Source: an optimization exercise on an open RTL-to-GDS flow (aim: small area and a short achievable clock period). Production flows keep margins and buffers that such runs may drop. At most, simulation tests tie the RTL to the original design; equivalence was not proved. The series may have gaps, and a smaller design here may also do less where the tests do not look. No functional check of the RTL was part of runs 1 and 2. Power figures rest on the tool's default switching activity, not on a simulated workload.

==> flow/design.v <==
module interrupt_controller(
	pclk_i,
	prst_i,
	penable_i,
	pready_o,
	pwrite_i,
	paddr_i,
	pwdata_i,
	prdata_o,
	interrupt_active_i,
	interrupt_valid_o,
	interrupt_to_be_serviced_o,
	interrupt_serviced_i);
	input pclk_i,prst_i,penable_i,pwrite_i;
	input [3:0] paddr_i,pwdata_i;
	output reg pready_o;
	output reg [3:0] prdata_o;
	input [15:0] interrupt_active_i;
	input interrupt_serviced_i;
	output reg interrupt_valid_o;
	output reg [3:0] interrupt_to_be_serviced_o;
	reg arb;
	integer i;
	genvar g;
	reg [15:0] pb3, pb2, pb1, pb0;
	wire [3:0] wdata = pwdata_i & {4{~prst_i}};
	wire wr = penable_i & pwrite_i;
	wire [15:0] sel;
	generate
		for (g = 0; g < 16; g = g + 1) begin : regs
			assign sel[g] = paddr_i == g;
			always @(posedge pclk_i)
				if (prst_i | (wr & sel[g])) begin
					pb3[g] <= wdata[3];
					pb2[g] <= wdata[2];
					pb1[g] <= wdata[1];
					pb0[g] <= wdata[0];
				end
		end
	endgenerate
	wire [3:0] rdata = {|(sel & pb3), |(sel & pb2), |(sel & pb1), |(sel & pb0)};
	always @(posedge pclk_i) begin
		pready_o <= penable_i & ~prst_i;
		if (prst_i | (penable_i & ~pwrite_i))
			prdata_o <= rdata & {4{~prst_i}};
	end
	wire [15:0] cw;
	ic_arb_core u_core(
		.req(interrupt_active_i),
		.pb3(pb3), .pb2(pb2), .pb1(pb1), .pb0(pb0),
		.cw(cw));
	wire [3:0] nz, lo_odd, lo_hi;
	generate
		for (g = 0; g < 4; g = g + 1) begin : quad
			wire [3:0] q = cw[4*g+3:4*g];
			assign nz[g] = |q;
			assign lo_hi[g] = ~q[0] & ~q[1];
			assign lo_odd[g] = ~q[0] & (q[1] | ~q[2]);
		end
	endgenerate
	wire [3:0] fq = {nz[3] & ~nz[2] & ~nz[1] & ~nz[0], nz[2] & ~nz[1] & ~nz[0],
	                 nz[1] & ~nz[0], nz[0]};
	wire [3:0] winner = {fq[3] | fq[2], fq[3] | fq[1], |(fq & lo_hi), |(fq & lo_odd)};
	always @(posedge pclk_i) begin
		if (prst_i) begin
			arb <= 1'b0;
			interrupt_valid_o <= 1'b0;
			interrupt_to_be_serviced_o <= 4'd0;
		end else begin
			arb <= (|interrupt_active_i) &
			       ((~arb & ~interrupt_valid_o) | (interrupt_valid_o & interrupt_serviced_i));
			interrupt_valid_o <= arb | (interrupt_valid_o & ~interrupt_serviced_i);
			if (arb) interrupt_to_be_serviced_o <= winner;
			else if (interrupt_serviced_i) interrupt_to_be_serviced_o <= 4'd0;
		end
	end
endmodule
module ic_arb_core(req, pb3, pb2, pb1, pb0, cw);
	input [15:0] req;
	input [15:0] pb3, pb2, pb1, pb0;
	output [15:0] cw;
	wire h3 = |(req & pb3);
	wire h2 = h3 ? |(req & pb3 & pb2) : |(req & pb2);
	wire [15:0] c1 = req & (pb3 | {16{~h3}}) & (pb2 | {16{~h2}});
	wire h1 = |(c1 & pb1);
	wire h0 = h1 ? |(c1 & pb1 & pb0) : |(c1 & pb0);
	assign cw = c1 & (pb1 | {16{~h1}}) & (pb0 | {16{~h0}});
endmodule
==> flow/flow/arb_core.v <==
// generated by gen/gen_core.py: the arbiter's two elimination stages
module ic_arb_core(req, pb3, pb2, pb1, pb0, cw);
  input [15:0] req, pb3, pb2, pb1, pb0;
  output [15:0] cw;
  wire [15:0] c1;
  wire s1h_x0;
  wire s1h_x1;
  wire s1h_x2;
  wire s1h_x3;
  wire s1h_x4;
  wire s1h_x5;
  wire s1h_x6;
  wire s1h_x7;
  wire s1h_y0;
  wire s1h_y1;
  wire s1h_n;
  wire s1a_z0;
  wire s1a_z1;
  wire s1a_z2;
  wire s1a_z3;
  wire s1a_z4;
  wire s1a_z5;
  wire s1a_z6;
  wire s1a_z7;
  wire s1a_z8;
  wire s1a_z9;
  wire s1a_z10;
  wire s1a_z11;
  wire s1a_z12;
  wire s1a_z13;
  wire s1a_z14;
  wire s1a_z15;
  wire s1a_w0;
  wire s1a_w1;
  wire s1a_w2;
  wire s1a_w3;
  wire s1a_n;
  wire s1b_x0;
  wire s1b_x1;
  wire s1b_x2;
  wire s1b_x3;
  wire s1b_x4;
  wire s1b_x5;
  wire s1b_x6;
  wire s1b_x7;
  wire s1b_y0;
  wire s1b_y1;
  wire s1b_n;
  wire s1_nlo;
  wire s2h_x0;
  wire s2h_x1;
  wire s2h_x2;
  wire s2h_x3;
  wire s2h_x4;
  wire s2h_x5;
  wire s2h_x6;
  wire s2h_x7;
  wire s2h_y0;
  wire s2h_y1;
  wire s2h_n;
  wire s2a_z0;
  wire s2a_z1;
  wire s2a_z2;
  wire s2a_z3;
  wire s2a_z4;
  wire s2a_z5;
  wire s2a_z6;
  wire s2a_z7;
  wire s2a_z8;
  wire s2a_z9;
  wire s2a_z10;
  wire s2a_z11;
  wire s2a_z12;
  wire s2a_z13;
  wire s2a_z14;
  wire s2a_z15;
  wire s2a_w0;
  wire s2a_w1;
  wire s2a_w2;
  wire s2a_w3;
  wire s2a_n;
  wire s2b_x0;
  wire s2b_x1;
  wire s2b_x2;
  wire s2b_x3;
  wire s2b_x4;
  wire s2b_x5;
  wire s2b_x6;
  wire s2b_x7;
  wire s2b_y0;
  wire s2b_y1;
  wire s2b_n;
  wire s2_nlo;
  sky130_fd_sc_hd__a22oi_1 g1 (.A1(req[0]), .A2(pb3[0]), .B1(req[1]), .B2(pb3[1]), .Y(s1h_x0));
  sky130_fd_sc_hd__a22oi_1 g2 (.A1(req[2]), .A2(pb3[2]), .B1(req[3]), .B2(pb3[3]), .Y(s1h_x1));
  sky130_fd_sc_hd__a22oi_1 g3 (.A1(req[4]), .A2(pb3[4]), .B1(req[5]), .B2(pb3[5]), .Y(s1h_x2));
  sky130_fd_sc_hd__a22oi_1 g4 (.A1(req[6]), .A2(pb3[6]), .B1(req[7]), .B2(pb3[7]), .Y(s1h_x3));
  sky130_fd_sc_hd__a22oi_1 g5 (.A1(req[8]), .A2(pb3[8]), .B1(req[9]), .B2(pb3[9]), .Y(s1h_x4));
  sky130_fd_sc_hd__a22oi_1 g6 (.A1(req[10]), .A2(pb3[10]), .B1(req[11]), .B2(pb3[11]), .Y(s1h_x5));
  sky130_fd_sc_hd__a22oi_1 g7 (.A1(req[12]), .A2(pb3[12]), .B1(req[13]), .B2(pb3[13]), .Y(s1h_x6));
  sky130_fd_sc_hd__a22oi_1 g8 (.A1(req[14]), .A2(pb3[14]), .B1(req[15]), .B2(pb3[15]), .Y(s1h_x7));
  sky130_fd_sc_hd__nand4_1 g9 (.A(s1h_x0), .B(s1h_x1), .C(s1h_x2), .D(s1h_x3), .Y(s1h_y0));
  sky130_fd_sc_hd__nand4_1 g10 (.A(s1h_x4), .B(s1h_x5), .C(s1h_x6), .D(s1h_x7), .Y(s1h_y1));
  sky130_fd_sc_hd__nor2_1 g11 (.A(s1h_y0), .B(s1h_y1), .Y(s1h_n));
  sky130_fd_sc_hd__nand3_1 g12 (.A(req[0]), .B(pb3[0]), .C(pb2[0]), .Y(s1a_z0));
  sky130_fd_sc_hd__nand3_1 g13 (.A(req[1]), .B(pb3[1]), .C(pb2[1]), .Y(s1a_z1));
  sky130_fd_sc_hd__nand3_1 g14 (.A(req[2]), .B(pb3[2]), .C(pb2[2]), .Y(s1a_z2));
  sky130_fd_sc_hd__nand3_1 g15 (.A(req[3]), .B(pb3[3]), .C(pb2[3]), .Y(s1a_z3));
  sky130_fd_sc_hd__nand3_1 g16 (.A(req[4]), .B(pb3[4]), .C(pb2[4]), .Y(s1a_z4));
  sky130_fd_sc_hd__nand3_1 g17 (.A(req[5]), .B(pb3[5]), .C(pb2[5]), .Y(s1a_z5));
  sky130_fd_sc_hd__nand3_1 g18 (.A(req[6]), .B(pb3[6]), .C(pb2[6]), .Y(s1a_z6));
  sky130_fd_sc_hd__nand3_1 g19 (.A(req[7]), .B(pb3[7]), .C(pb2[7]), .Y(s1a_z7));
  sky130_fd_sc_hd__nand3_1 g20 (.A(req[8]), .B(pb3[8]), .C(pb2[8]), .Y(s1a_z8));
  sky130_fd_sc_hd__nand3_1 g21 (.A(req[9]), .B(pb3[9]), .C(pb2[9]), .Y(s1a_z9));
  sky130_fd_sc_hd__nand3_1 g22 (.A(req[10]), .B(pb3[10]), .C(pb2[10]), .Y(s1a_z10));
  sky130_fd_sc_hd__nand3_1 g23 (.A(req[11]), .B(pb3[11]), .C(pb2[11]), .Y(s1a_z11));
  sky130_fd_sc_hd__nand3_1 g24 (.A(req[12]), .B(pb3[12]), .C(pb2[12]), .Y(s1a_z12));
  sky130_fd_sc_hd__nand3_1 g25 (.A(req[13]), .B(pb3[13]), .C(pb2[13]), .Y(s1a_z13));
  sky130_fd_sc_hd__nand3_1 g26 (.A(req[14]), .B(pb3[14]), .C(pb2[14]), .Y(s1a_z14));
  sky130_fd_sc_hd__nand3_1 g27 (.A(req[15]), .B(pb3[15]), .C(pb2[15]), .Y(s1a_z15));
  sky130_fd_sc_hd__nand4_1 g28 (.A(s1a_z0), .B(s1a_z1), .C(s1a_z2), .D(s1a_z3), .Y(s1a_w0));
  sky130_fd_sc_hd__nand4_1 g29 (.A(s1a_z4), .B(s1a_z5), .C(s1a_z6), .D(s1a_z7), .Y(s1a_w1));
  sky130_fd_sc_hd__nand4_1 g30 (.A(s1a_z8), .B(s1a_z9), .C(s1a_z10), .D(s1a_z11), .Y(s1a_w2));
  sky130_fd_sc_hd__nand4_1 g31 (.A(s1a_z12), .B(s1a_z13), .C(s1a_z14), .D(s1a_z15), .Y(s1a_w3));
  sky130_fd_sc_hd__nor4_1 g32 (.A(s1a_w0), .B(s1a_w1), .C(s1a_w2), .D(s1a_w3), .Y(s1a_n));
  sky130_fd_sc_hd__a22oi_1 g33 (.A1(req[0]), .A2(pb2[0]), .B1(req[1]), .B2(pb2[1]), .Y(s1b_x0));
  sky130_fd_sc_hd__a22oi_1 g34 (.A1(req[2]), .A2(pb2[2]), .B1(req[3]), .B2(pb2[3]), .Y(s1b_x1));
  sky130_fd_sc_hd__a22oi_1 g35 (.A1(req[4]), .A2(pb2[4]), .B1(req[5]), .B2(pb2[5]), .Y(s1b_x2));
  sky130_fd_sc_hd__a22oi_1 g36 (.A1(req[6]), .A2(pb2[6]), .B1(req[7]), .B2(pb2[7]), .Y(s1b_x3));
  sky130_fd_sc_hd__a22oi_1 g37 (.A1(req[8]), .A2(pb2[8]), .B1(req[9]), .B2(pb2[9]), .Y(s1b_x4));
  sky130_fd_sc_hd__a22oi_1 g38 (.A1(req[10]), .A2(pb2[10]), .B1(req[11]), .B2(pb2[11]), .Y(s1b_x5));
  sky130_fd_sc_hd__a22oi_1 g39 (.A1(req[12]), .A2(pb2[12]), .B1(req[13]), .B2(pb2[13]), .Y(s1b_x6));
  sky130_fd_sc_hd__a22oi_1 g40 (.A1(req[14]), .A2(pb2[14]), .B1(req[15]), .B2(pb2[15]), .Y(s1b_x7));
  sky130_fd_sc_hd__nand4_1 g41 (.A(s1b_x0), .B(s1b_x1), .C(s1b_x2), .D(s1b_x3), .Y(s1b_y0));
  sky130_fd_sc_hd__nand4_1 g42 (.A(s1b_x4), .B(s1b_x5), .C(s1b_x6), .D(s1b_x7), .Y(s1b_y1));
  sky130_fd_sc_hd__nor2_1 g43 (.A(s1b_y0), .B(s1b_y1), .Y(s1b_n));
  sky130_fd_sc_hd__mux2_1 g44 (.A0(s1a_n), .A1(s1b_n), .S(s1h_n), .X(s1_nlo));
  sky130_fd_sc_hd__o221a_1 g45 (.A1(pb3[0]), .A2(s1h_n), .B1(pb2[0]), .B2(s1_nlo), .C1(req[0]), .X(c1[0]));
  sky130_fd_sc_hd__o221a_1 g46 (.A1(pb3[1]), .A2(s1h_n), .B1(pb2[1]), .B2(s1_nlo), .C1(req[1]), .X(c1[1]));
  sky130_fd_sc_hd__o221a_1 g47 (.A1(pb3[2]), .A2(s1h_n), .B1(pb2[2]), .B2(s1_nlo), .C1(req[2]), .X(c1[2]));
  sky130_fd_sc_hd__o221a_1 g48 (.A1(pb3[3]), .A2(s1h_n), .B1(pb2[3]), .B2(s1_nlo), .C1(req[3]), .X(c1[3]));
  sky130_fd_sc_hd__o221a_1 g49 (.A1(pb3[4]), .A2(s1h_n), .B1(pb2[4]), .B2(s1_nlo), .C1(req[4]), .X(c1[4]));
  sky130_fd_sc_hd__o221a_1 g50 (.A1(pb3[5]), .A2(s1h_n), .B1(pb2[5]), .B2(s1_nlo), .C1(req[5]), .X(c1[5]));
  sky130_fd_sc_hd__o221a_1 g51 (.A1(pb3[6]), .A2(s1h_n), .B1(pb2[6]), .B2(s1_nlo), .C1(req[6]), .X(c1[6]));
  sky130_fd_sc_hd__o221a_1 g52 (.A1(pb3[7]), .A2(s1h_n), .B1(pb2[7]), .B2(s1_nlo), .C1(req[7]), .X(c1[7]));
  sky130_fd_sc_hd__o221a_1 g53 (.A1(pb3[8]), .A2(s1h_n), .B1(pb2[8]), .B2(s1_nlo), .C1(req[8]), .X(c1[8]));
  sky130_fd_sc_hd__o221a_1 g54 (.A1(pb3[9]), .A2(s1h_n), .B1(pb2[9]), .B2(s1_nlo), .C1(req[9]), .X(c1[9]));
  sky130_fd_sc_hd__o221a_1 g55 (.A1(pb3[10]), .A2(s1h_n), .B1(pb2[10]), .B2(s1_nlo), .C1(req[10]), .X(c1[10]));
  sky130_fd_sc_hd__o221a_1 g56 (.A1(pb3[11]), .A2(s1h_n), .B1(pb2[11]), .B2(s1_nlo), .C1(req[11]), .X(c1[11]));
  sky130_fd_sc_hd__o221a_1 g57 (.A1(pb3[12]), .A2(s1h_n), .B1(pb2[12]), .B2(s1_nlo), .C1(req[12]), .X(c1[12]));
  sky130_fd_sc_hd__o221a_1 g58 (.A1(pb3[13]), .A2(s1h_n), .B1(pb2[13]), .B2(s1_nlo), .C1(req[13]), .X(c1[13]));
  sky130_fd_sc_hd__o221a_1 g59 (.A1(pb3[14]), .A2(s1h_n), .B1(pb2[14]), .B2(s1_nlo), .C1(req[14]), .X(c1[14]));
  sky130_fd_sc_hd__o221a_1 g60 (.A1(pb3[15]), .A2(s1h_n), .B1(pb2[15]), .B2(s1_nlo), .C1(req[15]), .X(c1[15]));
  sky130_fd_sc_hd__a22oi_1 g61 (.A1(c1[0]), .A2(pb1[0]), .B1(c1[1]), .B2(pb1[1]), .Y(s2h_x0));
  sky130_fd_sc_hd__a22oi_1 g62 (.A1(c1[2]), .A2(pb1[2]), .B1(c1[3]), .B2(pb1[3]), .Y(s2h_x1));
  sky130_fd_sc_hd__a22oi_1 g63 (.A1(c1[4]), .A2(pb1[4]), .B1(c1[5]), .B2(pb1[5]), .Y(s2h_x2));
  sky130_fd_sc_hd__a22oi_1 g64 (.A1(c1[6]), .A2(pb1[6]), .B1(c1[7]), .B2(pb1[7]), .Y(s2h_x3));
  sky130_fd_sc_hd__a22oi_1 g65 (.A1(c1[8]), .A2(pb1[8]), .B1(c1[9]), .B2(pb1[9]), .Y(s2h_x4));
  sky130_fd_sc_hd__a22oi_1 g66 (.A1(c1[10]), .A2(pb1[10]), .B1(c1[11]), .B2(pb1[11]), .Y(s2h_x5));
  sky130_fd_sc_hd__a22oi_1 g67 (.A1(c1[12]), .A2(pb1[12]), .B1(c1[13]), .B2(pb1[13]), .Y(s2h_x6));
  sky130_fd_sc_hd__a22oi_1 g68 (.A1(c1[14]), .A2(pb1[14]), .B1(c1[15]), .B2(pb1[15]), .Y(s2h_x7));
  sky130_fd_sc_hd__nand4_1 g69 (.A(s2h_x0), .B(s2h_x1), .C(s2h_x2), .D(s2h_x3), .Y(s2h_y0));
  sky130_fd_sc_hd__nand4_1 g70 (.A(s2h_x4), .B(s2h_x5), .C(s2h_x6), .D(s2h_x7), .Y(s2h_y1));
  sky130_fd_sc_hd__nor2_1 g71 (.A(s2h_y0), .B(s2h_y1), .Y(s2h_n));
  sky130_fd_sc_hd__nand3_1 g72 (.A(c1[0]), .B(pb1[0]), .C(pb0[0]), .Y(s2a_z0));
  sky130_fd_sc_hd__nand3_1 g73 (.A(c1[1]), .B(pb1[1]), .C(pb0[1]), .Y(s2a_z1));
  sky130_fd_sc_hd__nand3_1 g74 (.A(c1[2]), .B(pb1[2]), .C(pb0[2]), .Y(s2a_z2));
  sky130_fd_sc_hd__nand3_1 g75 (.A(c1[3]), .B(pb1[3]), .C(pb0[3]), .Y(s2a_z3));
  sky130_fd_sc_hd__nand3_1 g76 (.A(c1[4]), .B(pb1[4]), .C(pb0[4]), .Y(s2a_z4));
  sky130_fd_sc_hd__nand3_1 g77 (.A(c1[5]), .B(pb1[5]), .C(pb0[5]), .Y(s2a_z5));
  sky130_fd_sc_hd__nand3_1 g78 (.A(c1[6]), .B(pb1[6]), .C(pb0[6]), .Y(s2a_z6));
  sky130_fd_sc_hd__nand3_1 g79 (.A(c1[7]), .B(pb1[7]), .C(pb0[7]), .Y(s2a_z7));
  sky130_fd_sc_hd__nand3_1 g80 (.A(c1[8]), .B(pb1[8]), .C(pb0[8]), .Y(s2a_z8));
  sky130_fd_sc_hd__nand3_1 g81 (.A(c1[9]), .B(pb1[9]), .C(pb0[9]), .Y(s2a_z9));
  sky130_fd_sc_hd__nand3_1 g82 (.A(c1[10]), .B(pb1[10]), .C(pb0[10]), .Y(s2a_z10));
  sky130_fd_sc_hd__nand3_1 g83 (.A(c1[11]), .B(pb1[11]), .C(pb0[11]), .Y(s2a_z11));
  sky130_fd_sc_hd__nand3_1 g84 (.A(c1[12]), .B(pb1[12]), .C(pb0[12]), .Y(s2a_z12));
  sky130_fd_sc_hd__nand3_1 g85 (.A(c1[13]), .B(pb1[13]), .C(pb0[13]), .Y(s2a_z13));
  sky130_fd_sc_hd__nand3_1 g86 (.A(c1[14]), .B(pb1[14]), .C(pb0[14]), .Y(s2a_z14));
  sky130_fd_sc_hd__nand3_1 g87 (.A(c1[15]), .B(pb1[15]), .C(pb0[15]), .Y(s2a_z15));
  sky130_fd_sc_hd__nand4_1 g88 (.A(s2a_z0), .B(s2a_z1), .C(s2a_z2), .D(s2a_z3), .Y(s2a_w0));
  sky130_fd_sc_hd__nand4_1 g89 (.A(s2a_z4), .B(s2a_z5), .C(s2a_z6), .D(s2a_z7), .Y(s2a_w1));
  sky130_fd_sc_hd__nand4_1 g90 (.A(s2a_z8), .B(s2a_z9), .C(s2a_z10), .D(s2a_z11), .Y(s2a_w2));
  sky130_fd_sc_hd__nand4_1 g91 (.A(s2a_z12), .B(s2a_z13), .C(s2a_z14), .D(s2a_z15), .Y(s2a_w3));
  sky130_fd_sc_hd__nor4_1 g92 (.A(s2a_w0), .B(s2a_w1), .C(s2a_w2), .D(s2a_w3), .Y(s2a_n));
  sky130_fd_sc_hd__a22oi_1 g93 (.A1(c1[0]), .A2(pb0[0]), .B1(c1[1]), .B2(pb0[1]), .Y(s2b_x0));
  sky130_fd_sc_hd__a22oi_1 g94 (.A1(c1[2]), .A2(pb0[2]), .B1(c1[3]), .B2(pb0[3]), .Y(s2b_x1));
  sky130_fd_sc_hd__a22oi_1 g95 (.A1(c1[4]), .A2(pb0[4]), .B1(c1[5]), .B2(pb0[5]), .Y(s2b_x2));
  sky130_fd_sc_hd__a22oi_1 g96 (.A1(c1[6]), .A2(pb0[6]), .B1(c1[7]), .B2(pb0[7]), .Y(s2b_x3));
  sky130_fd_sc_hd__a22oi_1 g97 (.A1(c1[8]), .A2(pb0[8]), .B1(c1[9]), .B2(pb0[9]), .Y(s2b_x4));
  sky130_fd_sc_hd__a22oi_1 g98 (.A1(c1[10]), .A2(pb0[10]), .B1(c1[11]), .B2(pb0[11]), .Y(s2b_x5));
  sky130_fd_sc_hd__a22oi_1 g99 (.A1(c1[12]), .A2(pb0[12]), .B1(c1[13]), .B2(pb0[13]), .Y(s2b_x6));
  sky130_fd_sc_hd__a22oi_1 g100 (.A1(c1[14]), .A2(pb0[14]), .B1(c1[15]), .B2(pb0[15]), .Y(s2b_x7));
  sky130_fd_sc_hd__nand4_1 g101 (.A(s2b_x0), .B(s2b_x1), .C(s2b_x2), .D(s2b_x3), .Y(s2b_y0));
  sky130_fd_sc_hd__nand4_1 g102 (.A(s2b_x4), .B(s2b_x5), .C(s2b_x6), .D(s2b_x7), .Y(s2b_y1));
  sky130_fd_sc_hd__nor2_1 g103 (.A(s2b_y0), .B(s2b_y1), .Y(s2b_n));
  sky130_fd_sc_hd__mux2_1 g104 (.A0(s2a_n), .A1(s2b_n), .S(s2h_n), .X(s2_nlo));
  sky130_fd_sc_hd__o221a_1 g105 (.A1(pb1[0]), .A2(s2h_n), .B1(pb0[0]), .B2(s2_nlo), .C1(c1[0]), .X(cw[0]));
  sky130_fd_sc_hd__o221a_1 g106 (.A1(pb1[1]), .A2(s2h_n), .B1(pb0[1]), .B2(s2_nlo), .C1(c1[1]), .X(cw[1]));
  sky130_fd_sc_hd__o221a_1 g107 (.A1(pb1[2]), .A2(s2h_n), .B1(pb0[2]), .B2(s2_nlo), .C1(c1[2]), .X(cw[2]));
  sky130_fd_sc_hd__o221a_1 g108 (.A1(pb1[3]), .A2(s2h_n), .B1(pb0[3]), .B2(s2_nlo), .C1(c1[3]), .X(cw[3]));
  sky130_fd_sc_hd__o221a_1 g109 (.A1(pb1[4]), .A2(s2h_n), .B1(pb0[4]), .B2(s2_nlo), .C1(c1[4]), .X(cw[4]));
  sky130_fd_sc_hd__o221a_1 g110 (.A1(pb1[5]), .A2(s2h_n), .B1(pb0[5]), .B2(s2_nlo), .C1(c1[5]), .X(cw[5]));
  sky130_fd_sc_hd__o221a_1 g111 (.A1(pb1[6]), .A2(s2h_n), .B1(pb0[6]), .B2(s2_nlo), .C1(c1[6]), .X(cw[6]));
  sky130_fd_sc_hd__o221a_1 g112 (.A1(pb1[7]), .A2(s2h_n), .B1(pb0[7]), .B2(s2_nlo), .C1(c1[7]), .X(cw[7]));
  sky130_fd_sc_hd__o221a_1 g113 (.A1(pb1[8]), .A2(s2h_n), .B1(pb0[8]), .B2(s2_nlo), .C1(c1[8]), .X(cw[8]));
  sky130_fd_sc_hd__o221a_1 g114 (.A1(pb1[9]), .A2(s2h_n), .B1(pb0[9]), .B2(s2_nlo), .C1(c1[9]), .X(cw[9]));
  sky130_fd_sc_hd__o221a_1 g115 (.A1(pb1[10]), .A2(s2h_n), .B1(pb0[10]), .B2(s2_nlo), .C1(c1[10]), .X(cw[10]));
  sky130_fd_sc_hd__o221a_1 g116 (.A1(pb1[11]), .A2(s2h_n), .B1(pb0[11]), .B2(s2_nlo), .C1(c1[11]), .X(cw[11]));
  sky130_fd_sc_hd__o221a_1 g117 (.A1(pb1[12]), .A2(s2h_n), .B1(pb0[12]), .B2(s2_nlo), .C1(c1[12]), .X(cw[12]));
  sky130_fd_sc_hd__o221a_1 g118 (.A1(pb1[13]), .A2(s2h_n), .B1(pb0[13]), .B2(s2_nlo), .C1(c1[13]), .X(cw[13]));
  sky130_fd_sc_hd__o221a_1 g119 (.A1(pb1[14]), .A2(s2h_n), .B1(pb0[14]), .B2(s2_nlo), .C1(c1[14]), .X(cw[14]));
  sky130_fd_sc_hd__o221a_1 g120 (.A1(pb1[15]), .A2(s2h_n), .B1(pb0[15]), .B2(s2_nlo), .C1(c1[15]), .X(cw[15]));
endmodule
==> flow/flow/run.sh <==
#!/bin/bash
# Own layout flow: the standard flow (standard.sh) with
#  - the standard synthesis, except that ABC maps with flow/abc.script
#    (registers are mapped before ABC runs, so they are unchanged) and,
#    when flow/arb_core.v exists, the combinational module ic_arb_core is
#    read from that gate netlist (made by gen/gen_core.py) instead of
#    being synthesised from rtl/ic.v,
#  - smaller port buffers,
#  - timing repair aimed at a setup slack margin below the clock period.
# make's full output is in standard_flow.log; ORFS's step logs are in orfs/logs/.
set -euo pipefail
source flow/params.sh
export MY_ABC_SCRIPT=$PWD/flow/abc.script
args=("BUFFER_PORTS_ARGS=-buffer_cell $PORT_BUF" "SETUP_SLACK_MARGIN=$MARGIN")
if [[ "${OWN_ABC:-1}" == 1 ]]; then args+=("SYNTH_SCRIPT=$PWD/flow/synth.tcl"); fi
if [[ -f flow/arb_core.v ]]; then
  export ARB_CORE_NETLIST=$PWD/flow/arb_core.v
  args+=("SYNTH_CANONICALIZE_TCL=$PWD/flow/subst.tcl")
fi
if [[ -n "${CTS_ARGS:-}" ]]; then args+=("CTS_ARGS=$CTS_ARGS"); fi
bash standard.sh "${args[@]}" finish > standard_flow.log 2>&1
==> flow/flow/subst.tcl <==
# Replace the behavioural ic_arb_core by its gate netlist (gen/gen_core.py).
delete ic_arb_core
read_verilog $::env(ARB_CORE_NETLIST)
hierarchy -check -top $::env(DESIGN_NAME)
==> flow/standard.sh <==
#!/bin/bash
# synth_recipe.tcl (not shown) runs the flow's synth.tcl, then flattens the netlist and writes it again
# the make line also repeats each setting of config.mk as NAME=value (left out here)
make -C /OpenROAD-flow-scripts/flow DESIGN_CONFIG=/design/flow/config.mk WORK_HOME=/design/flow/orfs CLKGATE_MAP_FILE= SYNTH_SCRIPT=/design/flow/synth_recipe.tcl "${@:-finish}"
==> flow/flow/params.sh <==
PORT_BUF=sky130_fd_sc_hd__buf_1
MARGIN=21.5
==> flow/constraint.sdc <==
create_clock -name core_clock -period 30.0 [get_ports {pclk_i}]
set_input_delay 6.0000 -clock core_clock [delete_from_list [all_inputs] [get_ports {pclk_i}]]
set_output_delay 6.0000 -clock core_clock [all_outputs]
set_load 0.01 [all_outputs]
==> flow/flow/synth.tcl <==
# synth_recipe.tcl (the standard synthesis), with ABC's script replaced by
# flow/abc.script when MY_ABC_SCRIPT names it.
proc synth {args} { yosys synth -nofsm -noshare {*}$args }
proc abc {args} {
  set i [lsearch -exact $args -script]
  if { $i >= 0 && [info exists ::env(MY_ABC_SCRIPT)] } {
    lset args [expr {$i + 1}] $::env(MY_ABC_SCRIPT)
  }
  puts "abc wrapper: $args"
  yosys abc {*}$args
}
source $::env(SCRIPTS_DIR)/synth.tcl
# left out here: clear keep_hierarchy, flatten, clean up, hide names made inside functions, write 1_2_yosys.v
==> flow/flow/abc.script <==
&get -n
&st
&dch
&nf -R 1000
&put
==> flow/config.mk <==
export PLATFORM = sky130hd
export DESIGN_NAME = interrupt_controller
export DESIGN_NICKNAME = interrupt_controller
export VERILOG_FILES = /design/flow/design.v
export SDC_FILE = /design/flow/constraint.sdc
export NUM_CORES = 8
export LEC_CHECK = 0
export ABC_AREA = 1
export CAP_MARGIN = 20
export CORE_MARGIN = 2
export CORE_UTILIZATION = 40
export CTS_BUF_LIST = sky130_fd_sc_hd__clkbuf_8
export SLEW_MARGIN = 20
**Run 1: clock nets**

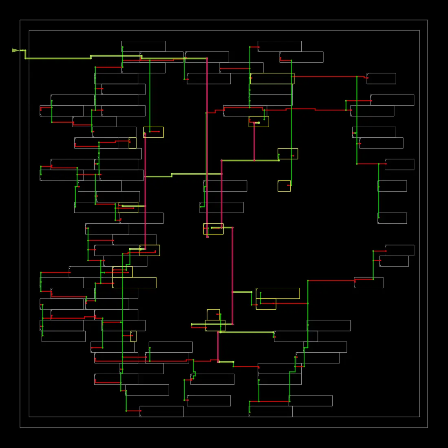
Clock Skews: 0.00741 ns
Inserted Clock Buffers: 9
sequential cell count: 75
worst skew pair latency: 0.35 ns
clk sinks: 75

**Run 1: sizing map**

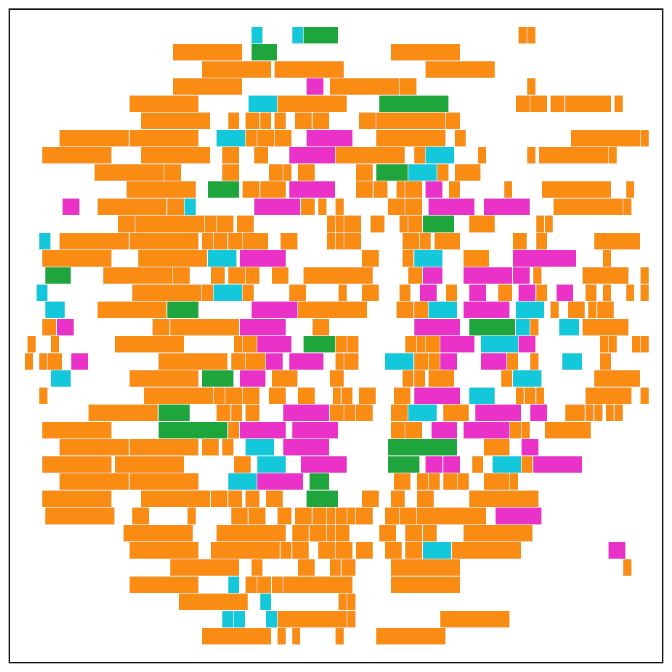
[x3 and x4] magenta | cells: 49 | share: 12%
[x1 and smaller] orange | cells: 311 | share: 76%
[x2] cyan | cells: 34 | share: 8.3%
[x6 and larger] green | cells: 17 | share: 4.1%

==> impl_metrics.tcl, run 1 <==
set metrics [dict create \
    cp_slowest_cell "or4_4" \
    crit_chain "buf_8 > a22oi_2 > nand4_1 > nor2_4 > mux2_4 > o221a_4 > a22oi_2 > nand4_1 > nor2_4 > mux2_2 > o221a_1 > or4_4 > a22oi_2 > o311ai_2 > a22oi_1 > nor2_1" \
    worstSetupEndpointType "flop" \
    final_hold_viol_count 0 \
    core_area_um2 9680 \
    required_ns 30.24 \
    drt-pass1-iter-count 5 \
    pwr-share-seq_pct 46.4 \
    grt_first_pass_wirelength_um 18500 \
    synth.avg_cell_area_um2 11.7 \
    syn_area_um2 3940 \
    seqCellArea_um2 2180 \
    portBuffers 38 \
    multi_input_area_um2 2130 \
    syn-num-nets 366 \
    viasPerCell 6.71 \
    status "timing/DRC/antenna clean" \
    crit_fanout 8 \
    cts_buffer_depth 2 \
    fillers 852 \
    r2r_start "pb3[10]$_DFFE_PP_" \
    start_util_pct 40.7 \
    finalNetCount 435 \
    drt_iter0_markers 386 \
    synth_top_area_share_pct 51.8 \
    cts_tree "yes" \
    route.detailed.drc 0 \
    synth_edf_count 68 \
    synth_cells 337 \
    dieArea_um2 10700 \
    chipHeight_um 103 \
    cp.buffers_inverters 1 \
    synth_most_common_cell "edfxtp_1" \
    period_share_pct 31.5 \
    critical-path-max-stage-delay_ns 0.50 \
    ys_types 25 \
    synth_commonest_cells "68 x edfxtp_1, 67 x a22oi_1, 32 x nand3_1, 32 x nor2_1, 32 x o221a_1" \
    swShare_pct 29.5 \
    crit_top_cell "a22oi_2" \
    slew_viol_final 0 \
    clockRootBuffer "clkbuf_8" \
    synth_top_area_cell "edfxtp_1" \
    power_frac_comb_pct 21.2 \
    synth.top_cells.by_area "edfxtp_1 52%, a22oi_1 13%, o221a_1 9.1%, nand3_1 4.1%, nand4_1 3.8%" \
    rsz0062_at_grt "yes" \
    synth_seq_cells 75 \
]
**Run 1: supply network**

Scale bar: 20 µm. Pins as bars on the die edge. Tap cells in grey.
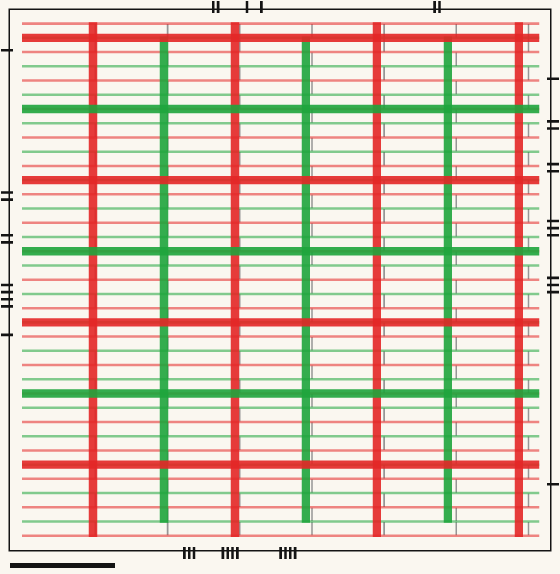
[VDD] green
[VSS] red
met4 straps: 7
rows: 36
met1 rails: 37
tap cells: 133

run 1: logic make-up (layout without fill, tap and decap cells):
family	Yosys count	count (layout)	synth area share, %
multiplexers	2	4	0.572
flip-flops	75	75	55.4
AND/OR/NAND/NOR	127	127	16.5
AO/OA/AOI/OAI	128	128	27.0
buffers and inverters	5	77	0.476
run 1: power groups by stage:
| stage | Combinational (µW) | Sequential (µW) | Clock, µW |
|---|---|---|---|
| 6_report | 62.6 | 137 | 95.3 |
| 5_1_grt | 67.0 | 138 | 101 |
| 4_1_cts | 57.6 | 135 | 96.7 |
| 3_5_place_dp | 43.8 | 137 | 0 |
| 3_3_place_gp | 43.1 | 137 | 0 |
| 2_1_floorplan | 29.6 | 134 | 0 |
run 1: flip-flops by register name (all words and copies together), names as in the netlist:
name / flops
pb1: 16
pready_o: 1
arb: 1
interrupt_to_be_serviced_o: 4
pb0: 16
interrupt_valid_o: 1
pb2: 16
prdata_o: 4
pb3: 16
run 1: cell type report:
class	count	area share, %
clock buffer	9	2.44
clock inverter	7	2.29
inverter	5	0.370
multi-input combinational	259	42.1
sequential	75	43.0
tap	133	3.28
timing repair buffer	56	6.54
run 1: worst paths after layout:
path                                                endpoint  depth (start not counted)
setup / recovery  interrupt_to_be_serviced_o[0]$_SDFFE_PP0P_                         16
setup reg to reg  interrupt_to_be_serviced_o[0]$_SDFFE_PP0P_                         15
hold reg to reg   interrupt_to_be_serviced_o[3]$_SDFFE_PP0P_                          2
hold / removal    interrupt_to_be_serviced_o[3]$_SDFFE_PP0P_                          2
run 1: routing by layer:
metal  vias to the layer above  wire length [µm]  global-route usage (%)
met4                         0               569                    13.3
met3                        48              1070                    4.77
met2                       228              5560                    35.4
met5                         -                 0                       0
met1                      1764              5230                    32.3
li1                       1612                 -                       -
run 1: repair_timing:
| item | CTS | global route |
|---|---|---|
| pin swaps | 15 | 13 |
| cloned | 2 | 0 |
| setup endpoints to repair | 4 | 4 |
| buffers inserted | 11 | 4 |
| gates resized for setup | 51 | 17 |
run 1: worst reg2reg max path: cells and delay by family (launching register included):
| kind | cells | cell delay, ns |
|---|---|---|
| simple gates | 6 | 1.37 |
| mux | 2 | 0.78 |
| flops | 1 | 0.51 |
| compound gates | 7 | 1.44 |
run 1: placed cells by master, fill, tap and decap left out, types with 3 or more instances in the layout:
cell	instances
a22oi_1	52
nand3_1	32
dfxtp_1	7
a21o_1	17
o221a_4	21
edfxtp_1	68
buf_1	25
nand2_1	6
bufinv_16	3
buf_2	8
nor4_1	7
a21oi_1	6
mux2_4	3
nand4_1	24
o221a_1	11
nor2b_1	4
nor3_1	9
clkbuf_8	9
nor2_1	29
a22oi_2	15
nand2b_1	4
clkinv_1	5
buf_4	18
run 1: metrics by stage:
stage	instance area, µm²	total power, µW	std cells	hold WS, ns
after floorplan	4000	163	337	0.470
after global placement	4330	180	511	0.440
after detailed placement	4330	180	511	0.451
after CTS	4950	290	540	0.462
after global routing	5070	305	544	0.474
final	5070	295	544	0.457
==> inputs of run 2 (changes only) <==
==> flow/flow/params.sh (replaced) <==
PORT_BUF=sky130_fd_sc_hd__buf_1
MARGIN=21
**Run 2: signal wires by layer**

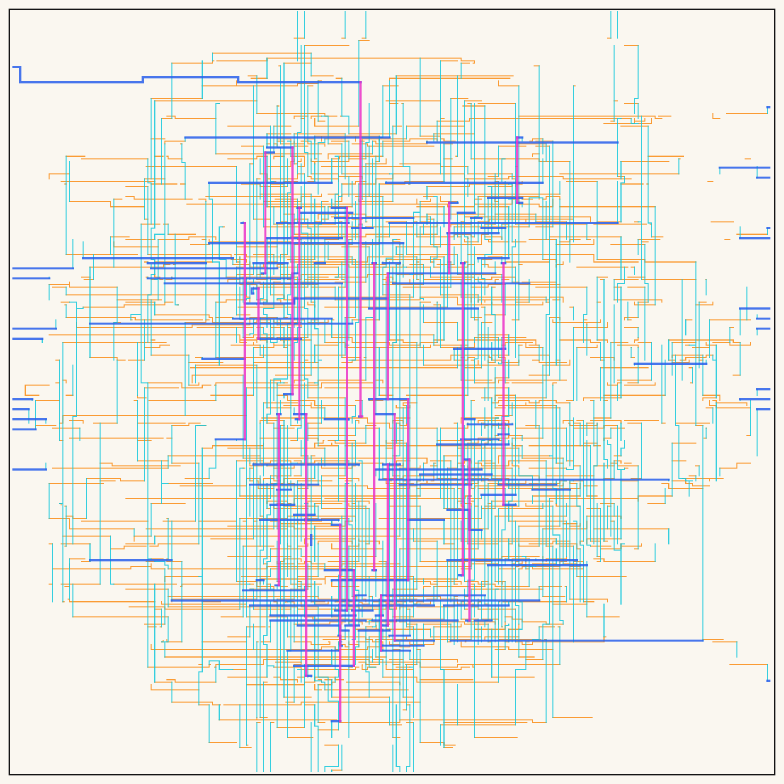
[M3] blue | wire length: 1070 µm
[M1] orange | wire length: 5230 µm
[M2] cyan | wire length: 5560 µm
[M4] magenta | wire length: 570 µm

==> impl_metrics.tcl, run 2 <==
set metrics [dict create \
    synth_cells 337 \
    grt_first_pass_wirelength_um 18500 \
    antenna_found_initial 0 \
    drive_above_1_share_pct 24.3 \
    cp-start-kind "primary input" \
    drt-pass1-iter-count 5 \
    syn_area_um2 3940 \
    start_util_pct 40.7 \
    route.detailed.drc 0 \
    leakagePower_uw 0.00180 \
    chipHeight_um 103 \
    synth_commonest_cells "68 x edfxtp_1, 67 x a22oi_1, 32 x nand3_1, 32 x nor2_1, 32 x o221a_1" \
    placedCellCount 511 \
    synth_top_area_cell "edfxtp_1" \
    finalNetCount 435 \
    diodes 0 \
    reg2reg_depth 15 \
    portBuffers 38 \
    clock_latency_ns 0.35 \
    worstSetupEndpointType "flop" \
    place_congestion 0.955 \
    synth_most_common_cell "edfxtp_1" \
    cts_buffer_depth 2 \
    final_cell_mix "68 x edfxtp_1, 52 x a22oi_1, 32 x nand3_1" \
    synth.top_cells.by_area "edfxtp_1 52%, a22oi_1 13%, o221a_1 9.1%, nand3_1 4.1%, nand4_1 3.8%" \
    synth_edf_count 68 \
    synth_top_area_share_pct 51.8 \
    rsz0062_at_grt "yes" \
    layout_commonest_cell "edfxtp_1" \
    crit_fanout 8 \
    hold-path-cell-count 2 \
    crit_top_cell "a22oi_2" \
    min_to "interrupt_to_be_serviced_o[3]$_SDFFE_PP0P_" \
    fmax_ghz 0.106 \
    critPathKind "primary input to flop" \
    final_hold_viol_count 0 \
    r2r_end "interrupt_to_be_serviced_o[0]$_SDFFE_PP0P_" \
    syn-num-nets 366 \
    ys_types 25 \
    cts_sinks 75 \
    drt_iter0_markers 386 \
    fp.dieW_um 103 \
    fin_skew_ns 0.00741 \
    dieArea_um2 10700 \
    cts_tree "yes" \
    slew_viol_final 0 \
    cp_slowest_cell "or4_4" \
    overflow 0 \
    clockRootBuffer "clkbuf_8" \
    period_share_pct 31.5 \
    synth_seq_area_share_pct 55.4 \
    cp_data_arrival_time_ns 9.68 \
    tightest_slew_ns 1.09 \
    r2r_start "pb3[10]$_DFFE_PP_" \
    crit_chain "buf_8 > a22oi_2 > nand4_1 > nor2_4 > mux2_4 > o221a_4 > a22oi_2 > nand4_1 > nor2_4 > mux2_2 > o221a_1 > or4_4 > a22oi_2 > o311ai_2 > a22oi_1 > nor2_1" \
    viasPerCell 6.71 \
    fin_setup_tns_ns 0 \
    avgRoutedWirePerCell_um 22.8 \
    critical-path-max-stage-delay_ns 0.50 \
    core_area_um2 9680 \
    required_ns 30.24 \
    synth.avg_cell_area_um2 11.7 \
    stdcell_count 544 \
    status "timing/DRC/antenna clean" \
    synth_seq_cells 75 \
    numCtsBuffers 9 \
    synth_warnings 1 \
]
**Run 2: register map, names as in the netlist**

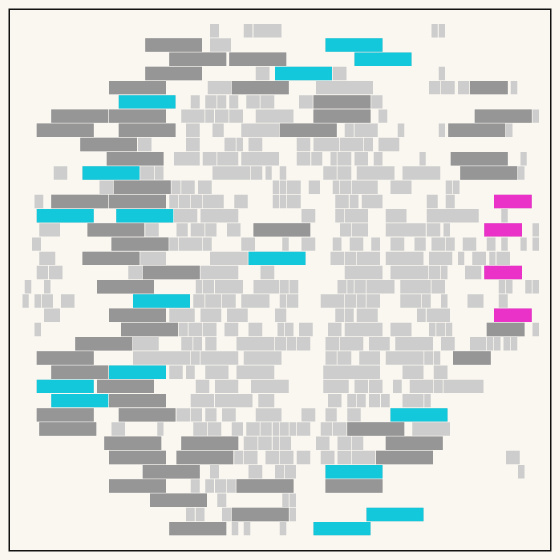
[pb0] cyan | flops: 16
[interrupt_to_be_serviced_o] magenta | flops: 4 | where: right middle
not coloured: 55

[run 2: cell counts after synthesis]
No cell type changed its count.
[run 2: power breakdown]
part / switching, µW / internal, µW
Sequential: 12.2 / 124
Combinational: 34.7 / 27.9
Clock: 40.1 / 55.3
Total: 87.0 / 208
[run 2: metal layers]
metal  part of all wire, %  track usage (%)  vias to the layer above  routed length (µm)
met4                   4.6             13.3                        0                 569
li1                      -                -                     1612                   -
met2                    45             35.4                      228                5560
met1                    42             32.3                     1764                5230
met3                   8.6             4.77                       48                1070
met5                     0                0                        -                   0
[run 2: critical path, delay by kind of cell]
kind / cells / cell delay, ns
simple gates: 6 / 1.38
compound gates: 7 / 1.41
buf+inv: 1 / 0.10
mux: 2 / 0.78
[run 2: through the flow]
step / hold WS, ns / util [%] / power (µW) / instance area (µm²)
global placement: 0.440 / 44.7 / 180 / 4330
floorplan: 0.470 / - / 163 / 4000
CTS: 0.462 / 51.1 / 290 / 4950
detailed placement: 0.451 / 44.7 / 180 / 4330
global route: 0.474 / 52.4 / 305 / 5070
finish: 0.457 / 52.4 / 295 / 5070
[run 2: cell type report]
class	count	area, µm²
Fill cell	852	4610
Sequential cell	75	2180
Multi-Input combinational cell	259	2130
Timing Repair Buffer	56	332
Tap cell	133	166
Clock buffer	9	124
Clock inverter	7	116
Inverter	5	18.8
[run 2: repair_timing]
item                                    CTS  global route
pin swaps                                15            13
setup buffers                            11             4
gates resized for setup                  51            17
endpoints found under the setup margin    4             4
cloned                                    2             0
[run 2: kinds of logic after synthesis]
group	synth area share (%)
AO/OA/AOI/OAI	27.0
buffers and inverters	0.476
flip-flops	55.4
multiplexers	0.572
AND/OR/NAND/NOR	16.5
[run 2: worst max path at each step]
stage | start | end | slack (ns) | cells after the start
6_report | interrupt_active_i[12] | interrupt_to_be_serviced_o[0]$_SDFFE_PP0P_ | 20.56 | 16
5_1_grt | interrupt_active_i[12] | interrupt_to_be_serviced_o[0]$_SDFFE_PP0P_ | 20.44 | 16
4_1_cts | interrupt_active_i[12] | interrupt_to_be_serviced_o[1]$_SDFFE_PP0P_ | 20.68 | 19
3_5_place_dp | interrupt_active_i[12] | interrupt_to_be_serviced_o[0]$_SDFFE_PP0P_ | 19.53 | 17
3_3_place_gp | interrupt_active_i[12] | interrupt_to_be_serviced_o[0]$_SDFFE_PP0P_ | 19.59 | 17
2_1_floorplan | interrupt_active_i[14] | interrupt_to_be_serviced_o[0]$_SDFFE_PP0P_ | 20.35 | 16
--- run 3 (changed files replaced; the others as in run 2) ---
==> flow/design.v <==
module interrupt_controller(
	pclk_i,
	prst_i,
	penable_i,
	pready_o,
	pwrite_i,
	paddr_i,
	pwdata_i,
	prdata_o,
	interrupt_active_i,
	interrupt_valid_o,
	interrupt_to_be_serviced_o,
	interrupt_serviced_i);
	input pclk_i,prst_i,penable_i,pwrite_i;
	input [3:0] paddr_i,pwdata_i;
	output reg pready_o;
	output reg [3:0] prdata_o;
	input [15:0] interrupt_active_i;
	input interrupt_serviced_i;
	output reg interrupt_valid_o;
	output reg [3:0] interrupt_to_be_serviced_o;
	reg arb;
	integer i;
	genvar g;
	reg [15:0] pb3, pb2, npb1, npb0;
	wire [3:0] wdata = pwdata_i & {4{~prst_i}};
	wire wr = penable_i & pwrite_i;
	wire [15:0] sel;
	generate
		for (g = 0; g < 16; g = g + 1) begin : regs
			assign sel[g] = paddr_i == g;
			always @(posedge pclk_i)
				if (prst_i | (wr & sel[g])) begin
					pb3[g] <= wdata[3];
					pb2[g] <= wdata[2];
					npb1[g] <= ~wdata[1];
					npb0[g] <= ~wdata[0];
				end
		end
	endgenerate
	wire [3:0] rdata = {|(sel & pb3), |(sel & pb2), |(sel & ~npb1), |(sel & ~npb0)};
	always @(posedge pclk_i) begin
		pready_o <= penable_i & ~prst_i;
		if (prst_i | (penable_i & ~pwrite_i))
			prdata_o <= rdata & {4{~prst_i}};
	end
	wire [3:0] winner;
	ic_arb_core u_core(
		.req(interrupt_active_i),
		.pb3(pb3), .pb2(pb2), .npb1(npb1), .npb0(npb0),
		.win(winner));
	always @(posedge pclk_i) begin
		if (prst_i) begin
			arb <= 1'b0;
			interrupt_valid_o <= 1'b0;
			interrupt_to_be_serviced_o <= 4'd0;
		end else begin
			arb <= (|interrupt_active_i) &
			       ((~arb & ~interrupt_valid_o) | (interrupt_valid_o & interrupt_serviced_i));
			interrupt_valid_o <= arb | (interrupt_valid_o & ~interrupt_serviced_i);
			if (arb) interrupt_to_be_serviced_o <= winner;
			else if (interrupt_serviced_i) interrupt_to_be_serviced_o <= 4'd0;
		end
	end
endmodule
module ic_arb_core(req, pb3, pb2, npb1, npb0, win);
	input [15:0] req;
	input [15:0] pb3, pb2, npb1, npb0;
	output [3:0] win;
	genvar g;
	wire [15:0] pb1 = ~npb1;
	wire [15:0] pb0 = ~npb0;
	wire h3 = |(req & pb3);
	wire h2 = h3 ? |(req & pb3 & pb2) : |(req & pb2);
	wire [15:0] c1 = req & (pb3 | {16{~h3}}) & (pb2 | {16{~h2}});
	wire h1 = |(c1 & pb1);
	wire h0 = h1 ? |(c1 & pb1 & pb0) : |(c1 & pb0);
	wire [15:0] cw = c1 & (pb1 | {16{~h1}}) & (pb0 | {16{~h0}});
	wire [3:0] nz, lo_odd, lo_hi;
	generate
		for (g = 0; g < 4; g = g + 1) begin : quad
			wire [3:0] q = cw[4*g+3:4*g];
			assign nz[g] = |q;
			assign lo_hi[g] = ~q[0] & ~q[1];
			assign lo_odd[g] = ~q[0] & (q[1] | ~q[2]);
		end
	endgenerate
	wire [3:0] fq = {nz[3] & ~nz[2] & ~nz[1] & ~nz[0], nz[2] & ~nz[1] & ~nz[0],
	                 nz[1] & ~nz[0], nz[0]};
	assign win = {fq[3] | fq[2], fq[3] | fq[1], |(fq & lo_hi), |(fq & lo_odd)};
endmodule
==> flow/flow/arb_core.v <==
// generated by gen/gen_core3.py: the arbiter
module ic_arb_core(req, pb3, pb2, npb1, npb0, win);
  input [15:0] req, pb3, pb2, npb1, npb0;
  output [3:0] win;
  wire [15:0] nc1, cw;
  wire s1h_x0;
  wire s1h_x1;
  wire s1h_x2;
  wire s1h_x3;
  wire s1h_x4;
  wire s1h_x5;
  wire s1h_x6;
  wire s1h_x7;
  wire s1h_y0;
  wire s1h_y1;
  wire nh3;
  wire s1a_z0;
  wire s1a_z1;
  wire s1a_z2;
  wire s1a_z3;
  wire s1a_z4;
  wire s1a_z5;
  wire s1a_z6;
  wire s1a_z7;
  wire s1a_z8;
  wire s1a_z9;
  wire s1a_z10;
  wire s1a_z11;
  wire s1a_z12;
  wire s1a_z13;
  wire s1a_z14;
  wire s1a_z15;
  wire s1a_w0;
  wire s1a_w1;
  wire s1a_w2;
  wire s1a_w3;
  wire nt2a;
  wire s1b_x0;
  wire s1b_x1;
  wire s1b_x2;
  wire s1b_x3;
  wire s1b_x4;
  wire s1b_x5;
  wire s1b_x6;
  wire s1b_x7;
  wire s1b_y0;
  wire s1b_y1;
  wire nt2b;
  wire nh2;
  wire s2h_x0;
  wire s2h_x1;
  wire s2h_x2;
  wire s2h_x3;
  wire s2h_x4;
  wire s2h_x5;
  wire s2h_x6;
  wire s2h_x7;
  wire s2h_y0;
  wire s2h_y1;
  wire h1;
  wire s2a_z0;
  wire s2a_z1;
  wire s2a_z2;
  wire s2a_z3;
  wire s2a_z4;
  wire s2a_z5;
  wire s2a_z6;
  wire s2a_z7;
  wire s2a_z8;
  wire s2a_z9;
  wire s2a_z10;
  wire s2a_z11;
  wire s2a_z12;
  wire s2a_z13;
  wire s2a_z14;
  wire s2a_z15;
  wire s2a_w0;
  wire s2a_w1;
  wire s2a_w2;
  wire s2a_w3;
  wire t0a;
  wire s2b_x0;
  wire s2b_x1;
  wire s2b_x2;
  wire s2b_x3;
  wire s2b_x4;
  wire s2b_x5;
  wire s2b_x6;
  wire s2b_x7;
  wire s2b_y0;
  wire s2b_y1;
  wire t0b;
  wire h0;
  wire pn0;
  wire pn1;
  wire pn2;
  wire pn3;
  wire pn4;
  wire pn5;
  wire pn6;
  wire pn7;
  wire nz0;
  wire nz1;
  wire nz2;
  wire nz3;
  wire z01;
  wire f1;
  wire f2;
  wire f3;
  wire e23;
  wire u0;
  wire u1;
  wire od0;
  wire od1;
  wire od2;
  wire od3;
  wire v0;
  wire v1;
  sky130_fd_sc_hd__a22oi_1 g1 (.A1(req[0]), .A2(pb3[0]), .B1(req[1]), .B2(pb3[1]), .Y(s1h_x0));
  sky130_fd_sc_hd__a22oi_1 g2 (.A1(req[2]), .A2(pb3[2]), .B1(req[3]), .B2(pb3[3]), .Y(s1h_x1));
  sky130_fd_sc_hd__a22oi_1 g3 (.A1(req[4]), .A2(pb3[4]), .B1(req[5]), .B2(pb3[5]), .Y(s1h_x2));
  sky130_fd_sc_hd__a22oi_1 g4 (.A1(req[6]), .A2(pb3[6]), .B1(req[7]), .B2(pb3[7]), .Y(s1h_x3));
  sky130_fd_sc_hd__a22oi_1 g5 (.A1(req[8]), .A2(pb3[8]), .B1(req[9]), .B2(pb3[9]), .Y(s1h_x4));
  sky130_fd_sc_hd__a22oi_1 g6 (.A1(req[10]), .A2(pb3[10]), .B1(req[11]), .B2(pb3[11]), .Y(s1h_x5));
  sky130_fd_sc_hd__a22oi_1 g7 (.A1(req[12]), .A2(pb3[12]), .B1(req[13]), .B2(pb3[13]), .Y(s1h_x6));
  sky130_fd_sc_hd__a22oi_1 g8 (.A1(req[14]), .A2(pb3[14]), .B1(req[15]), .B2(pb3[15]), .Y(s1h_x7));
  sky130_fd_sc_hd__nand4_1 g9 (.A(s1h_x0), .B(s1h_x1), .C(s1h_x2), .D(s1h_x3), .Y(s1h_y0));
  sky130_fd_sc_hd__nand4_1 g10 (.A(s1h_x4), .B(s1h_x5), .C(s1h_x6), .D(s1h_x7), .Y(s1h_y1));
  sky130_fd_sc_hd__nor2_4 g11 (.A(s1h_y0), .B(s1h_y1), .Y(nh3));
  sky130_fd_sc_hd__nand3_1 g12 (.A(req[0]), .B(pb3[0]), .C(pb2[0]), .Y(s1a_z0));
  sky130_fd_sc_hd__nand3_1 g13 (.A(req[1]), .B(pb3[1]), .C(pb2[1]), .Y(s1a_z1));
  sky130_fd_sc_hd__nand3_1 g14 (.A(req[2]), .B(pb3[2]), .C(pb2[2]), .Y(s1a_z2));
  sky130_fd_sc_hd__nand3_1 g15 (.A(req[3]), .B(pb3[3]), .C(pb2[3]), .Y(s1a_z3));
  sky130_fd_sc_hd__nand3_1 g16 (.A(req[4]), .B(pb3[4]), .C(pb2[4]), .Y(s1a_z4));
  sky130_fd_sc_hd__nand3_1 g17 (.A(req[5]), .B(pb3[5]), .C(pb2[5]), .Y(s1a_z5));
  sky130_fd_sc_hd__nand3_1 g18 (.A(req[6]), .B(pb3[6]), .C(pb2[6]), .Y(s1a_z6));
  sky130_fd_sc_hd__nand3_1 g19 (.A(req[7]), .B(pb3[7]), .C(pb2[7]), .Y(s1a_z7));
  sky130_fd_sc_hd__nand3_1 g20 (.A(req[8]), .B(pb3[8]), .C(pb2[8]), .Y(s1a_z8));
  sky130_fd_sc_hd__nand3_1 g21 (.A(req[9]), .B(pb3[9]), .C(pb2[9]), .Y(s1a_z9));
  sky130_fd_sc_hd__nand3_1 g22 (.A(req[10]), .B(pb3[10]), .C(pb2[10]), .Y(s1a_z10));
  sky130_fd_sc_hd__nand3_1 g23 (.A(req[11]), .B(pb3[11]), .C(pb2[11]), .Y(s1a_z11));
  sky130_fd_sc_hd__nand3_1 g24 (.A(req[12]), .B(pb3[12]), .C(pb2[12]), .Y(s1a_z12));
  sky130_fd_sc_hd__nand3_1 g25 (.A(req[13]), .B(pb3[13]), .C(pb2[13]), .Y(s1a_z13));
  sky130_fd_sc_hd__nand3_1 g26 (.A(req[14]), .B(pb3[14]), .C(pb2[14]), .Y(s1a_z14));
  sky130_fd_sc_hd__nand3_1 g27 (.A(req[15]), .B(pb3[15]), .C(pb2[15]), .Y(s1a_z15));
  sky130_fd_sc_hd__nand4_1 g28 (.A(s1a_z0), .B(s1a_z1), .C(s1a_z2), .D(s1a_z3), .Y(s1a_w0));
  sky130_fd_sc_hd__nand4_1 g29 (.A(s1a_z4), .B(s1a_z5), .C(s1a_z6), .D(s1a_z7), .Y(s1a_w1));
  sky130_fd_sc_hd__nand4_1 g30 (.A(s1a_z8), .B(s1a_z9), .C(s1a_z10), .D(s1a_z11), .Y(s1a_w2));
  sky130_fd_sc_hd__nand4_1 g31 (.A(s1a_z12), .B(s1a_z13), .C(s1a_z14), .D(s1a_z15), .Y(s1a_w3));
  sky130_fd_sc_hd__nor4_1 g32 (.A(s1a_w0), .B(s1a_w1), .C(s1a_w2), .D(s1a_w3), .Y(nt2a));
  sky130_fd_sc_hd__a22oi_1 g33 (.A1(req[0]), .A2(pb2[0]), .B1(req[1]), .B2(pb2[1]), .Y(s1b_x0));
  sky130_fd_sc_hd__a22oi_1 g34 (.A1(req[2]), .A2(pb2[2]), .B1(req[3]), .B2(pb2[3]), .Y(s1b_x1));
  sky130_fd_sc_hd__a22oi_1 g35 (.A1(req[4]), .A2(pb2[4]), .B1(req[5]), .B2(pb2[5]), .Y(s1b_x2));
  sky130_fd_sc_hd__a22oi_1 g36 (.A1(req[6]), .A2(pb2[6]), .B1(req[7]), .B2(pb2[7]), .Y(s1b_x3));
  sky130_fd_sc_hd__a22oi_1 g37 (.A1(req[8]), .A2(pb2[8]), .B1(req[9]), .B2(pb2[9]), .Y(s1b_x4));
  sky130_fd_sc_hd__a22oi_1 g38 (.A1(req[10]), .A2(pb2[10]), .B1(req[11]), .B2(pb2[11]), .Y(s1b_x5));
  sky130_fd_sc_hd__a22oi_1 g39 (.A1(req[12]), .A2(pb2[12]), .B1(req[13]), .B2(pb2[13]), .Y(s1b_x6));
  sky130_fd_sc_hd__a22oi_1 g40 (.A1(req[14]), .A2(pb2[14]), .B1(req[15]), .B2(pb2[15]), .Y(s1b_x7));
  sky130_fd_sc_hd__nand4_1 g41 (.A(s1b_x0), .B(s1b_x1), .C(s1b_x2), .D(s1b_x3), .Y(s1b_y0));
  sky130_fd_sc_hd__nand4_1 g42 (.A(s1b_x4), .B(s1b_x5), .C(s1b_x6), .D(s1b_x7), .Y(s1b_y1));
  sky130_fd_sc_hd__nor2_1 g43 (.A(s1b_y0), .B(s1b_y1), .Y(nt2b));
  sky130_fd_sc_hd__mux2_4 g44 (.A0(nt2a), .A1(nt2b), .S(nh3), .X(nh2));
  sky130_fd_sc_hd__o221ai_1 g45 (.A1(pb3[0]), .A2(nh3), .B1(pb2[0]), .B2(nh2), .C1(req[0]), .Y(nc1[0]));
  sky130_fd_sc_hd__o221ai_1 g46 (.A1(pb3[1]), .A2(nh3), .B1(pb2[1]), .B2(nh2), .C1(req[1]), .Y(nc1[1]));
  sky130_fd_sc_hd__o221ai_1 g47 (.A1(pb3[2]), .A2(nh3), .B1(pb2[2]), .B2(nh2), .C1(req[2]), .Y(nc1[2]));
  sky130_fd_sc_hd__o221ai_1 g48 (.A1(pb3[3]), .A2(nh3), .B1(pb2[3]), .B2(nh2), .C1(req[3]), .Y(nc1[3]));
  sky130_fd_sc_hd__o221ai_1 g49 (.A1(pb3[4]), .A2(nh3), .B1(pb2[4]), .B2(nh2), .C1(req[4]), .Y(nc1[4]));
  sky130_fd_sc_hd__o221ai_1 g50 (.A1(pb3[5]), .A2(nh3), .B1(pb2[5]), .B2(nh2), .C1(req[5]), .Y(nc1[5]));
  sky130_fd_sc_hd__o221ai_1 g51 (.A1(pb3[6]), .A2(nh3), .B1(pb2[6]), .B2(nh2), .C1(req[6]), .Y(nc1[6]));
  sky130_fd_sc_hd__o221ai_1 g52 (.A1(pb3[7]), .A2(nh3), .B1(pb2[7]), .B2(nh2), .C1(req[7]), .Y(nc1[7]));
  sky130_fd_sc_hd__o221ai_1 g53 (.A1(pb3[8]), .A2(nh3), .B1(pb2[8]), .B2(nh2), .C1(req[8]), .Y(nc1[8]));
  sky130_fd_sc_hd__o221ai_1 g54 (.A1(pb3[9]), .A2(nh3), .B1(pb2[9]), .B2(nh2), .C1(req[9]), .Y(nc1[9]));
  sky130_fd_sc_hd__o221ai_1 g55 (.A1(pb3[10]), .A2(nh3), .B1(pb2[10]), .B2(nh2), .C1(req[10]), .Y(nc1[10]));
  sky130_fd_sc_hd__o221ai_1 g56 (.A1(pb3[11]), .A2(nh3), .B1(pb2[11]), .B2(nh2), .C1(req[11]), .Y(nc1[11]));
  sky130_fd_sc_hd__o221ai_1 g57 (.A1(pb3[12]), .A2(nh3), .B1(pb2[12]), .B2(nh2), .C1(req[12]), .Y(nc1[12]));
  sky130_fd_sc_hd__o221ai_1 g58 (.A1(pb3[13]), .A2(nh3), .B1(pb2[13]), .B2(nh2), .C1(req[13]), .Y(nc1[13]));
  sky130_fd_sc_hd__o221ai_1 g59 (.A1(pb3[14]), .A2(nh3), .B1(pb2[14]), .B2(nh2), .C1(req[14]), .Y(nc1[14]));
  sky130_fd_sc_hd__o221ai_1 g60 (.A1(pb3[15]), .A2(nh3), .B1(pb2[15]), .B2(nh2), .C1(req[15]), .Y(nc1[15]));
  sky130_fd_sc_hd__o22ai_1 g61 (.A1(nc1[0]), .A2(npb1[0]), .B1(nc1[1]), .B2(npb1[1]), .Y(s2h_x0));
  sky130_fd_sc_hd__o22ai_1 g62 (.A1(nc1[2]), .A2(npb1[2]), .B1(nc1[3]), .B2(npb1[3]), .Y(s2h_x1));
  sky130_fd_sc_hd__o22ai_1 g63 (.A1(nc1[4]), .A2(npb1[4]), .B1(nc1[5]), .B2(npb1[5]), .Y(s2h_x2));
  sky130_fd_sc_hd__o22ai_1 g64 (.A1(nc1[6]), .A2(npb1[6]), .B1(nc1[7]), .B2(npb1[7]), .Y(s2h_x3));
  sky130_fd_sc_hd__o22ai_1 g65 (.A1(nc1[8]), .A2(npb1[8]), .B1(nc1[9]), .B2(npb1[9]), .Y(s2h_x4));
  sky130_fd_sc_hd__o22ai_1 g66 (.A1(nc1[10]), .A2(npb1[10]), .B1(nc1[11]), .B2(npb1[11]), .Y(s2h_x5));
  sky130_fd_sc_hd__o22ai_1 g67 (.A1(nc1[12]), .A2(npb1[12]), .B1(nc1[13]), .B2(npb1[13]), .Y(s2h_x6));
  sky130_fd_sc_hd__o22ai_1 g68 (.A1(nc1[14]), .A2(npb1[14]), .B1(nc1[15]), .B2(npb1[15]), .Y(s2h_x7));
  sky130_fd_sc_hd__nor4_1 g69 (.A(s2h_x0), .B(s2h_x1), .C(s2h_x2), .D(s2h_x3), .Y(s2h_y0));
  sky130_fd_sc_hd__nor4_1 g70 (.A(s2h_x4), .B(s2h_x5), .C(s2h_x6), .D(s2h_x7), .Y(s2h_y1));
  sky130_fd_sc_hd__nand2_4 g71 (.A(s2h_y0), .B(s2h_y1), .Y(h1));
  sky130_fd_sc_hd__nor3_1 g72 (.A(nc1[0]), .B(npb1[0]), .C(npb0[0]), .Y(s2a_z0));
  sky130_fd_sc_hd__nor3_1 g73 (.A(nc1[1]), .B(npb1[1]), .C(npb0[1]), .Y(s2a_z1));
  sky130_fd_sc_hd__nor3_1 g74 (.A(nc1[2]), .B(npb1[2]), .C(npb0[2]), .Y(s2a_z2));
  sky130_fd_sc_hd__nor3_1 g75 (.A(nc1[3]), .B(npb1[3]), .C(npb0[3]), .Y(s2a_z3));
  sky130_fd_sc_hd__nor3_1 g76 (.A(nc1[4]), .B(npb1[4]), .C(npb0[4]), .Y(s2a_z4));
  sky130_fd_sc_hd__nor3_1 g77 (.A(nc1[5]), .B(npb1[5]), .C(npb0[5]), .Y(s2a_z5));
  sky130_fd_sc_hd__nor3_1 g78 (.A(nc1[6]), .B(npb1[6]), .C(npb0[6]), .Y(s2a_z6));
  sky130_fd_sc_hd__nor3_1 g79 (.A(nc1[7]), .B(npb1[7]), .C(npb0[7]), .Y(s2a_z7));
  sky130_fd_sc_hd__nor3_1 g80 (.A(nc1[8]), .B(npb1[8]), .C(npb0[8]), .Y(s2a_z8));
  sky130_fd_sc_hd__nor3_1 g81 (.A(nc1[9]), .B(npb1[9]), .C(npb0[9]), .Y(s2a_z9));
  sky130_fd_sc_hd__nor3_1 g82 (.A(nc1[10]), .B(npb1[10]), .C(npb0[10]), .Y(s2a_z10));
  sky130_fd_sc_hd__nor3_1 g83 (.A(nc1[11]), .B(npb1[11]), .C(npb0[11]), .Y(s2a_z11));
  sky130_fd_sc_hd__nor3_1 g84 (.A(nc1[12]), .B(npb1[12]), .C(npb0[12]), .Y(s2a_z12));
  sky130_fd_sc_hd__nor3_1 g85 (.A(nc1[13]), .B(npb1[13]), .C(npb0[13]), .Y(s2a_z13));
  sky130_fd_sc_hd__nor3_1 g86 (.A(nc1[14]), .B(npb1[14]), .C(npb0[14]), .Y(s2a_z14));
  sky130_fd_sc_hd__nor3_1 g87 (.A(nc1[15]), .B(npb1[15]), .C(npb0[15]), .Y(s2a_z15));
  sky130_fd_sc_hd__nor4_1 g88 (.A(s2a_z0), .B(s2a_z1), .C(s2a_z2), .D(s2a_z3), .Y(s2a_w0));
  sky130_fd_sc_hd__nor4_1 g89 (.A(s2a_z4), .B(s2a_z5), .C(s2a_z6), .D(s2a_z7), .Y(s2a_w1));
  sky130_fd_sc_hd__nor4_1 g90 (.A(s2a_z8), .B(s2a_z9), .C(s2a_z10), .D(s2a_z11), .Y(s2a_w2));
  sky130_fd_sc_hd__nor4_1 g91 (.A(s2a_z12), .B(s2a_z13), .C(s2a_z14), .D(s2a_z15), .Y(s2a_w3));
  sky130_fd_sc_hd__nand4_1 g92 (.A(s2a_w0), .B(s2a_w1), .C(s2a_w2), .D(s2a_w3), .Y(t0a));
  sky130_fd_sc_hd__o22ai_1 g93 (.A1(nc1[0]), .A2(npb0[0]), .B1(nc1[1]), .B2(npb0[1]), .Y(s2b_x0));
  sky130_fd_sc_hd__o22ai_1 g94 (.A1(nc1[2]), .A2(npb0[2]), .B1(nc1[3]), .B2(npb0[3]), .Y(s2b_x1));
  sky130_fd_sc_hd__o22ai_1 g95 (.A1(nc1[4]), .A2(npb0[4]), .B1(nc1[5]), .B2(npb0[5]), .Y(s2b_x2));
  sky130_fd_sc_hd__o22ai_1 g96 (.A1(nc1[6]), .A2(npb0[6]), .B1(nc1[7]), .B2(npb0[7]), .Y(s2b_x3));
  sky130_fd_sc_hd__o22ai_1 g97 (.A1(nc1[8]), .A2(npb0[8]), .B1(nc1[9]), .B2(npb0[9]), .Y(s2b_x4));
  sky130_fd_sc_hd__o22ai_1 g98 (.A1(nc1[10]), .A2(npb0[10]), .B1(nc1[11]), .B2(npb0[11]), .Y(s2b_x5));
  sky130_fd_sc_hd__o22ai_1 g99 (.A1(nc1[12]), .A2(npb0[12]), .B1(nc1[13]), .B2(npb0[13]), .Y(s2b_x6));
  sky130_fd_sc_hd__o22ai_1 g100 (.A1(nc1[14]), .A2(npb0[14]), .B1(nc1[15]), .B2(npb0[15]), .Y(s2b_x7));
  sky130_fd_sc_hd__nor4_1 g101 (.A(s2b_x0), .B(s2b_x1), .C(s2b_x2), .D(s2b_x3), .Y(s2b_y0));
  sky130_fd_sc_hd__nor4_1 g102 (.A(s2b_x4), .B(s2b_x5), .C(s2b_x6), .D(s2b_x7), .Y(s2b_y1));
  sky130_fd_sc_hd__nand2_1 g103 (.A(s2b_y0), .B(s2b_y1), .Y(t0b));
  sky130_fd_sc_hd__mux2_4 g104 (.A0(t0b), .A1(t0a), .S(h1), .X(h0));
  sky130_fd_sc_hd__a221oi_1 g105 (.A1(npb1[0]), .A2(h1), .B1(npb0[0]), .B2(h0), .C1(nc1[0]), .Y(cw[0]));
  sky130_fd_sc_hd__a221oi_1 g106 (.A1(npb1[1]), .A2(h1), .B1(npb0[1]), .B2(h0), .C1(nc1[1]), .Y(cw[1]));
  sky130_fd_sc_hd__a221oi_1 g107 (.A1(npb1[2]), .A2(h1), .B1(npb0[2]), .B2(h0), .C1(nc1[2]), .Y(cw[2]));
  sky130_fd_sc_hd__a221oi_1 g108 (.A1(npb1[3]), .A2(h1), .B1(npb0[3]), .B2(h0), .C1(nc1[3]), .Y(cw[3]));
  sky130_fd_sc_hd__a221oi_1 g109 (.A1(npb1[4]), .A2(h1), .B1(npb0[4]), .B2(h0), .C1(nc1[4]), .Y(cw[4]));
  sky130_fd_sc_hd__a221oi_1 g110 (.A1(npb1[5]), .A2(h1), .B1(npb0[5]), .B2(h0), .C1(nc1[5]), .Y(cw[5]));
  sky130_fd_sc_hd__a221oi_1 g111 (.A1(npb1[6]), .A2(h1), .B1(npb0[6]), .B2(h0), .C1(nc1[6]), .Y(cw[6]));
  sky130_fd_sc_hd__a221oi_1 g112 (.A1(npb1[7]), .A2(h1), .B1(npb0[7]), .B2(h0), .C1(nc1[7]), .Y(cw[7]));
  sky130_fd_sc_hd__a221oi_1 g113 (.A1(npb1[8]), .A2(h1), .B1(npb0[8]), .B2(h0), .C1(nc1[8]), .Y(cw[8]));
  sky130_fd_sc_hd__a221oi_1 g114 (.A1(npb1[9]), .A2(h1), .B1(npb0[9]), .B2(h0), .C1(nc1[9]), .Y(cw[9]));
  sky130_fd_sc_hd__a221oi_1 g115 (.A1(npb1[10]), .A2(h1), .B1(npb0[10]), .B2(h0), .C1(nc1[10]), .Y(cw[10]));
  sky130_fd_sc_hd__a221oi_1 g116 (.A1(npb1[11]), .A2(h1), .B1(npb0[11]), .B2(h0), .C1(nc1[11]), .Y(cw[11]));
  sky130_fd_sc_hd__a221oi_1 g117 (.A1(npb1[12]), .A2(h1), .B1(npb0[12]), .B2(h0), .C1(nc1[12]), .Y(cw[12]));
  sky130_fd_sc_hd__a221oi_1 g118 (.A1(npb1[13]), .A2(h1), .B1(npb0[13]), .B2(h0), .C1(nc1[13]), .Y(cw[13]));
  sky130_fd_sc_hd__a221oi_1 g119 (.A1(npb1[14]), .A2(h1), .B1(npb0[14]), .B2(h0), .C1(nc1[14]), .Y(cw[14]));
  sky130_fd_sc_hd__a221oi_1 g120 (.A1(npb1[15]), .A2(h1), .B1(npb0[15]), .B2(h0), .C1(nc1[15]), .Y(cw[15]));
  sky130_fd_sc_hd__nor2_1 g121 (.A(cw[0]), .B(cw[1]), .Y(pn0));
  sky130_fd_sc_hd__nor2_1 g122 (.A(cw[2]), .B(cw[3]), .Y(pn1));
  sky130_fd_sc_hd__nor2_1 g123 (.A(cw[4]), .B(cw[5]), .Y(pn2));
  sky130_fd_sc_hd__nor2_1 g124 (.A(cw[6]), .B(cw[7]), .Y(pn3));
  sky130_fd_sc_hd__nor2_1 g125 (.A(cw[8]), .B(cw[9]), .Y(pn4));
  sky130_fd_sc_hd__nor2_1 g126 (.A(cw[10]), .B(cw[11]), .Y(pn5));
  sky130_fd_sc_hd__nor2_1 g127 (.A(cw[12]), .B(cw[13]), .Y(pn6));
  sky130_fd_sc_hd__nor2_1 g128 (.A(cw[14]), .B(cw[15]), .Y(pn7));
  sky130_fd_sc_hd__nand2_1 g129 (.A(pn0), .B(pn1), .Y(nz0));
  sky130_fd_sc_hd__nand2_1 g130 (.A(pn2), .B(pn3), .Y(nz1));
  sky130_fd_sc_hd__nand2_1 g131 (.A(pn4), .B(pn5), .Y(nz2));
  sky130_fd_sc_hd__nand2_1 g132 (.A(pn6), .B(pn7), .Y(nz3));
  sky130_fd_sc_hd__nor2_1 g133 (.A(nz0), .B(nz1), .Y(z01));
  sky130_fd_sc_hd__nor2b_1 g134 (.A(nz0), .B_N(nz1), .Y(f1));
  sky130_fd_sc_hd__and2_1 g135 (.A(z01), .B(nz2), .X(f2));
  sky130_fd_sc_hd__and3b_1 g136 (.A_N(nz2), .B(z01), .C(nz3), .X(f3));
  sky130_fd_sc_hd__o21a_1 g137 (.A1(nz2), .A2(nz3), .B1(z01), .X(win[3]));
  sky130_fd_sc_hd__and2b_1 g138 (.A_N(nz2), .B(nz3), .X(e23));
  sky130_fd_sc_hd__o21ba_1 g139 (.A1(nz1), .A2(e23), .B1_N(nz0), .X(win[2]));
  sky130_fd_sc_hd__a22oi_1 g140 (.A1(nz0), .A2(pn0), .B1(f1), .B2(pn2), .Y(u0));
  sky130_fd_sc_hd__a22oi_1 g141 (.A1(f2), .A2(pn4), .B1(f3), .B2(pn6), .Y(u1));
  sky130_fd_sc_hd__nand2_1 g142 (.A(u0), .B(u1), .Y(win[1]));
  sky130_fd_sc_hd__mux2i_1 g143 (.A0(cw[0]), .A1(cw[2]), .S(pn0), .Y(od0));
  sky130_fd_sc_hd__mux2i_1 g144 (.A0(cw[4]), .A1(cw[6]), .S(pn2), .Y(od1));
  sky130_fd_sc_hd__mux2i_1 g145 (.A0(cw[8]), .A1(cw[10]), .S(pn4), .Y(od2));
  sky130_fd_sc_hd__mux2i_1 g146 (.A0(cw[12]), .A1(cw[14]), .S(pn6), .Y(od3));
  sky130_fd_sc_hd__a22oi_1 g147 (.A1(nz0), .A2(od0), .B1(f1), .B2(od1), .Y(v0));
  sky130_fd_sc_hd__a22oi_1 g148 (.A1(f2), .A2(od2), .B1(f3), .B2(od3), .Y(v1));
  sky130_fd_sc_hd__nand2_1 g149 (.A(v0), .B(v1), .Y(win[0]));
endmodule
==> flow/flow/params.sh <==
PORT_BUF=sky130_fd_sc_hd__buf_1
MARGIN=0
**Run 3: signal wires by layer**

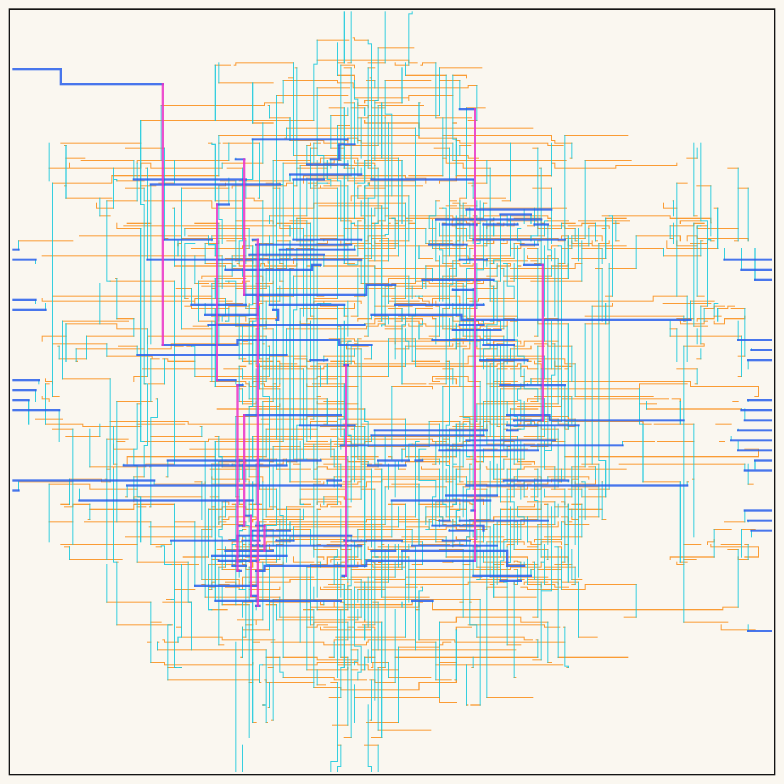
[M4] magenta | wire length: 292 µm
[M3] blue | wire length: 1150 µm
[M2] cyan | wire length: 5170 µm
[M1] orange | wire length: 5040 µm

**Run 3: sizing map**

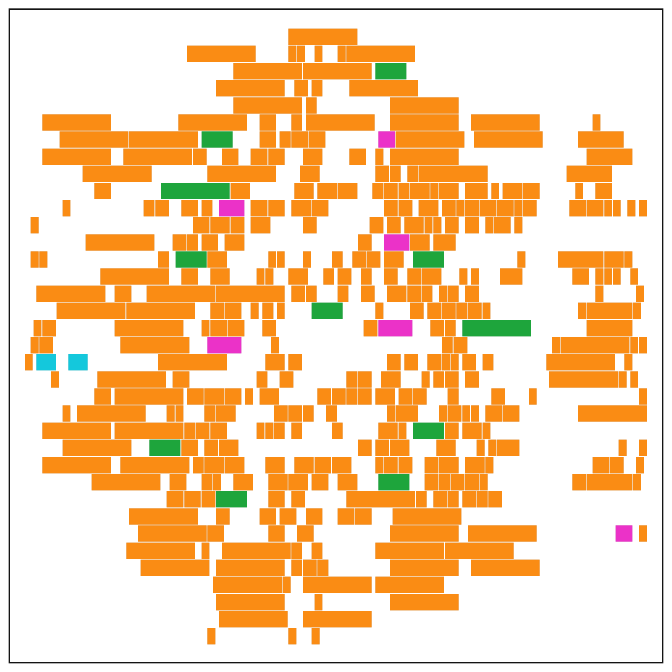
[x2] cyan | cells: 2 | share: 0.49%
[x3 and x4] magenta | cells: 6 | share: 1.5%
[x1 and smaller] orange | cells: 389 | share: 95%
[x6 and larger] green | cells: 11 | share: 2.7%

==> impl_metrics.tcl, run 3 <==
set metrics [dict create \
    hold-path-cell-count 2 \
    avgRoutedWirePerCell_um 21.5 \
    r2r_end "interrupt_to_be_serviced_o[0]$_SDFFE_PP0P_" \
    fin_skew_ns 0.0112 \
    syn_area_um2 3960 \
    synth_edf_count 68 \
    synth_commonest_cells "68 x edfxtp_1, 32 x a22oi_1, 32 x o22ai_1" \
    clock_latency_ns 0.36 \
    critPathCapture "interrupt_to_be_serviced_o[0]$_SDFFE_PP0P_" \
    synth_most_common_cell "edfxtp_1" \
    syn-num-nets 382 \
    synth.avg_cell_area_um2 11.2 \
    cts_buffer_depth 2 \
    clockRootBuffer "clkbuf_8" \
    synth_warnings 1 \
    reg2reg_depth 18 \
    cts_tree "yes" \
    r2r_start "pb3[0]$_DFFE_PP_" \
    place_congestion 0.939 \
    rsz0062_at_grt "no" \
    cp_top_family "simple AND/OR/NAND/NOR gates" \
    cts_resized 0 \
    fin_setup_tns_ns 0 \
    synth_seq_area_share_pct 55.1 \
    ys_types 31 \
    cp-start-kind "primary input" \
    finalNetCount 432 \
    status "timing/DRC/antenna clean" \
    synth_cells 353 \
    wl_met1_um 5040 \
    viasPerCell 6.76 \
    dieArea_um2 10700 \
    diodes 0 \
    placedCellCount 525 \
    tightest_slew_ns 1.09 \
    final_hold_viol_count 0 \
    grt_first_pass_wirelength_um 18200 \
    crit_fanout 17 \
    fillers 894 \
    fp.dieW_um 104 \
    required_ns 30.24 \
]
-- run 3: cell types whose count changed after synthesis, sizes merged, moves of 8 or more --
cell    change
a221oi     +20
a22oi      -35
nand2      +13
nand3      -10
nand4      -14
nor3       +13
nor4        +8
o221a      -32
o221ai     +16
o22ai      +32
-- run 3: worst min-delay path by stage --
stage                                                from                                    endpoint
3_5_place_dp                 interrupt_valid_o$_SDFF_PP0_                              arb$_SDFF_PP0_
5_1_grt        interrupt_to_be_serviced_o[0]$_SDFFE_PP0P_  interrupt_to_be_serviced_o[0]$_SDFFE_PP0P_
6_report                     interrupt_valid_o$_SDFF_PP0_                              arb$_SDFF_PP0_
2_1_floorplan                interrupt_valid_o$_SDFF_PP0_                              arb$_SDFF_PP0_
3_3_place_gp                 interrupt_valid_o$_SDFF_PP0_                              arb$_SDFF_PP0_
4_1_cts                      interrupt_valid_o$_SDFF_PP0_                              arb$_SDFF_PP0_
-- run 3: worst register-to-register path: stages, from the launching register on --
cell and delay, ns:
edfxtp_1 0.46, a22oi_1 0.25, nand4_1 0.25, nor2_4 0.44, mux2_4 0.44, o221ai_1 0.39, o22ai_1 0.17, nor4_1 0.66
nand2_4 0.26, mux2_4 0.45, a221oi_1 0.37, nor2_1 0.15, nand2_1 0.17, nor2_1 0.09, and2_1 0.16, a22oi_1 0.18
nand2_1 0.09, a22oi_1 0.19, nor2_1 0.06
-- run 3: area by class of cell --
class	instances	area [µm²]	share of cell area, %
Clock buffer	9	124	2.76
Timing Repair Buffer	39	150	3.34
Clock inverter	7	82.6	1.84
Sequential cell	75	2180	48.6
Tap cell	133	166	3.70
Multi-Input combinational cell	276	1780	39.6
Inverter	2	7.51	0.167
-- run 3: through the flow --
| step | utilization (%) | worst slack [ns] | total power, µW |
|---|---|---|---|
| after floorplan | - | 20.25 | 164 |
| after global placement | 44.2 | 19.22 | 181 |
| after detailed placement | 44.2 | 19.22 | 181 |
| after CTS | 46.3 | 19.60 | 264 |
| after global routing | 46.4 | 19.18 | 275 |
| final | 46.4 | 19.37 | 264 |
-- run 3: metal layers --
metal	vias to the layer above	track usage (%)
met2	241	32.6
met1	1770	31.1
met3	24	4.66
li1	1621	-
met5	-	0
met4	0	8.59
-- run 3: cell families (layout without fill, tap and decap cells) --
logic type             count (synthesis)  in the layout  share of synthesized area (%)
AND/OR/NAND/NOR                      142            142                           18.6
AO/OA/AOI/OAI                        128            128                           24.4
flip-flops                            75             75                           55.1
multiplexers                           6              6                           1.77
buffers and inverters                  2             57                          0.189
-- run 3: where the power goes --
group	leakage, µW	internal, µW	switching, µW
clock	0.0000994	45.7	37.0
sequential	0.000727	125	9.97
combinational	0.000636	16.5	29.9
total	0.00146	187	76.9
**Run 3: clock nets**

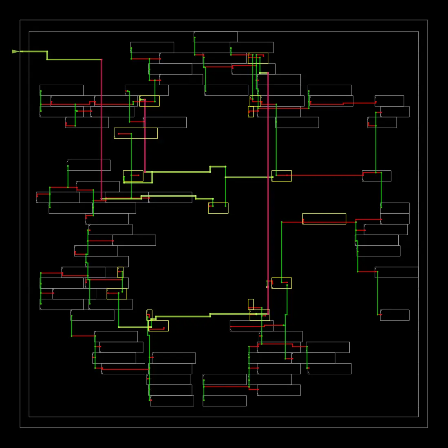

==> inputs of run 4 (changes only) <==
==> flow/flow/params.sh (replaced) <==
PORT_BUF=sky130_fd_sc_hd__buf_1
MARGIN=20.3
**Run 4: clock nets**

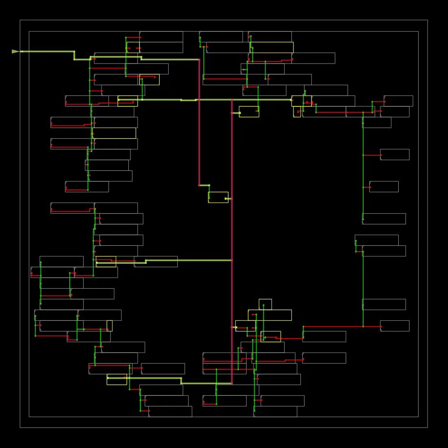
clock buf count: 9
Clk. pwr: 91.9 µW
Clock Skews: 0.00675 ns
worst skew pair latency: 0.36 ns

**Run 4: signal wires by layer**

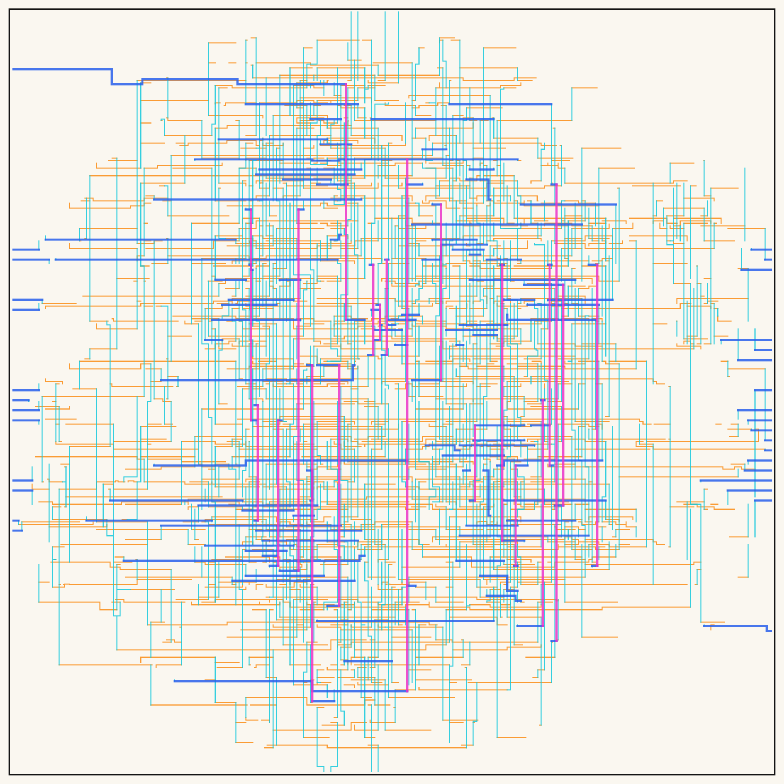
[M2] cyan | wire length: 5910 µm
[M4] magenta | wire length: 600 µm
[M3] blue | wire length: 1090 µm
[M1] orange | wire length: 5570 µm

==> impl_metrics.tcl, run 4 <==
set metrics [dict create \
    start_util_pct 40.9 \
    ctsHtreeMaxLevel 3 \
    drive_above_1_share_pct 21.7 \
    synth.avg_cell_area_um2 11.2 \
    cts_sinks 75 \
    ys_types 31 \
    slew_viol_final 0 \
    synth_seq_area_share_pct 55.1 \
    syn-num-nets 382 \
    dieArea_um2 10700 \
    cts_buffer_depth 2 \
    critPathKind "primary input to flop" \
    required_ns 30.23 \
    vdd_drop_max_uv 27.8 \
    grt.total_usage_pct 23.9 \
    synth_cells 353 \
    clk_pin_slew_worst_paths_ns 0.07 \
    place_congestion 0.926 \
    numCtsBuffers 9 \
    avgRoutedWirePerCell_um 23.7 \
    drt-pass1-iter-count 5 \
    fin_util_pct 53.5 \
    setup_viol 0 \
    finalNetCount 447 \
    layout_commonest_cell "edfxtp_1" \
    overflow 0 \
    powerDensity_nw_per_um2 57.0 \
    routed_wl_um 13200 \
    io_pins 39 \
    rows 36 \
    synth_edf_count 68 \
    synth_commonest_cells "68 x edfxtp_1, 32 x a22oi_1, 32 x o22ai_1" \
    fmax_ghz 0.104 \
    grt_first_pass_wirelength_um 19600 \
    area_growth_pct 30.8 \
    grt_pass1_vias 3506 \
    worstSetupEndpointType "flop" \
    grt_max_degree 33 \
    rsz0062_at_grt "yes" \
    cp-start-kind "primary input" \
    period_minus_slack_ns 9.62 \
    clockRootBuffer "clkbuf_8" \
    period_share_pct 32.1 \
    fin_hold_ws_ns 0.500 \
    status "timing/DRC/antenna clean" \
    synth_warnings 1 \
    ctsHoldBuffers 0 \
    total_power_uw 296 \
    chipHeight_um 104 \
    diodes 0 \
    tightest_slew_ns 0.948 \
    dp_hpwl_um 9150 \
    maxCapViolations 0 \
    final_hold_viol_count 0 \
    ys_async_sr_fraction_pct 0 \
    hp-class "flop to flop" \
    synth_seq_cells 75 \
    crit_fanout 8 \
    yosys_most_used_dff "edfxtp_1" \
    leakagePower_uw 0.00169 \
    syn_area_um2 3960 \
    core_area_um2 9680 \
    fin_setup_tns_ns 0 \
    antenna_found_initial 0 \
    cts_tree "yes" \
    cp_data_arrival_time_ns 9.86 \
    final_cell_mix "68 x edfxtp_1, 32 x buf_1, 28 x a22oi_1, 28 x o22ai_1, 25 x nor2_1" \
    synth_top_area_share_pct 51.5 \
    fp.dieW_um 104 \
    route.detailed.drc 0 \
    drt_iter0_markers 449 \
    viasPerCell 6.84 \
    portBuffers 38 \
    stdcell_count 556 \
    synth.top_cells.by_area "edfxtp_1 52%, a22oi_1 6.1%, o22ai_1 5.1%, a221oi_1 4.4%, dfxtp_1 3.5%" \
    relSlewSlack_pct 36.8 \
    synth_most_common_cell "edfxtp_1" \
    synth_top_area_cell "edfxtp_1" \
    placedCellCount 525 \
    ant_nets 0 \
    vias 3802 \
]
[run 4: path summary, 6_finish.rpt]
path         depth (start not counted)  slack, ns                                          to                          from
max reg2reg                         18      25.66  interrupt_to_be_serviced_o[0]$_SDFFE_PP0P_              pb3[0]$_DFFE_PP_
min                                  2       0.50                              arb$_SDFF_PP0_  interrupt_valid_o$_SDFF_PP0_
max                                 19      20.38  interrupt_to_be_serviced_o[0]$_SDFFE_PP0P_         interrupt_active_i[4]
min reg2reg                          2       0.50                              arb$_SDFF_PP0_  interrupt_valid_o$_SDFF_PP0_
[run 4: layer usage]
layer	vias to the layer above	routed length, µm	global-route usage [%]
met1	1853	5570	33.2
met2	238	5910	36.4
li1	1666	-	-
met3	45	1090	5.16
met4	0	600	9.85
met5	-	0	0
[run 4: logic make-up after synthesis]
family / after synthesis / synth area share, %
AND/OR/NAND/NOR: 142 / 18.6
AO/OA/AOI/OAI: 128 / 24.4
flip-flops: 75 / 55.1
multiplexers: 6 / 1.77
buffers and inverters: 2 / 0.189
[run 4: repair_timing]
item / CTS / global route
gates resized for setup: 22 / 55
buffers inserted: 2 / 11
setup endpoints to repair: 4 / 3
cloned: 1 / 1
pin swaps: 4 / 21
[run 4: cell type report]
| cell class | instances | area [µm²] |
|---|---|---|
| Multi-Input combinational cell | 278 | 2330 |
| Clock inverter | 7 | 116 |
| Fill cell | 849 | 4500 |
| Tap cell | 133 | 166 |
| Clock buffer | 9 | 124 |
| Timing Repair Buffer | 52 | 255 |
| Sequential cell | 75 | 2180 |
| Inverter | 2 | 7.51 |
[run 4: critical path, stage by stage]
cell      delay [ns]
clkbuf_2        0.16
a22oi_2         0.22
nand4_1         0.24
nor2_4          0.23
mux2_4          0.42
buf_4           0.17
o221ai_4        0.26
o22ai_2         0.15
nor4_4          0.26
nand2_4         0.11
mux2_4          0.41
buf_4           0.18
a221oi_1        0.32
nor2_2          0.10
mux2i_1         0.14
a22oi_1         0.17
nand2_1         0.09
a22oi_2         0.19
nor2_1          0.06
[run 4: report_power, final]
part           leakage [µW]  total, µW  internal [µW]  switching (µW)
registers          0.000727        139            125            14.1
logic              0.000838       65.1           24.9            40.2
clock network      0.000121       91.9           55.0            36.9
[run 4: per-stage QoR]
| stage | instance area [µm²] | worst slack, ns |
|---|---|---|
| 2_1_floorplan | 3980 | 20.34 |
| 3_3_place_gp | 4290 | 19.41 |
| 3_5_place_dp | 4300 | 19.30 |
| 4_1_cts | 4710 | 20.33 |
| 5_1_grt | 5180 | 20.25 |
| 6_report | 5180 | 20.38 |
**Run 4: register map, names as in the netlist**

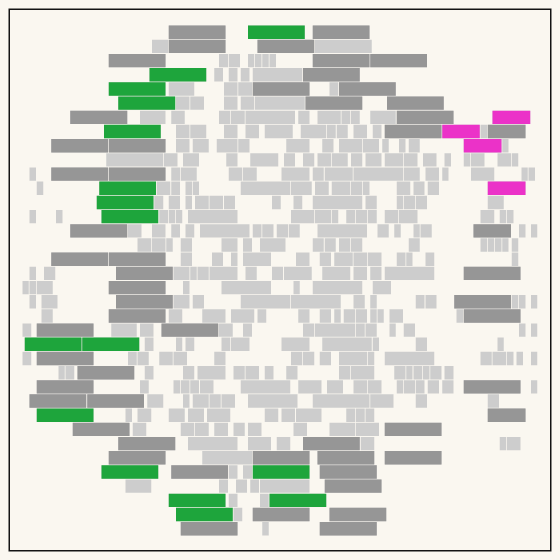

--- run 5: outline of the changes from run 4 ---
changed, not shown: flow/flow/arb_core.v
changed, not shown: flow/flow/params.sh
**Run 5: register map, names as in the netlist**

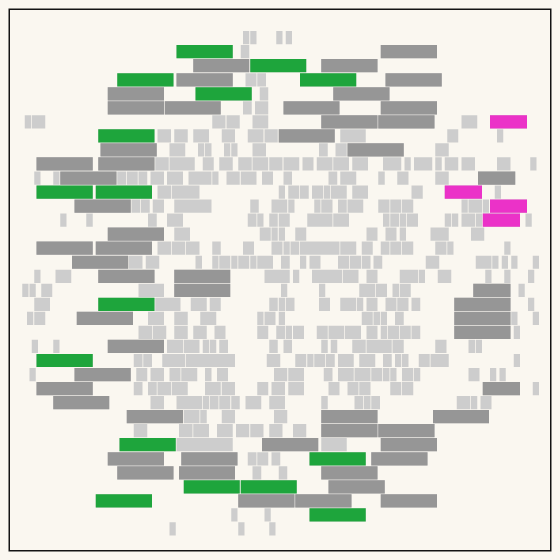
[interrupt_to_be_serviced_o] magenta | flops: 4
[pb3] green | flops: 16

**Run 5: clock nets**

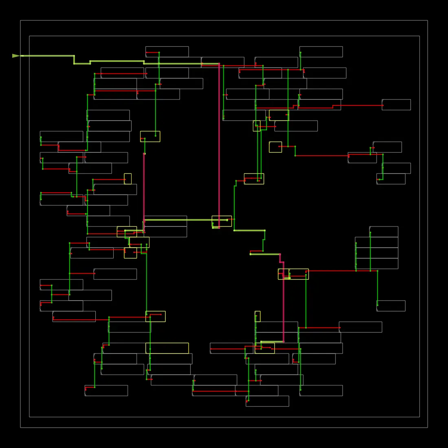
worst skew pair latency: 0.35 ns
Clk. pwr: 76.7 µW
Clock Skews: 0.00854 ns

==> impl_metrics.tcl, run 5 <==
set metrics [dict create \
    start_util_pct 41.3 \
    syn_area_um2 4050 \
    diodes 0 \
    worstSetupEndpointType "flop" \
    dp_hpwl_um 8840 \
    multi_input_area_um2 1880 \
    status "timing/DRC/antenna clean" \
    period_share_pct 32.4 \
    chipHeight_um 105 \
    cts_tree "yes" \
    cp_slowest_cell "o221ai_1" \
    core_area_um2 9820 \
    finalNetCount 446 \
    seqCellArea_um2 2180 \
    clk_pin_slew_worst_paths_ns 0.08 \
    synth_top_area_share_pct 50.4 \
    fp.dieW_um 105 \
    synth_seq_cells 75 \
    grt_first_pass_wirelength_um 18600 \
    cts_buffer_depth 2 \
    grt_pass1_vias 3291 \
    synth_most_common_cell "edfxtp_1" \
    layout_commonest_cell "edfxtp_1" \
    crit_top_cell "nor2_1" \
    relSlewSlack_pct 36.3 \
    place_ws_ns 19.99 \
    rsz0062_at_grt "no" \
    overflow 0 \
    critical-path-max-stage-delay_ns 0.45 \
    drive_above_1_share_pct 7.58 \
    rows 36 \
    route.detailed.drc 0 \
    fin_hold_ws_ns 0.503 \
    place_congestion 0.914 \
    synth.avg_cell_area_um2 11.1 \
    setup_viol 0 \
    vias 3719 \
    avgRoutedWirePerCell_um 21.8 \
    drt-pass1-iter-count 8 \
    synth_warnings 1 \
]
-- run 5: cell types whose count changed after synthesis, sizes merged --
cell,delta
mux2,-2
nand4,+2
nor4,-9
nand2,+1
a21oi,+1
a221oi,+1
nor2,+19
-- run 5: layout make-up --
class | instances | area share, %
well taps | 133 | 3.63
repair buffers | 39 | 3.28
flip-flops and latches | 75 | 47.6
clock buffers | 9 | 2.70
inverters | 2 | 0.164
clock inverters | 7 | 1.50
multi-input cells | 290 | 41.1
-- run 5: cell families after synthesis --
family	Yosys count	share of synthesized area [%]
mux	4	0.988
buf+inv	2	0.185
simple gates	155	20.0
flops	75	53.9
compound gates	130	24.9
-- run 5: final timing paths --
path	start	to	slack, ns	depth (start not counted)
worst max-delay path	interrupt_active_i[2]	interrupt_to_be_serviced_o[1]$_SDFFE_PP0P_	20.28	20
worst min-delay path	interrupt_to_be_serviced_o[1]$_SDFFE_PP0P_	interrupt_to_be_serviced_o[1]$_SDFFE_PP0P_	0.50	2
worst max register to register	pb3[0]$_DFFE_PP_	interrupt_to_be_serviced_o[1]$_SDFFE_PP0P_	25.58	19
worst min register to register	interrupt_to_be_serviced_o[1]$_SDFFE_PP0P_	interrupt_to_be_serviced_o[1]$_SDFFE_PP0P_	0.50	2
-- run 5: power breakdown --
part	switching, µW	internal [µW]
logic	32.0	17.2
clock network	38.5	38.2
registers	10.7	124
total	81.2	180
-- run 5: metal layers --
layer,GRT usage [%],part of all wire (%),vias up
li1,-,-,1660
met1,32.2,44,1764
met2,33.2,44,264
met3,4.24,9.8,31
met4,7.33,2.1,0
met5,0,0,-
-- run 5: stage by stage --
step	area [µm²]	util, %	std cells
finish	4580	46.6	555
global route	4580	46.6	555
CTS	4560	46.5	554
detailed placement	4370	44.5	538
global placement	4370	44.5	538
floorplan	4050	-	366
-- run 5: critical path: cells and delay by family --
family                 cells  cell delay [ns]
buffers and inverters      1             0.13
AND/OR/NAND/NOR           12             1.89
AO/OA/AOI/OAI              7             1.93
-- run 5: what timing repair did --
item	4_1_cts	5_1_grt
hold buffers	0	0
setup buffers	0	0
gates resized for setup	0	1
endpoints found under the setup margin	0	1
**Run 5: signal wires by layer**

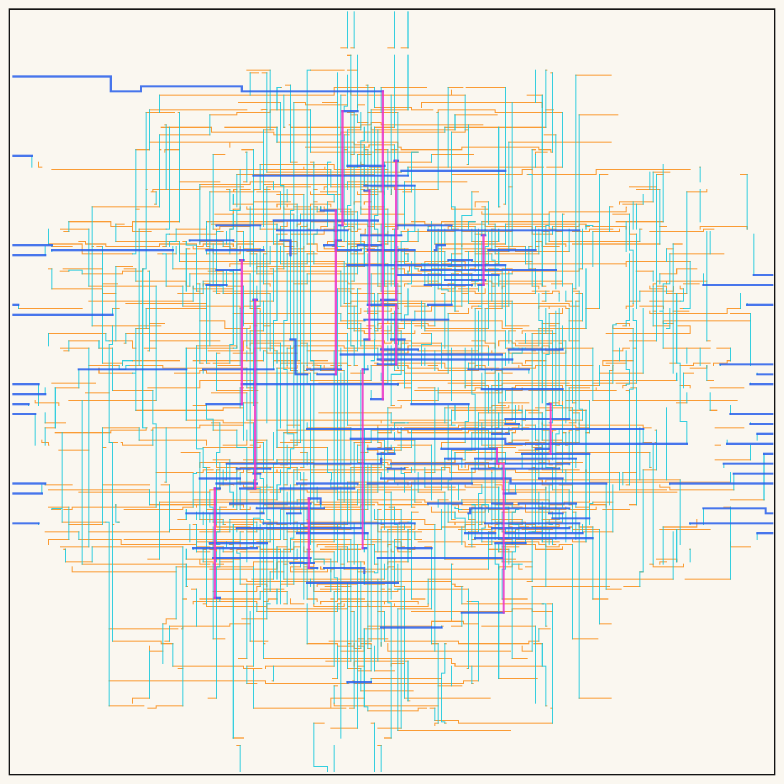

==> inputs of run 6 (changes only) <==
==> flow/flow/params.sh (replaced) <==
PORT_BUF=sky130_fd_sc_hd__buf_1
MARGIN=0
**Run 6: signal wires by layer**

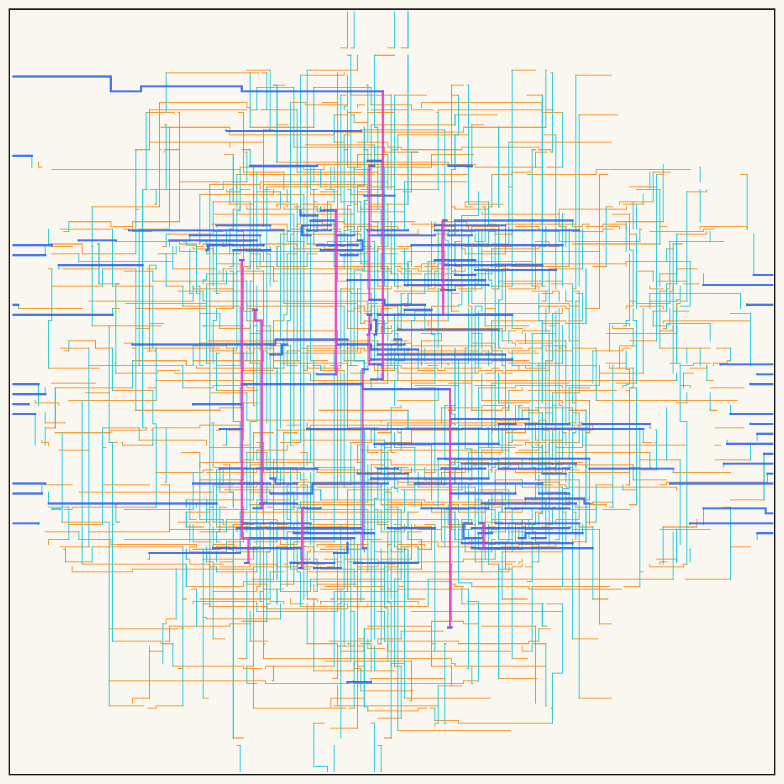
[M4] magenta | wire length: 239 µm
[M3] blue | wire length: 1200 µm
[M2] cyan | wire length: 5270 µm
[M1] orange | wire length: 5360 µm

==> impl_metrics.tcl, run 6 <==
set metrics [dict create \
    avgRoutedWirePerCell_um 21.8 \
    setup_viol 0 \
    synth_seq_cells 75 \
    grt.total_usage_pct 22.1 \
    cts_buffer_depth 2 \
    ys_async_sr_fraction_pct 0 \
    ctsHoldBuffers 0 \
    ctsHtreeMaxLevel 3 \
    fin_util_pct 46.5 \
    dp_hpwl_um 8840 \
    synth_warnings 1 \
    viasPerCell 6.64 \
    fp.dieW_um 105 \
    rows 36 \
    fin_hold_ws_ns 0.502 \
    cp_slowest_cell "o221ai_1" \
    diodes 0 \
    power_frac_comb_pct 18.5 \
    critical-path-max-stage-delay_ns 0.46 \
    tightest_slew_ns 0.972 \
    drt-pass1-iter-count 5 \
    route.detailed.drc 0 \
    cp_data_arrival_time_ns 10.07 \
    fmax_ghz 0.102 \
    critPathKind "primary input to flop" \
    final_area_um2 4570 \
    powerDensity_nw_per_um2 56.9 \
    synth_most_common_cell "edfxtp_1" \
    place_area_um2 4370 \
    cp_top_family "simple AND/OR/NAND/NOR gates" \
    crit_chain "buf_1 > a22oi_1 > nand4_2 > nor2_8 > a221oi_4 > o221ai_1 > o22ai_1 > nor2_1 > nand4_4 > a21oi_4 > a221oi_1 > nor2_2 > nand2_2 > nor2_1 > and3b_1 > a22oi_1 > nand2_1 > a22oi_1 > nor2_1" \
    core_area_um2 9820 \
    r2r_start "pb3[0]$_DFFE_PP_" \
    min-delay-start "interrupt_to_be_serviced_o[1]$_SDFFE_PP0P_" \
    vdd_drop_max_uv 23.9 \
    slew_viol_final 0 \
    relSlewSlack_pct 35.1 \
    clockRootBuffer "clkbuf_8" \
    ys_types 35 \
    period_minus_slack_ns 9.78 \
    min_to "interrupt_to_be_serviced_o[1]$_SDFFE_PP0P_" \
    leakagePower_uw 0.00152 \
    r2r_setup_slack_ns 25.53 \
    synth_edf_count 68 \
    hp-class "flop to flop" \
    synth_seq_area_share_pct 53.9 \
    internal_power_uw 180 \
    dieArea_um2 10900 \
    fillers 955 \
    r2r_end "interrupt_to_be_serviced_o[1]$_SDFFE_PP0P_" \
    synth.avg_cell_area_um2 11.1 \
    cp-start-kind "primary input" \
    synth_top_area_share_pct 50.4 \
    hold-path-cell-count 2 \
    cts_tree "yes" \
    grt_first_pass_wirelength_um 18600 \
    status "timing/DRC/antenna clean" \
    finalNetCount 445 \
    area_growth_pct 12.7 \
    synth_commonest_cells "68 x edfxtp_1, 44 x nor2_1, 32 x a22oi_1, 32 x o22ai_1" \
    clk_pin_slew_worst_paths_ns 0.08 \
    fin_setup_tns_ns 0 \
    pwr-share-seq_pct 52.0 \
    layout_commonest_cell "edfxtp_1" \
    io_pins 39 \
    cts_sinks 75 \
    worstSetupEndpointType "flop" \
    synth_top_area_cell "edfxtp_1" \
    synth.top_cells.by_area "edfxtp_1 50%, a22oi_1 5.9%, o22ai_1 4.9%, a221oi_1 4.3%, nor2_1 4.1%" \
    routed_wl_um 12100 \
    yosys_most_used_dff "edfxtp_1" \
    portBuffers 38 \
    drt_iter0_markers 582 \
    final_cell_mix "68 x edfxtp_1, 44 x nor2_1, 38 x buf_1" \
    syn_area_um2 4050 \
    drive_above_1_share_pct 7.13 \
    grt_pass1_vias 3291 \
    reg2reg_depth 18 \
    fin_skew_ns 0.0101 \
    cp.buffers_inverters 1 \
    start_util_pct 41.3 \
    final_hold_viol_count 0 \
    cts_resized 0 \
    pwr-share-clk_pct 29.4 \
    synth_cells 366 \
    netSwitchingPower_uw 80.2 \
    place_congestion 0.914 \
    antenna_found_initial 0 \
    vias 3679 \
    required_ns 30.29 \
    overflow 0 \
    ant_nets 0 \
    syn-num-nets 395 \
    postCtsSetupBuffers 0 \
    chipHeight_um 105 \
    numCtsBuffers 9 \
    rsz0062_at_grt "no" \
    grt_max_degree 33 \
    maxCapViolations 0 \
    clock_latency_ns 0.35 \
    crit_fanout 18 \
    swShare_pct 30.9 \
    period_share_pct 32.6 \
]
**Run 6: sizing map**

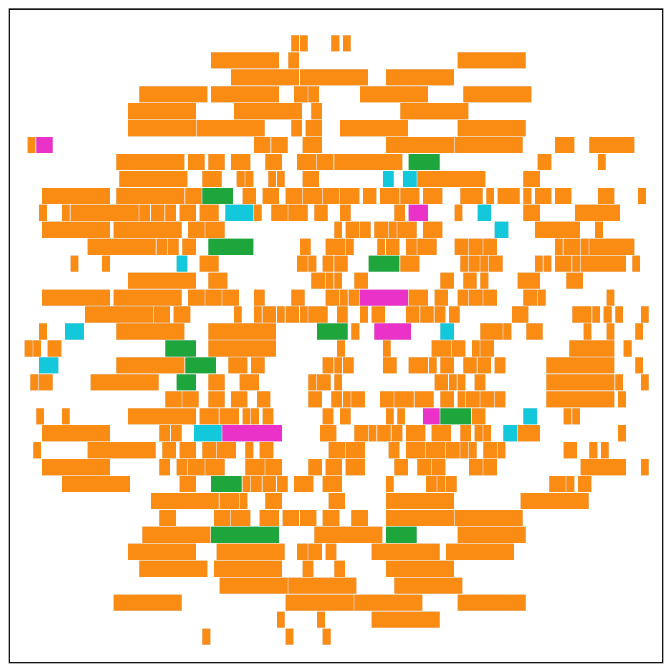
[x2] cyan | cells: 12 | share: 2.9%
[x6 and larger] green | cells: 12 | share: 2.9%
[x1 and smaller] orange | cells: 391 | share: 93%
[x3 and x4] magenta | cells: 6 | share: 1.4%

==> run 6: changes by cell type in the layout (fill, tap and decap cells not counted) <==
| cell | previous run | this run |
|---|---|---|
| o221ai_1 | 15 | 16 |
| a21oi_2 | 1 | 0 |
| o221ai_2 | 1 | 0 |
==> run 6: per-layer routing <==
| metal | up-vias | routed length, µm | GRT usage [%] |
|---|---|---|---|
| li1 | 1651 | - | - |
| met1 | 1747 | 5360 | 32.2 |
| met2 | 254 | 5270 | 33.2 |
| met3 | 27 | 1200 | 4.24 |
| met4 | 0 | 239 | 7.33 |
| met5 | - | 0 | 0 |
==> run 6: logic make-up (layout without fill, tap and decap cells) <==
logic type      after synthesis  after routing  share of synthesized area [%]
flops                        75             75                           53.9
simple gates                155            155                           20.0
mux                           4              4                          0.988
compound gates              130            130                           24.9
buf+inv                       2             57                          0.185
==> run 6: how the worst max path moves through the flow <==
stage / from / to / slack [ns] / cells past startpoint
2_1_floorplan: interrupt_active_i[6] / interrupt_to_be_serviced_o[0]$_SDFFE_PP0P_ / 20.88 / 17
3_3_place_gp: interrupt_active_i[0] / interrupt_to_be_serviced_o[0]$_SDFFE_PP0P_ / 20.05 / 19
3_5_place_dp: interrupt_active_i[2] / interrupt_to_be_serviced_o[1]$_SDFFE_PP0P_ / 19.99 / 19
4_1_cts: interrupt_active_i[2] / interrupt_to_be_serviced_o[1]$_SDFFE_PP0P_ / 20.35 / 19
5_1_grt: interrupt_active_i[0] / interrupt_to_be_serviced_o[1]$_SDFFE_PP0P_ / 19.96 / 18
6_report: interrupt_active_i[2] / interrupt_to_be_serviced_o[1]$_SDFFE_PP0P_ / 20.22 / 19
==> run 6: layout make-up <==
| cell class | instances | area [µm²] | share of cell area, % |
|---|---|---|---|
| flip-flops and latches | 75 | 2180 | 47.8 |
| multi-input cells | 289 | 1870 | 40.9 |
| well taps | 133 | 166 | 3.64 |
| repair buffers | 39 | 150 | 3.29 |
| clock buffers | 9 | 124 | 2.71 |
| clock inverters | 7 | 68.8 | 1.51 |
| inverters | 2 | 7.51 | 0.164 |
==> run 6: worst reg2reg max path: cells and delay by family (launching register included) <==
family	cells	cell delay [ns]
flops	1	0.46
compound gates	8	1.97
simple gates	10	1.98
==> run 6: power by group through the flow <==
stage,Combinational [µW],Sequential (µW),Clock [µW]
after global placement,46.6,137,0
after CTS,47.3,135,78.1
after floorplan,32.3,134,0
final,48.2,135,76.5
after detailed placement,47.0,137,0
after global routing,52.4,136,81.9
==> run 6: per-stage QoR <==
step | cells | setup slack (ns) | power, µW
after floorplan | 366 | 20.88 | 166
after global placement | 538 | 20.05 | 184
after global routing | 554 | 19.96 | 270
after detailed placement | 538 | 19.99 | 184
final | 554 | 20.22 | 260
after CTS | 554 | 20.35 | 260
**Run 6: register map, names as in the netlist**

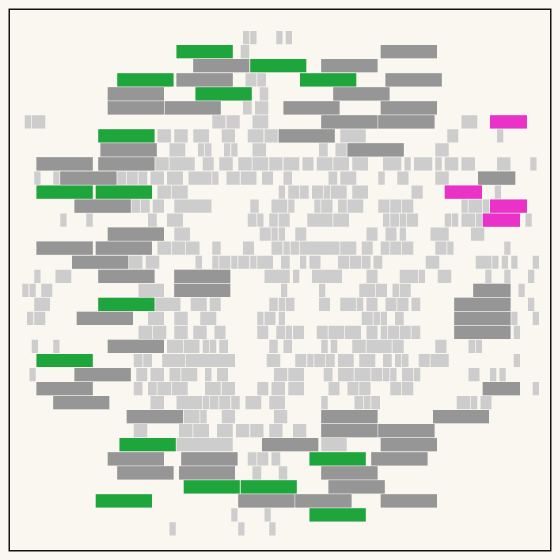

==> inputs of run 7 (changes only) <==
--- a/flow/flow/arb_core.v
+++ b/flow/flow/arb_core.v
@@ -1,2 +1,2 @@
-// generated by gen/gen_core4.py g10=2 g11=8 g117=4 g134=2 g136=2 g138=2 g140=2 g142=2 g144=2 g45=4 g74=4 g9=2
+// generated by gen/gen_core4.py g11=8 g117=4 g138=2 g140=2 g144=2 g146=2 g45=4 g74=4 g9=2
 module ic_arb_core(req, pb3, pb2, npb1, npb0, win);
@@ -140,3 +140,3 @@
   sky130_fd_sc_hd__nand4_2 g9 (.A(x3_0), .B(x3_1), .C(x3_2), .D(x3_3), .Y(y3_0));
-  sky130_fd_sc_hd__nand4_2 g10 (.A(x3_4), .B(x3_5), .C(x3_6), .D(x3_7), .Y(y3_1));
+  sky130_fd_sc_hd__nand4_1 g10 (.A(x3_4), .B(x3_5), .C(x3_6), .D(x3_7), .Y(y3_1));
   sky130_fd_sc_hd__nor2_8 g11 (.A(y3_0), .B(y3_1), .Y(nh3));
@@ -264,5 +264,5 @@
   sky130_fd_sc_hd__a221oi_1 g133 (.A1(npb1[15]), .A2(h1), .B1(npb0[15]), .B2(h0), .C1(nc1[15]), .Y(cw[15]));
-  sky130_fd_sc_hd__nor2_2 g134 (.A(cw[0]), .B(cw[1]), .Y(pn0));
+  sky130_fd_sc_hd__nor2_1 g134 (.A(cw[0]), .B(cw[1]), .Y(pn0));
   sky130_fd_sc_hd__nor2_1 g135 (.A(cw[2]), .B(cw[3]), .Y(pn1));
-  sky130_fd_sc_hd__nor2_2 g136 (.A(cw[4]), .B(cw[5]), .Y(pn2));
+  sky130_fd_sc_hd__nor2_1 g136 (.A(cw[4]), .B(cw[5]), .Y(pn2));
   sky130_fd_sc_hd__nor2_1 g137 (.A(cw[6]), .B(cw[7]), .Y(pn3));
@@ -272,3 +272,3 @@
   sky130_fd_sc_hd__nor2_1 g141 (.A(cw[14]), .B(cw[15]), .Y(pn7));
-  sky130_fd_sc_hd__nand2_2 g142 (.A(pn0), .B(pn1), .Y(nz0));
+  sky130_fd_sc_hd__nand2_1 g142 (.A(pn0), .B(pn1), .Y(nz0));
   sky130_fd_sc_hd__nand2_1 g143 (.A(pn2), .B(pn3), .Y(nz1));
@@ -276,3 +276,3 @@
   sky130_fd_sc_hd__nand2_1 g145 (.A(pn6), .B(pn7), .Y(nz3));
-  sky130_fd_sc_hd__nor2_1 g146 (.A(nz0), .B(nz1), .Y(z01));
+  sky130_fd_sc_hd__nor2_2 g146 (.A(nz0), .B(nz1), .Y(z01));
   sky130_fd_sc_hd__nor2b_1 g147 (.A(nz0), .B_N(nz1), .Y(f1));
==> flow/flow/params.sh (replaced) <==
PORT_BUF=sky130_fd_sc_hd__buf_1
MARGIN=20.5
CTS_ARGS="-sink_clustering_enable -repair_clock_nets -buf_list sky130_fd_sc_hd__clkbuf_8 -dont_use_dummy_load"
**Run 7: register map, names as in the netlist**

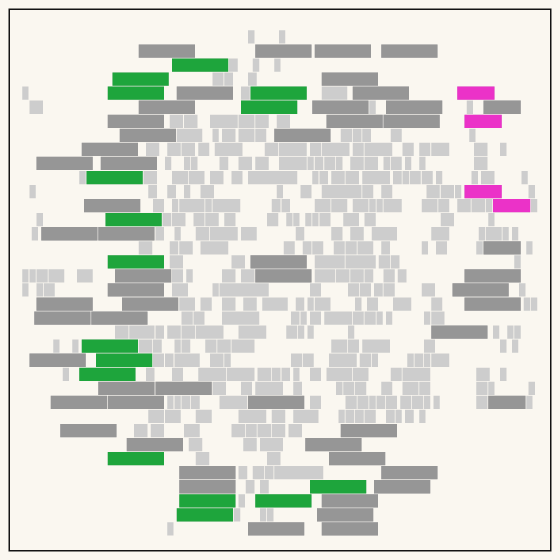
[pb3] green | flops: 16
[interrupt_to_be_serviced_o] magenta | flops: 4 | where: top right

**Run 7: clock nets**

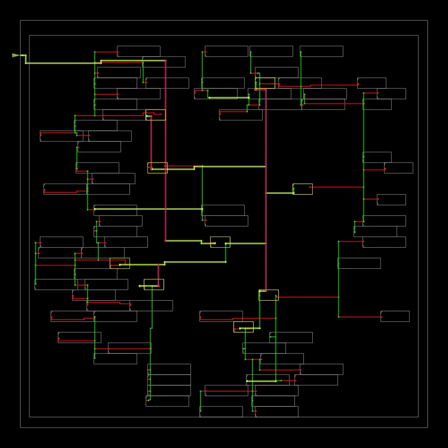
Clk. pwr: 60.4 µW
worst skew pair latency: 0.36 ns

==> impl_metrics.tcl, run 7 <==
set metrics [dict create \
    portBuffers 38 \
    synth_most_common_cell "edfxtp_1" \
    maxCapViolations 0 \
    dp_hpwl_um 8760 \
    synth_top_area_share_pct 50.5 \
    status "timing/DRC/antenna clean" \
    required_ns 30.22 \
    tightest_slew_ns 0.994 \
    fin_skew_ns 0.0177 \
    relSlewSlack_pct 33.7 \
    synth_commonest_cells "68 x edfxtp_1, 45 x nor2_1, 32 x a22oi_1, 32 x o22ai_1" \
    drt_iter0_markers 450 \
    route.detailed.drc 0 \
    chipHeight_um 105 \
    io_pins 39 \
    cts_sinks 75 \
    antenna_found_initial 0 \
    fillers 889 \
    avgRoutedWirePerCell_um 22.6 \
    layout_commonest_cell "edfxtp_1" \
    synth_edf_count 68 \
    r2r_end "interrupt_to_be_serviced_o[0]$_SDFFE_PP0P_" \
    synth_seq_area_share_pct 54.0 \
    numCtsBuffers 9 \
    start_util_pct 41.3 \
    final_cell_mix "68 x edfxtp_1, 42 x nor2_1, 38 x buf_1" \
    routed_wl_um 12700 \
    overflow 0 \
    syn_area_um2 4040 \
    ctsHoldBuffers 0 \
    synth_warnings 1 \
    ant_nets 0 \
    synth_cells 366 \
    final_hold_viol_count 0 \
    grt_first_pass_wirelength_um 18900 \
    worstSetupEndpointType "flop" \
    cp_slowest_cell "a21oi_4" \
    slew_viol_final 0 \
    clk_pin_slew_worst_paths_ns 0.06 \
    min_to "interrupt_to_be_serviced_o[0]$_SDFFE_PP0P_" \
    cp-start-kind "primary input" \
    pwr-share-clk_pct 23.5 \
    drive_above_1_share_pct 14.5 \
    fin_setup_tns_ns 0 \
    rows 36 \
    ctsHtreeMaxLevel 3 \
    cp_data_arrival_time_ns 9.60 \
    fin_util_pct 48.9 \
    fp.dieW_um 105 \
    cts_tree "yes" \
    synth.top_cells.by_area "edfxtp_1 51%, a22oi_1 5.9%, o22ai_1 5.0%, a221oi_1 4.3%, nor2_1 4.2%" \
    vdd_drop_max_uv 23.6 \
    vias 3767 \
    diodes 0 \
    crit_chain "buf_1 > a22oi_1 > nand4_1 > nor2_8 > a221oi_4 > buf_4 > buf_4 > o221ai_4 > o22ai_1 > nor2_2 > nand4_4 > a21oi_4 > a221oi_1 > nor2_1 > nand2_1 > nor2b_1 > a22oi_1 > nand2_1 > a22oi_1 > nor2_1" \
    hp-class "flop to flop" \
    synth.avg_cell_area_um2 11.0 \
    grt_pass1_vias 3423 \
    clockRootBuffer "clkbuf_8" \
    cts_buffer_depth 2 \
    internal_power_uw 174 \
    pwr-share-seq_pct 53.1 \
    grt_max_degree 33 \
    swShare_pct 32.0 \
    period_share_pct 31.2 \
    drt-pass1-iter-count 5 \
    crit_top_cell "a22oi_1" \
    yosys_most_used_dff "edfxtp_1" \
    crit_fanout 8 \
    ys_types 35 \
    fmax_ghz 0.107 \
    period_minus_slack_ns 9.37 \
    viasPerCell 6.73 \
    powerDensity_nw_per_um2 53.7 \
    critPathKind "primary input to flop" \
]
-- run 7: cell types whose count changed after synthesis --
cell / delta
nand2_1: +1
nand2_2: -1
nand4_1: +1
nand4_2: -1
nor2_1: +1
nor2_2: -1
-- run 7: worst max-delay path by stage --
stage | startpoint | to | slack [ns] | cells past startpoint
floorplan | interrupt_active_i[14] | interrupt_to_be_serviced_o[1]$_SDFFE_PP0P_ | 20.88 | 18
global placement | interrupt_active_i[12] | interrupt_to_be_serviced_o[1]$_SDFFE_PP0P_ | 19.90 | 18
detailed placement | interrupt_active_i[12] | interrupt_to_be_serviced_o[1]$_SDFFE_PP0P_ | 19.91 | 18
CTS | interrupt_active_i[12] | interrupt_to_be_serviced_o[1]$_SDFFE_PP0P_ | 20.52 | 20
global route | interrupt_active_i[12] | interrupt_to_be_serviced_o[1]$_SDFFE_PP0P_ | 20.47 | 20
finish | interrupt_active_i[10] | interrupt_to_be_serviced_o[0]$_SDFFE_PP0P_ | 20.63 | 20
-- run 7: timing repair --
action | 4_1_cts | 5_1_grt
gates cloned | 1 | 0
endpoints found under the setup margin | 4 | 4
buffers inserted | 7 | 5
resized for setup | 3 | 29
pin swaps | 3 | 8
-- run 7: power by group through the flow --
stage / Sequential, µW / Clock [µW] / Combinational (µW)
floorplan: 134 / 0 / 32.1
global placement: 137 / 0 / 47.0
detailed placement: 136 / 0 / 47.2
CTS: 134 / 61.3 / 50.9
global route: 137 / 65.1 / 64.5
finish: 136 / 60.4 / 60.0
-- run 7: final cells by class --
class	instances	area (µm²)	share of cell area (%)
timing repair buffer	51	240	5.03
sequential	75	2180	45.7
clock buffer	9	124	2.59
multi-input combinational	290	2060	43.1
inverter	2	7.51	0.157
tap	133	166	3.48
-- run 7: cells by family after synthesis --
logic type / synth area share, %
DFF: 54.0
AOI/OAI and AO/OA: 25.0
buffers and inverters: 0.186
muxes: 0.991
and+or+nand+nor: 19.8
-- run 7: per-layer routing --
| layer | GRT usage, % | share of wire (%) |
|---|---|---|
| met1 | 31.9 | 42 |
| met2 | 33.8 | 44 |
| met3 | 5.20 | 10 |
| met4 | 8.40 | 3.1 |
| met5 | 0 | 0 |
-- run 7: per-stage QoR --
step	hold slack [ns]	cells	cell area, µm²	worst slack [ns]	total power (µW)
after floorplan	0.498	366	4040	20.88	166
final	0.504	560	4780	20.63	257
after CTS	0.506	555	4560	20.52	246
after detailed placement	0.488	538	4360	19.91	183
after global placement	0.491	538	4360	19.90	184
after global routing	0.546	560	4780	20.47	267
-- run 7: worst max-delay path: cells and delay by family --
family	cells	cell delay [ns]
buffers and inverters	3	0.50
AO/OA/AOI/OAI	8	1.51
AND/OR/NAND/NOR	9	1.59

[afterwards: timing with drivers on the ports]
The flow's constraints put no driver on any port. The routed layouts listed below were extracted and timed again, unchanged, in two steps. Step 1: set_driving_cell puts a clkbuf_16 on pclk_i and a buf_2 on each other input, an assumption about the parent block. Step 2 times the ports against the registers' clock, not the clock port: input delays grow and output delays shrink by t, the midpoint of the rising clock arrivals with the driver on. Slacks: no drivers / after step 1 / after step 2; pairs: no drivers / after step 1.
run | shift t [ns] | setup slack, ns | latest minus earliest clock arrival (ns) | cell pins on the clock port's net
run 1 | 0.386 | 20.560 / 20.556 / 20.170 | 0.011 / 0.010 | 1
run 2 | 0.386 | 20.560 / 20.556 / 20.170 | 0.011 / 0.010 | 1
run 3 | 0.392 | 19.368 / 19.368 / 18.977 | 0.012 / 0.011 | 1
run 4 | 0.387 | 20.377 / 20.389 / 20.003 | 0.007 / 0.007 | 1
run 5 | 0.384 | 20.275 / 20.288 / 19.904 | 0.009 / 0.009 | 1
run 6 | 0.382 | 20.220 / 20.234 / 19.852 | 0.010 / 0.010 | 1
run 7 | 0.383 | 20.628 / 20.643 / 20.260 | 0.019 / 0.019 | 1
After both steps setup and hold are still met in every run listed. The setup slack of run 3, which loses most, moves by 0.000 ns with the drivers and by -0.391 ns with both steps.
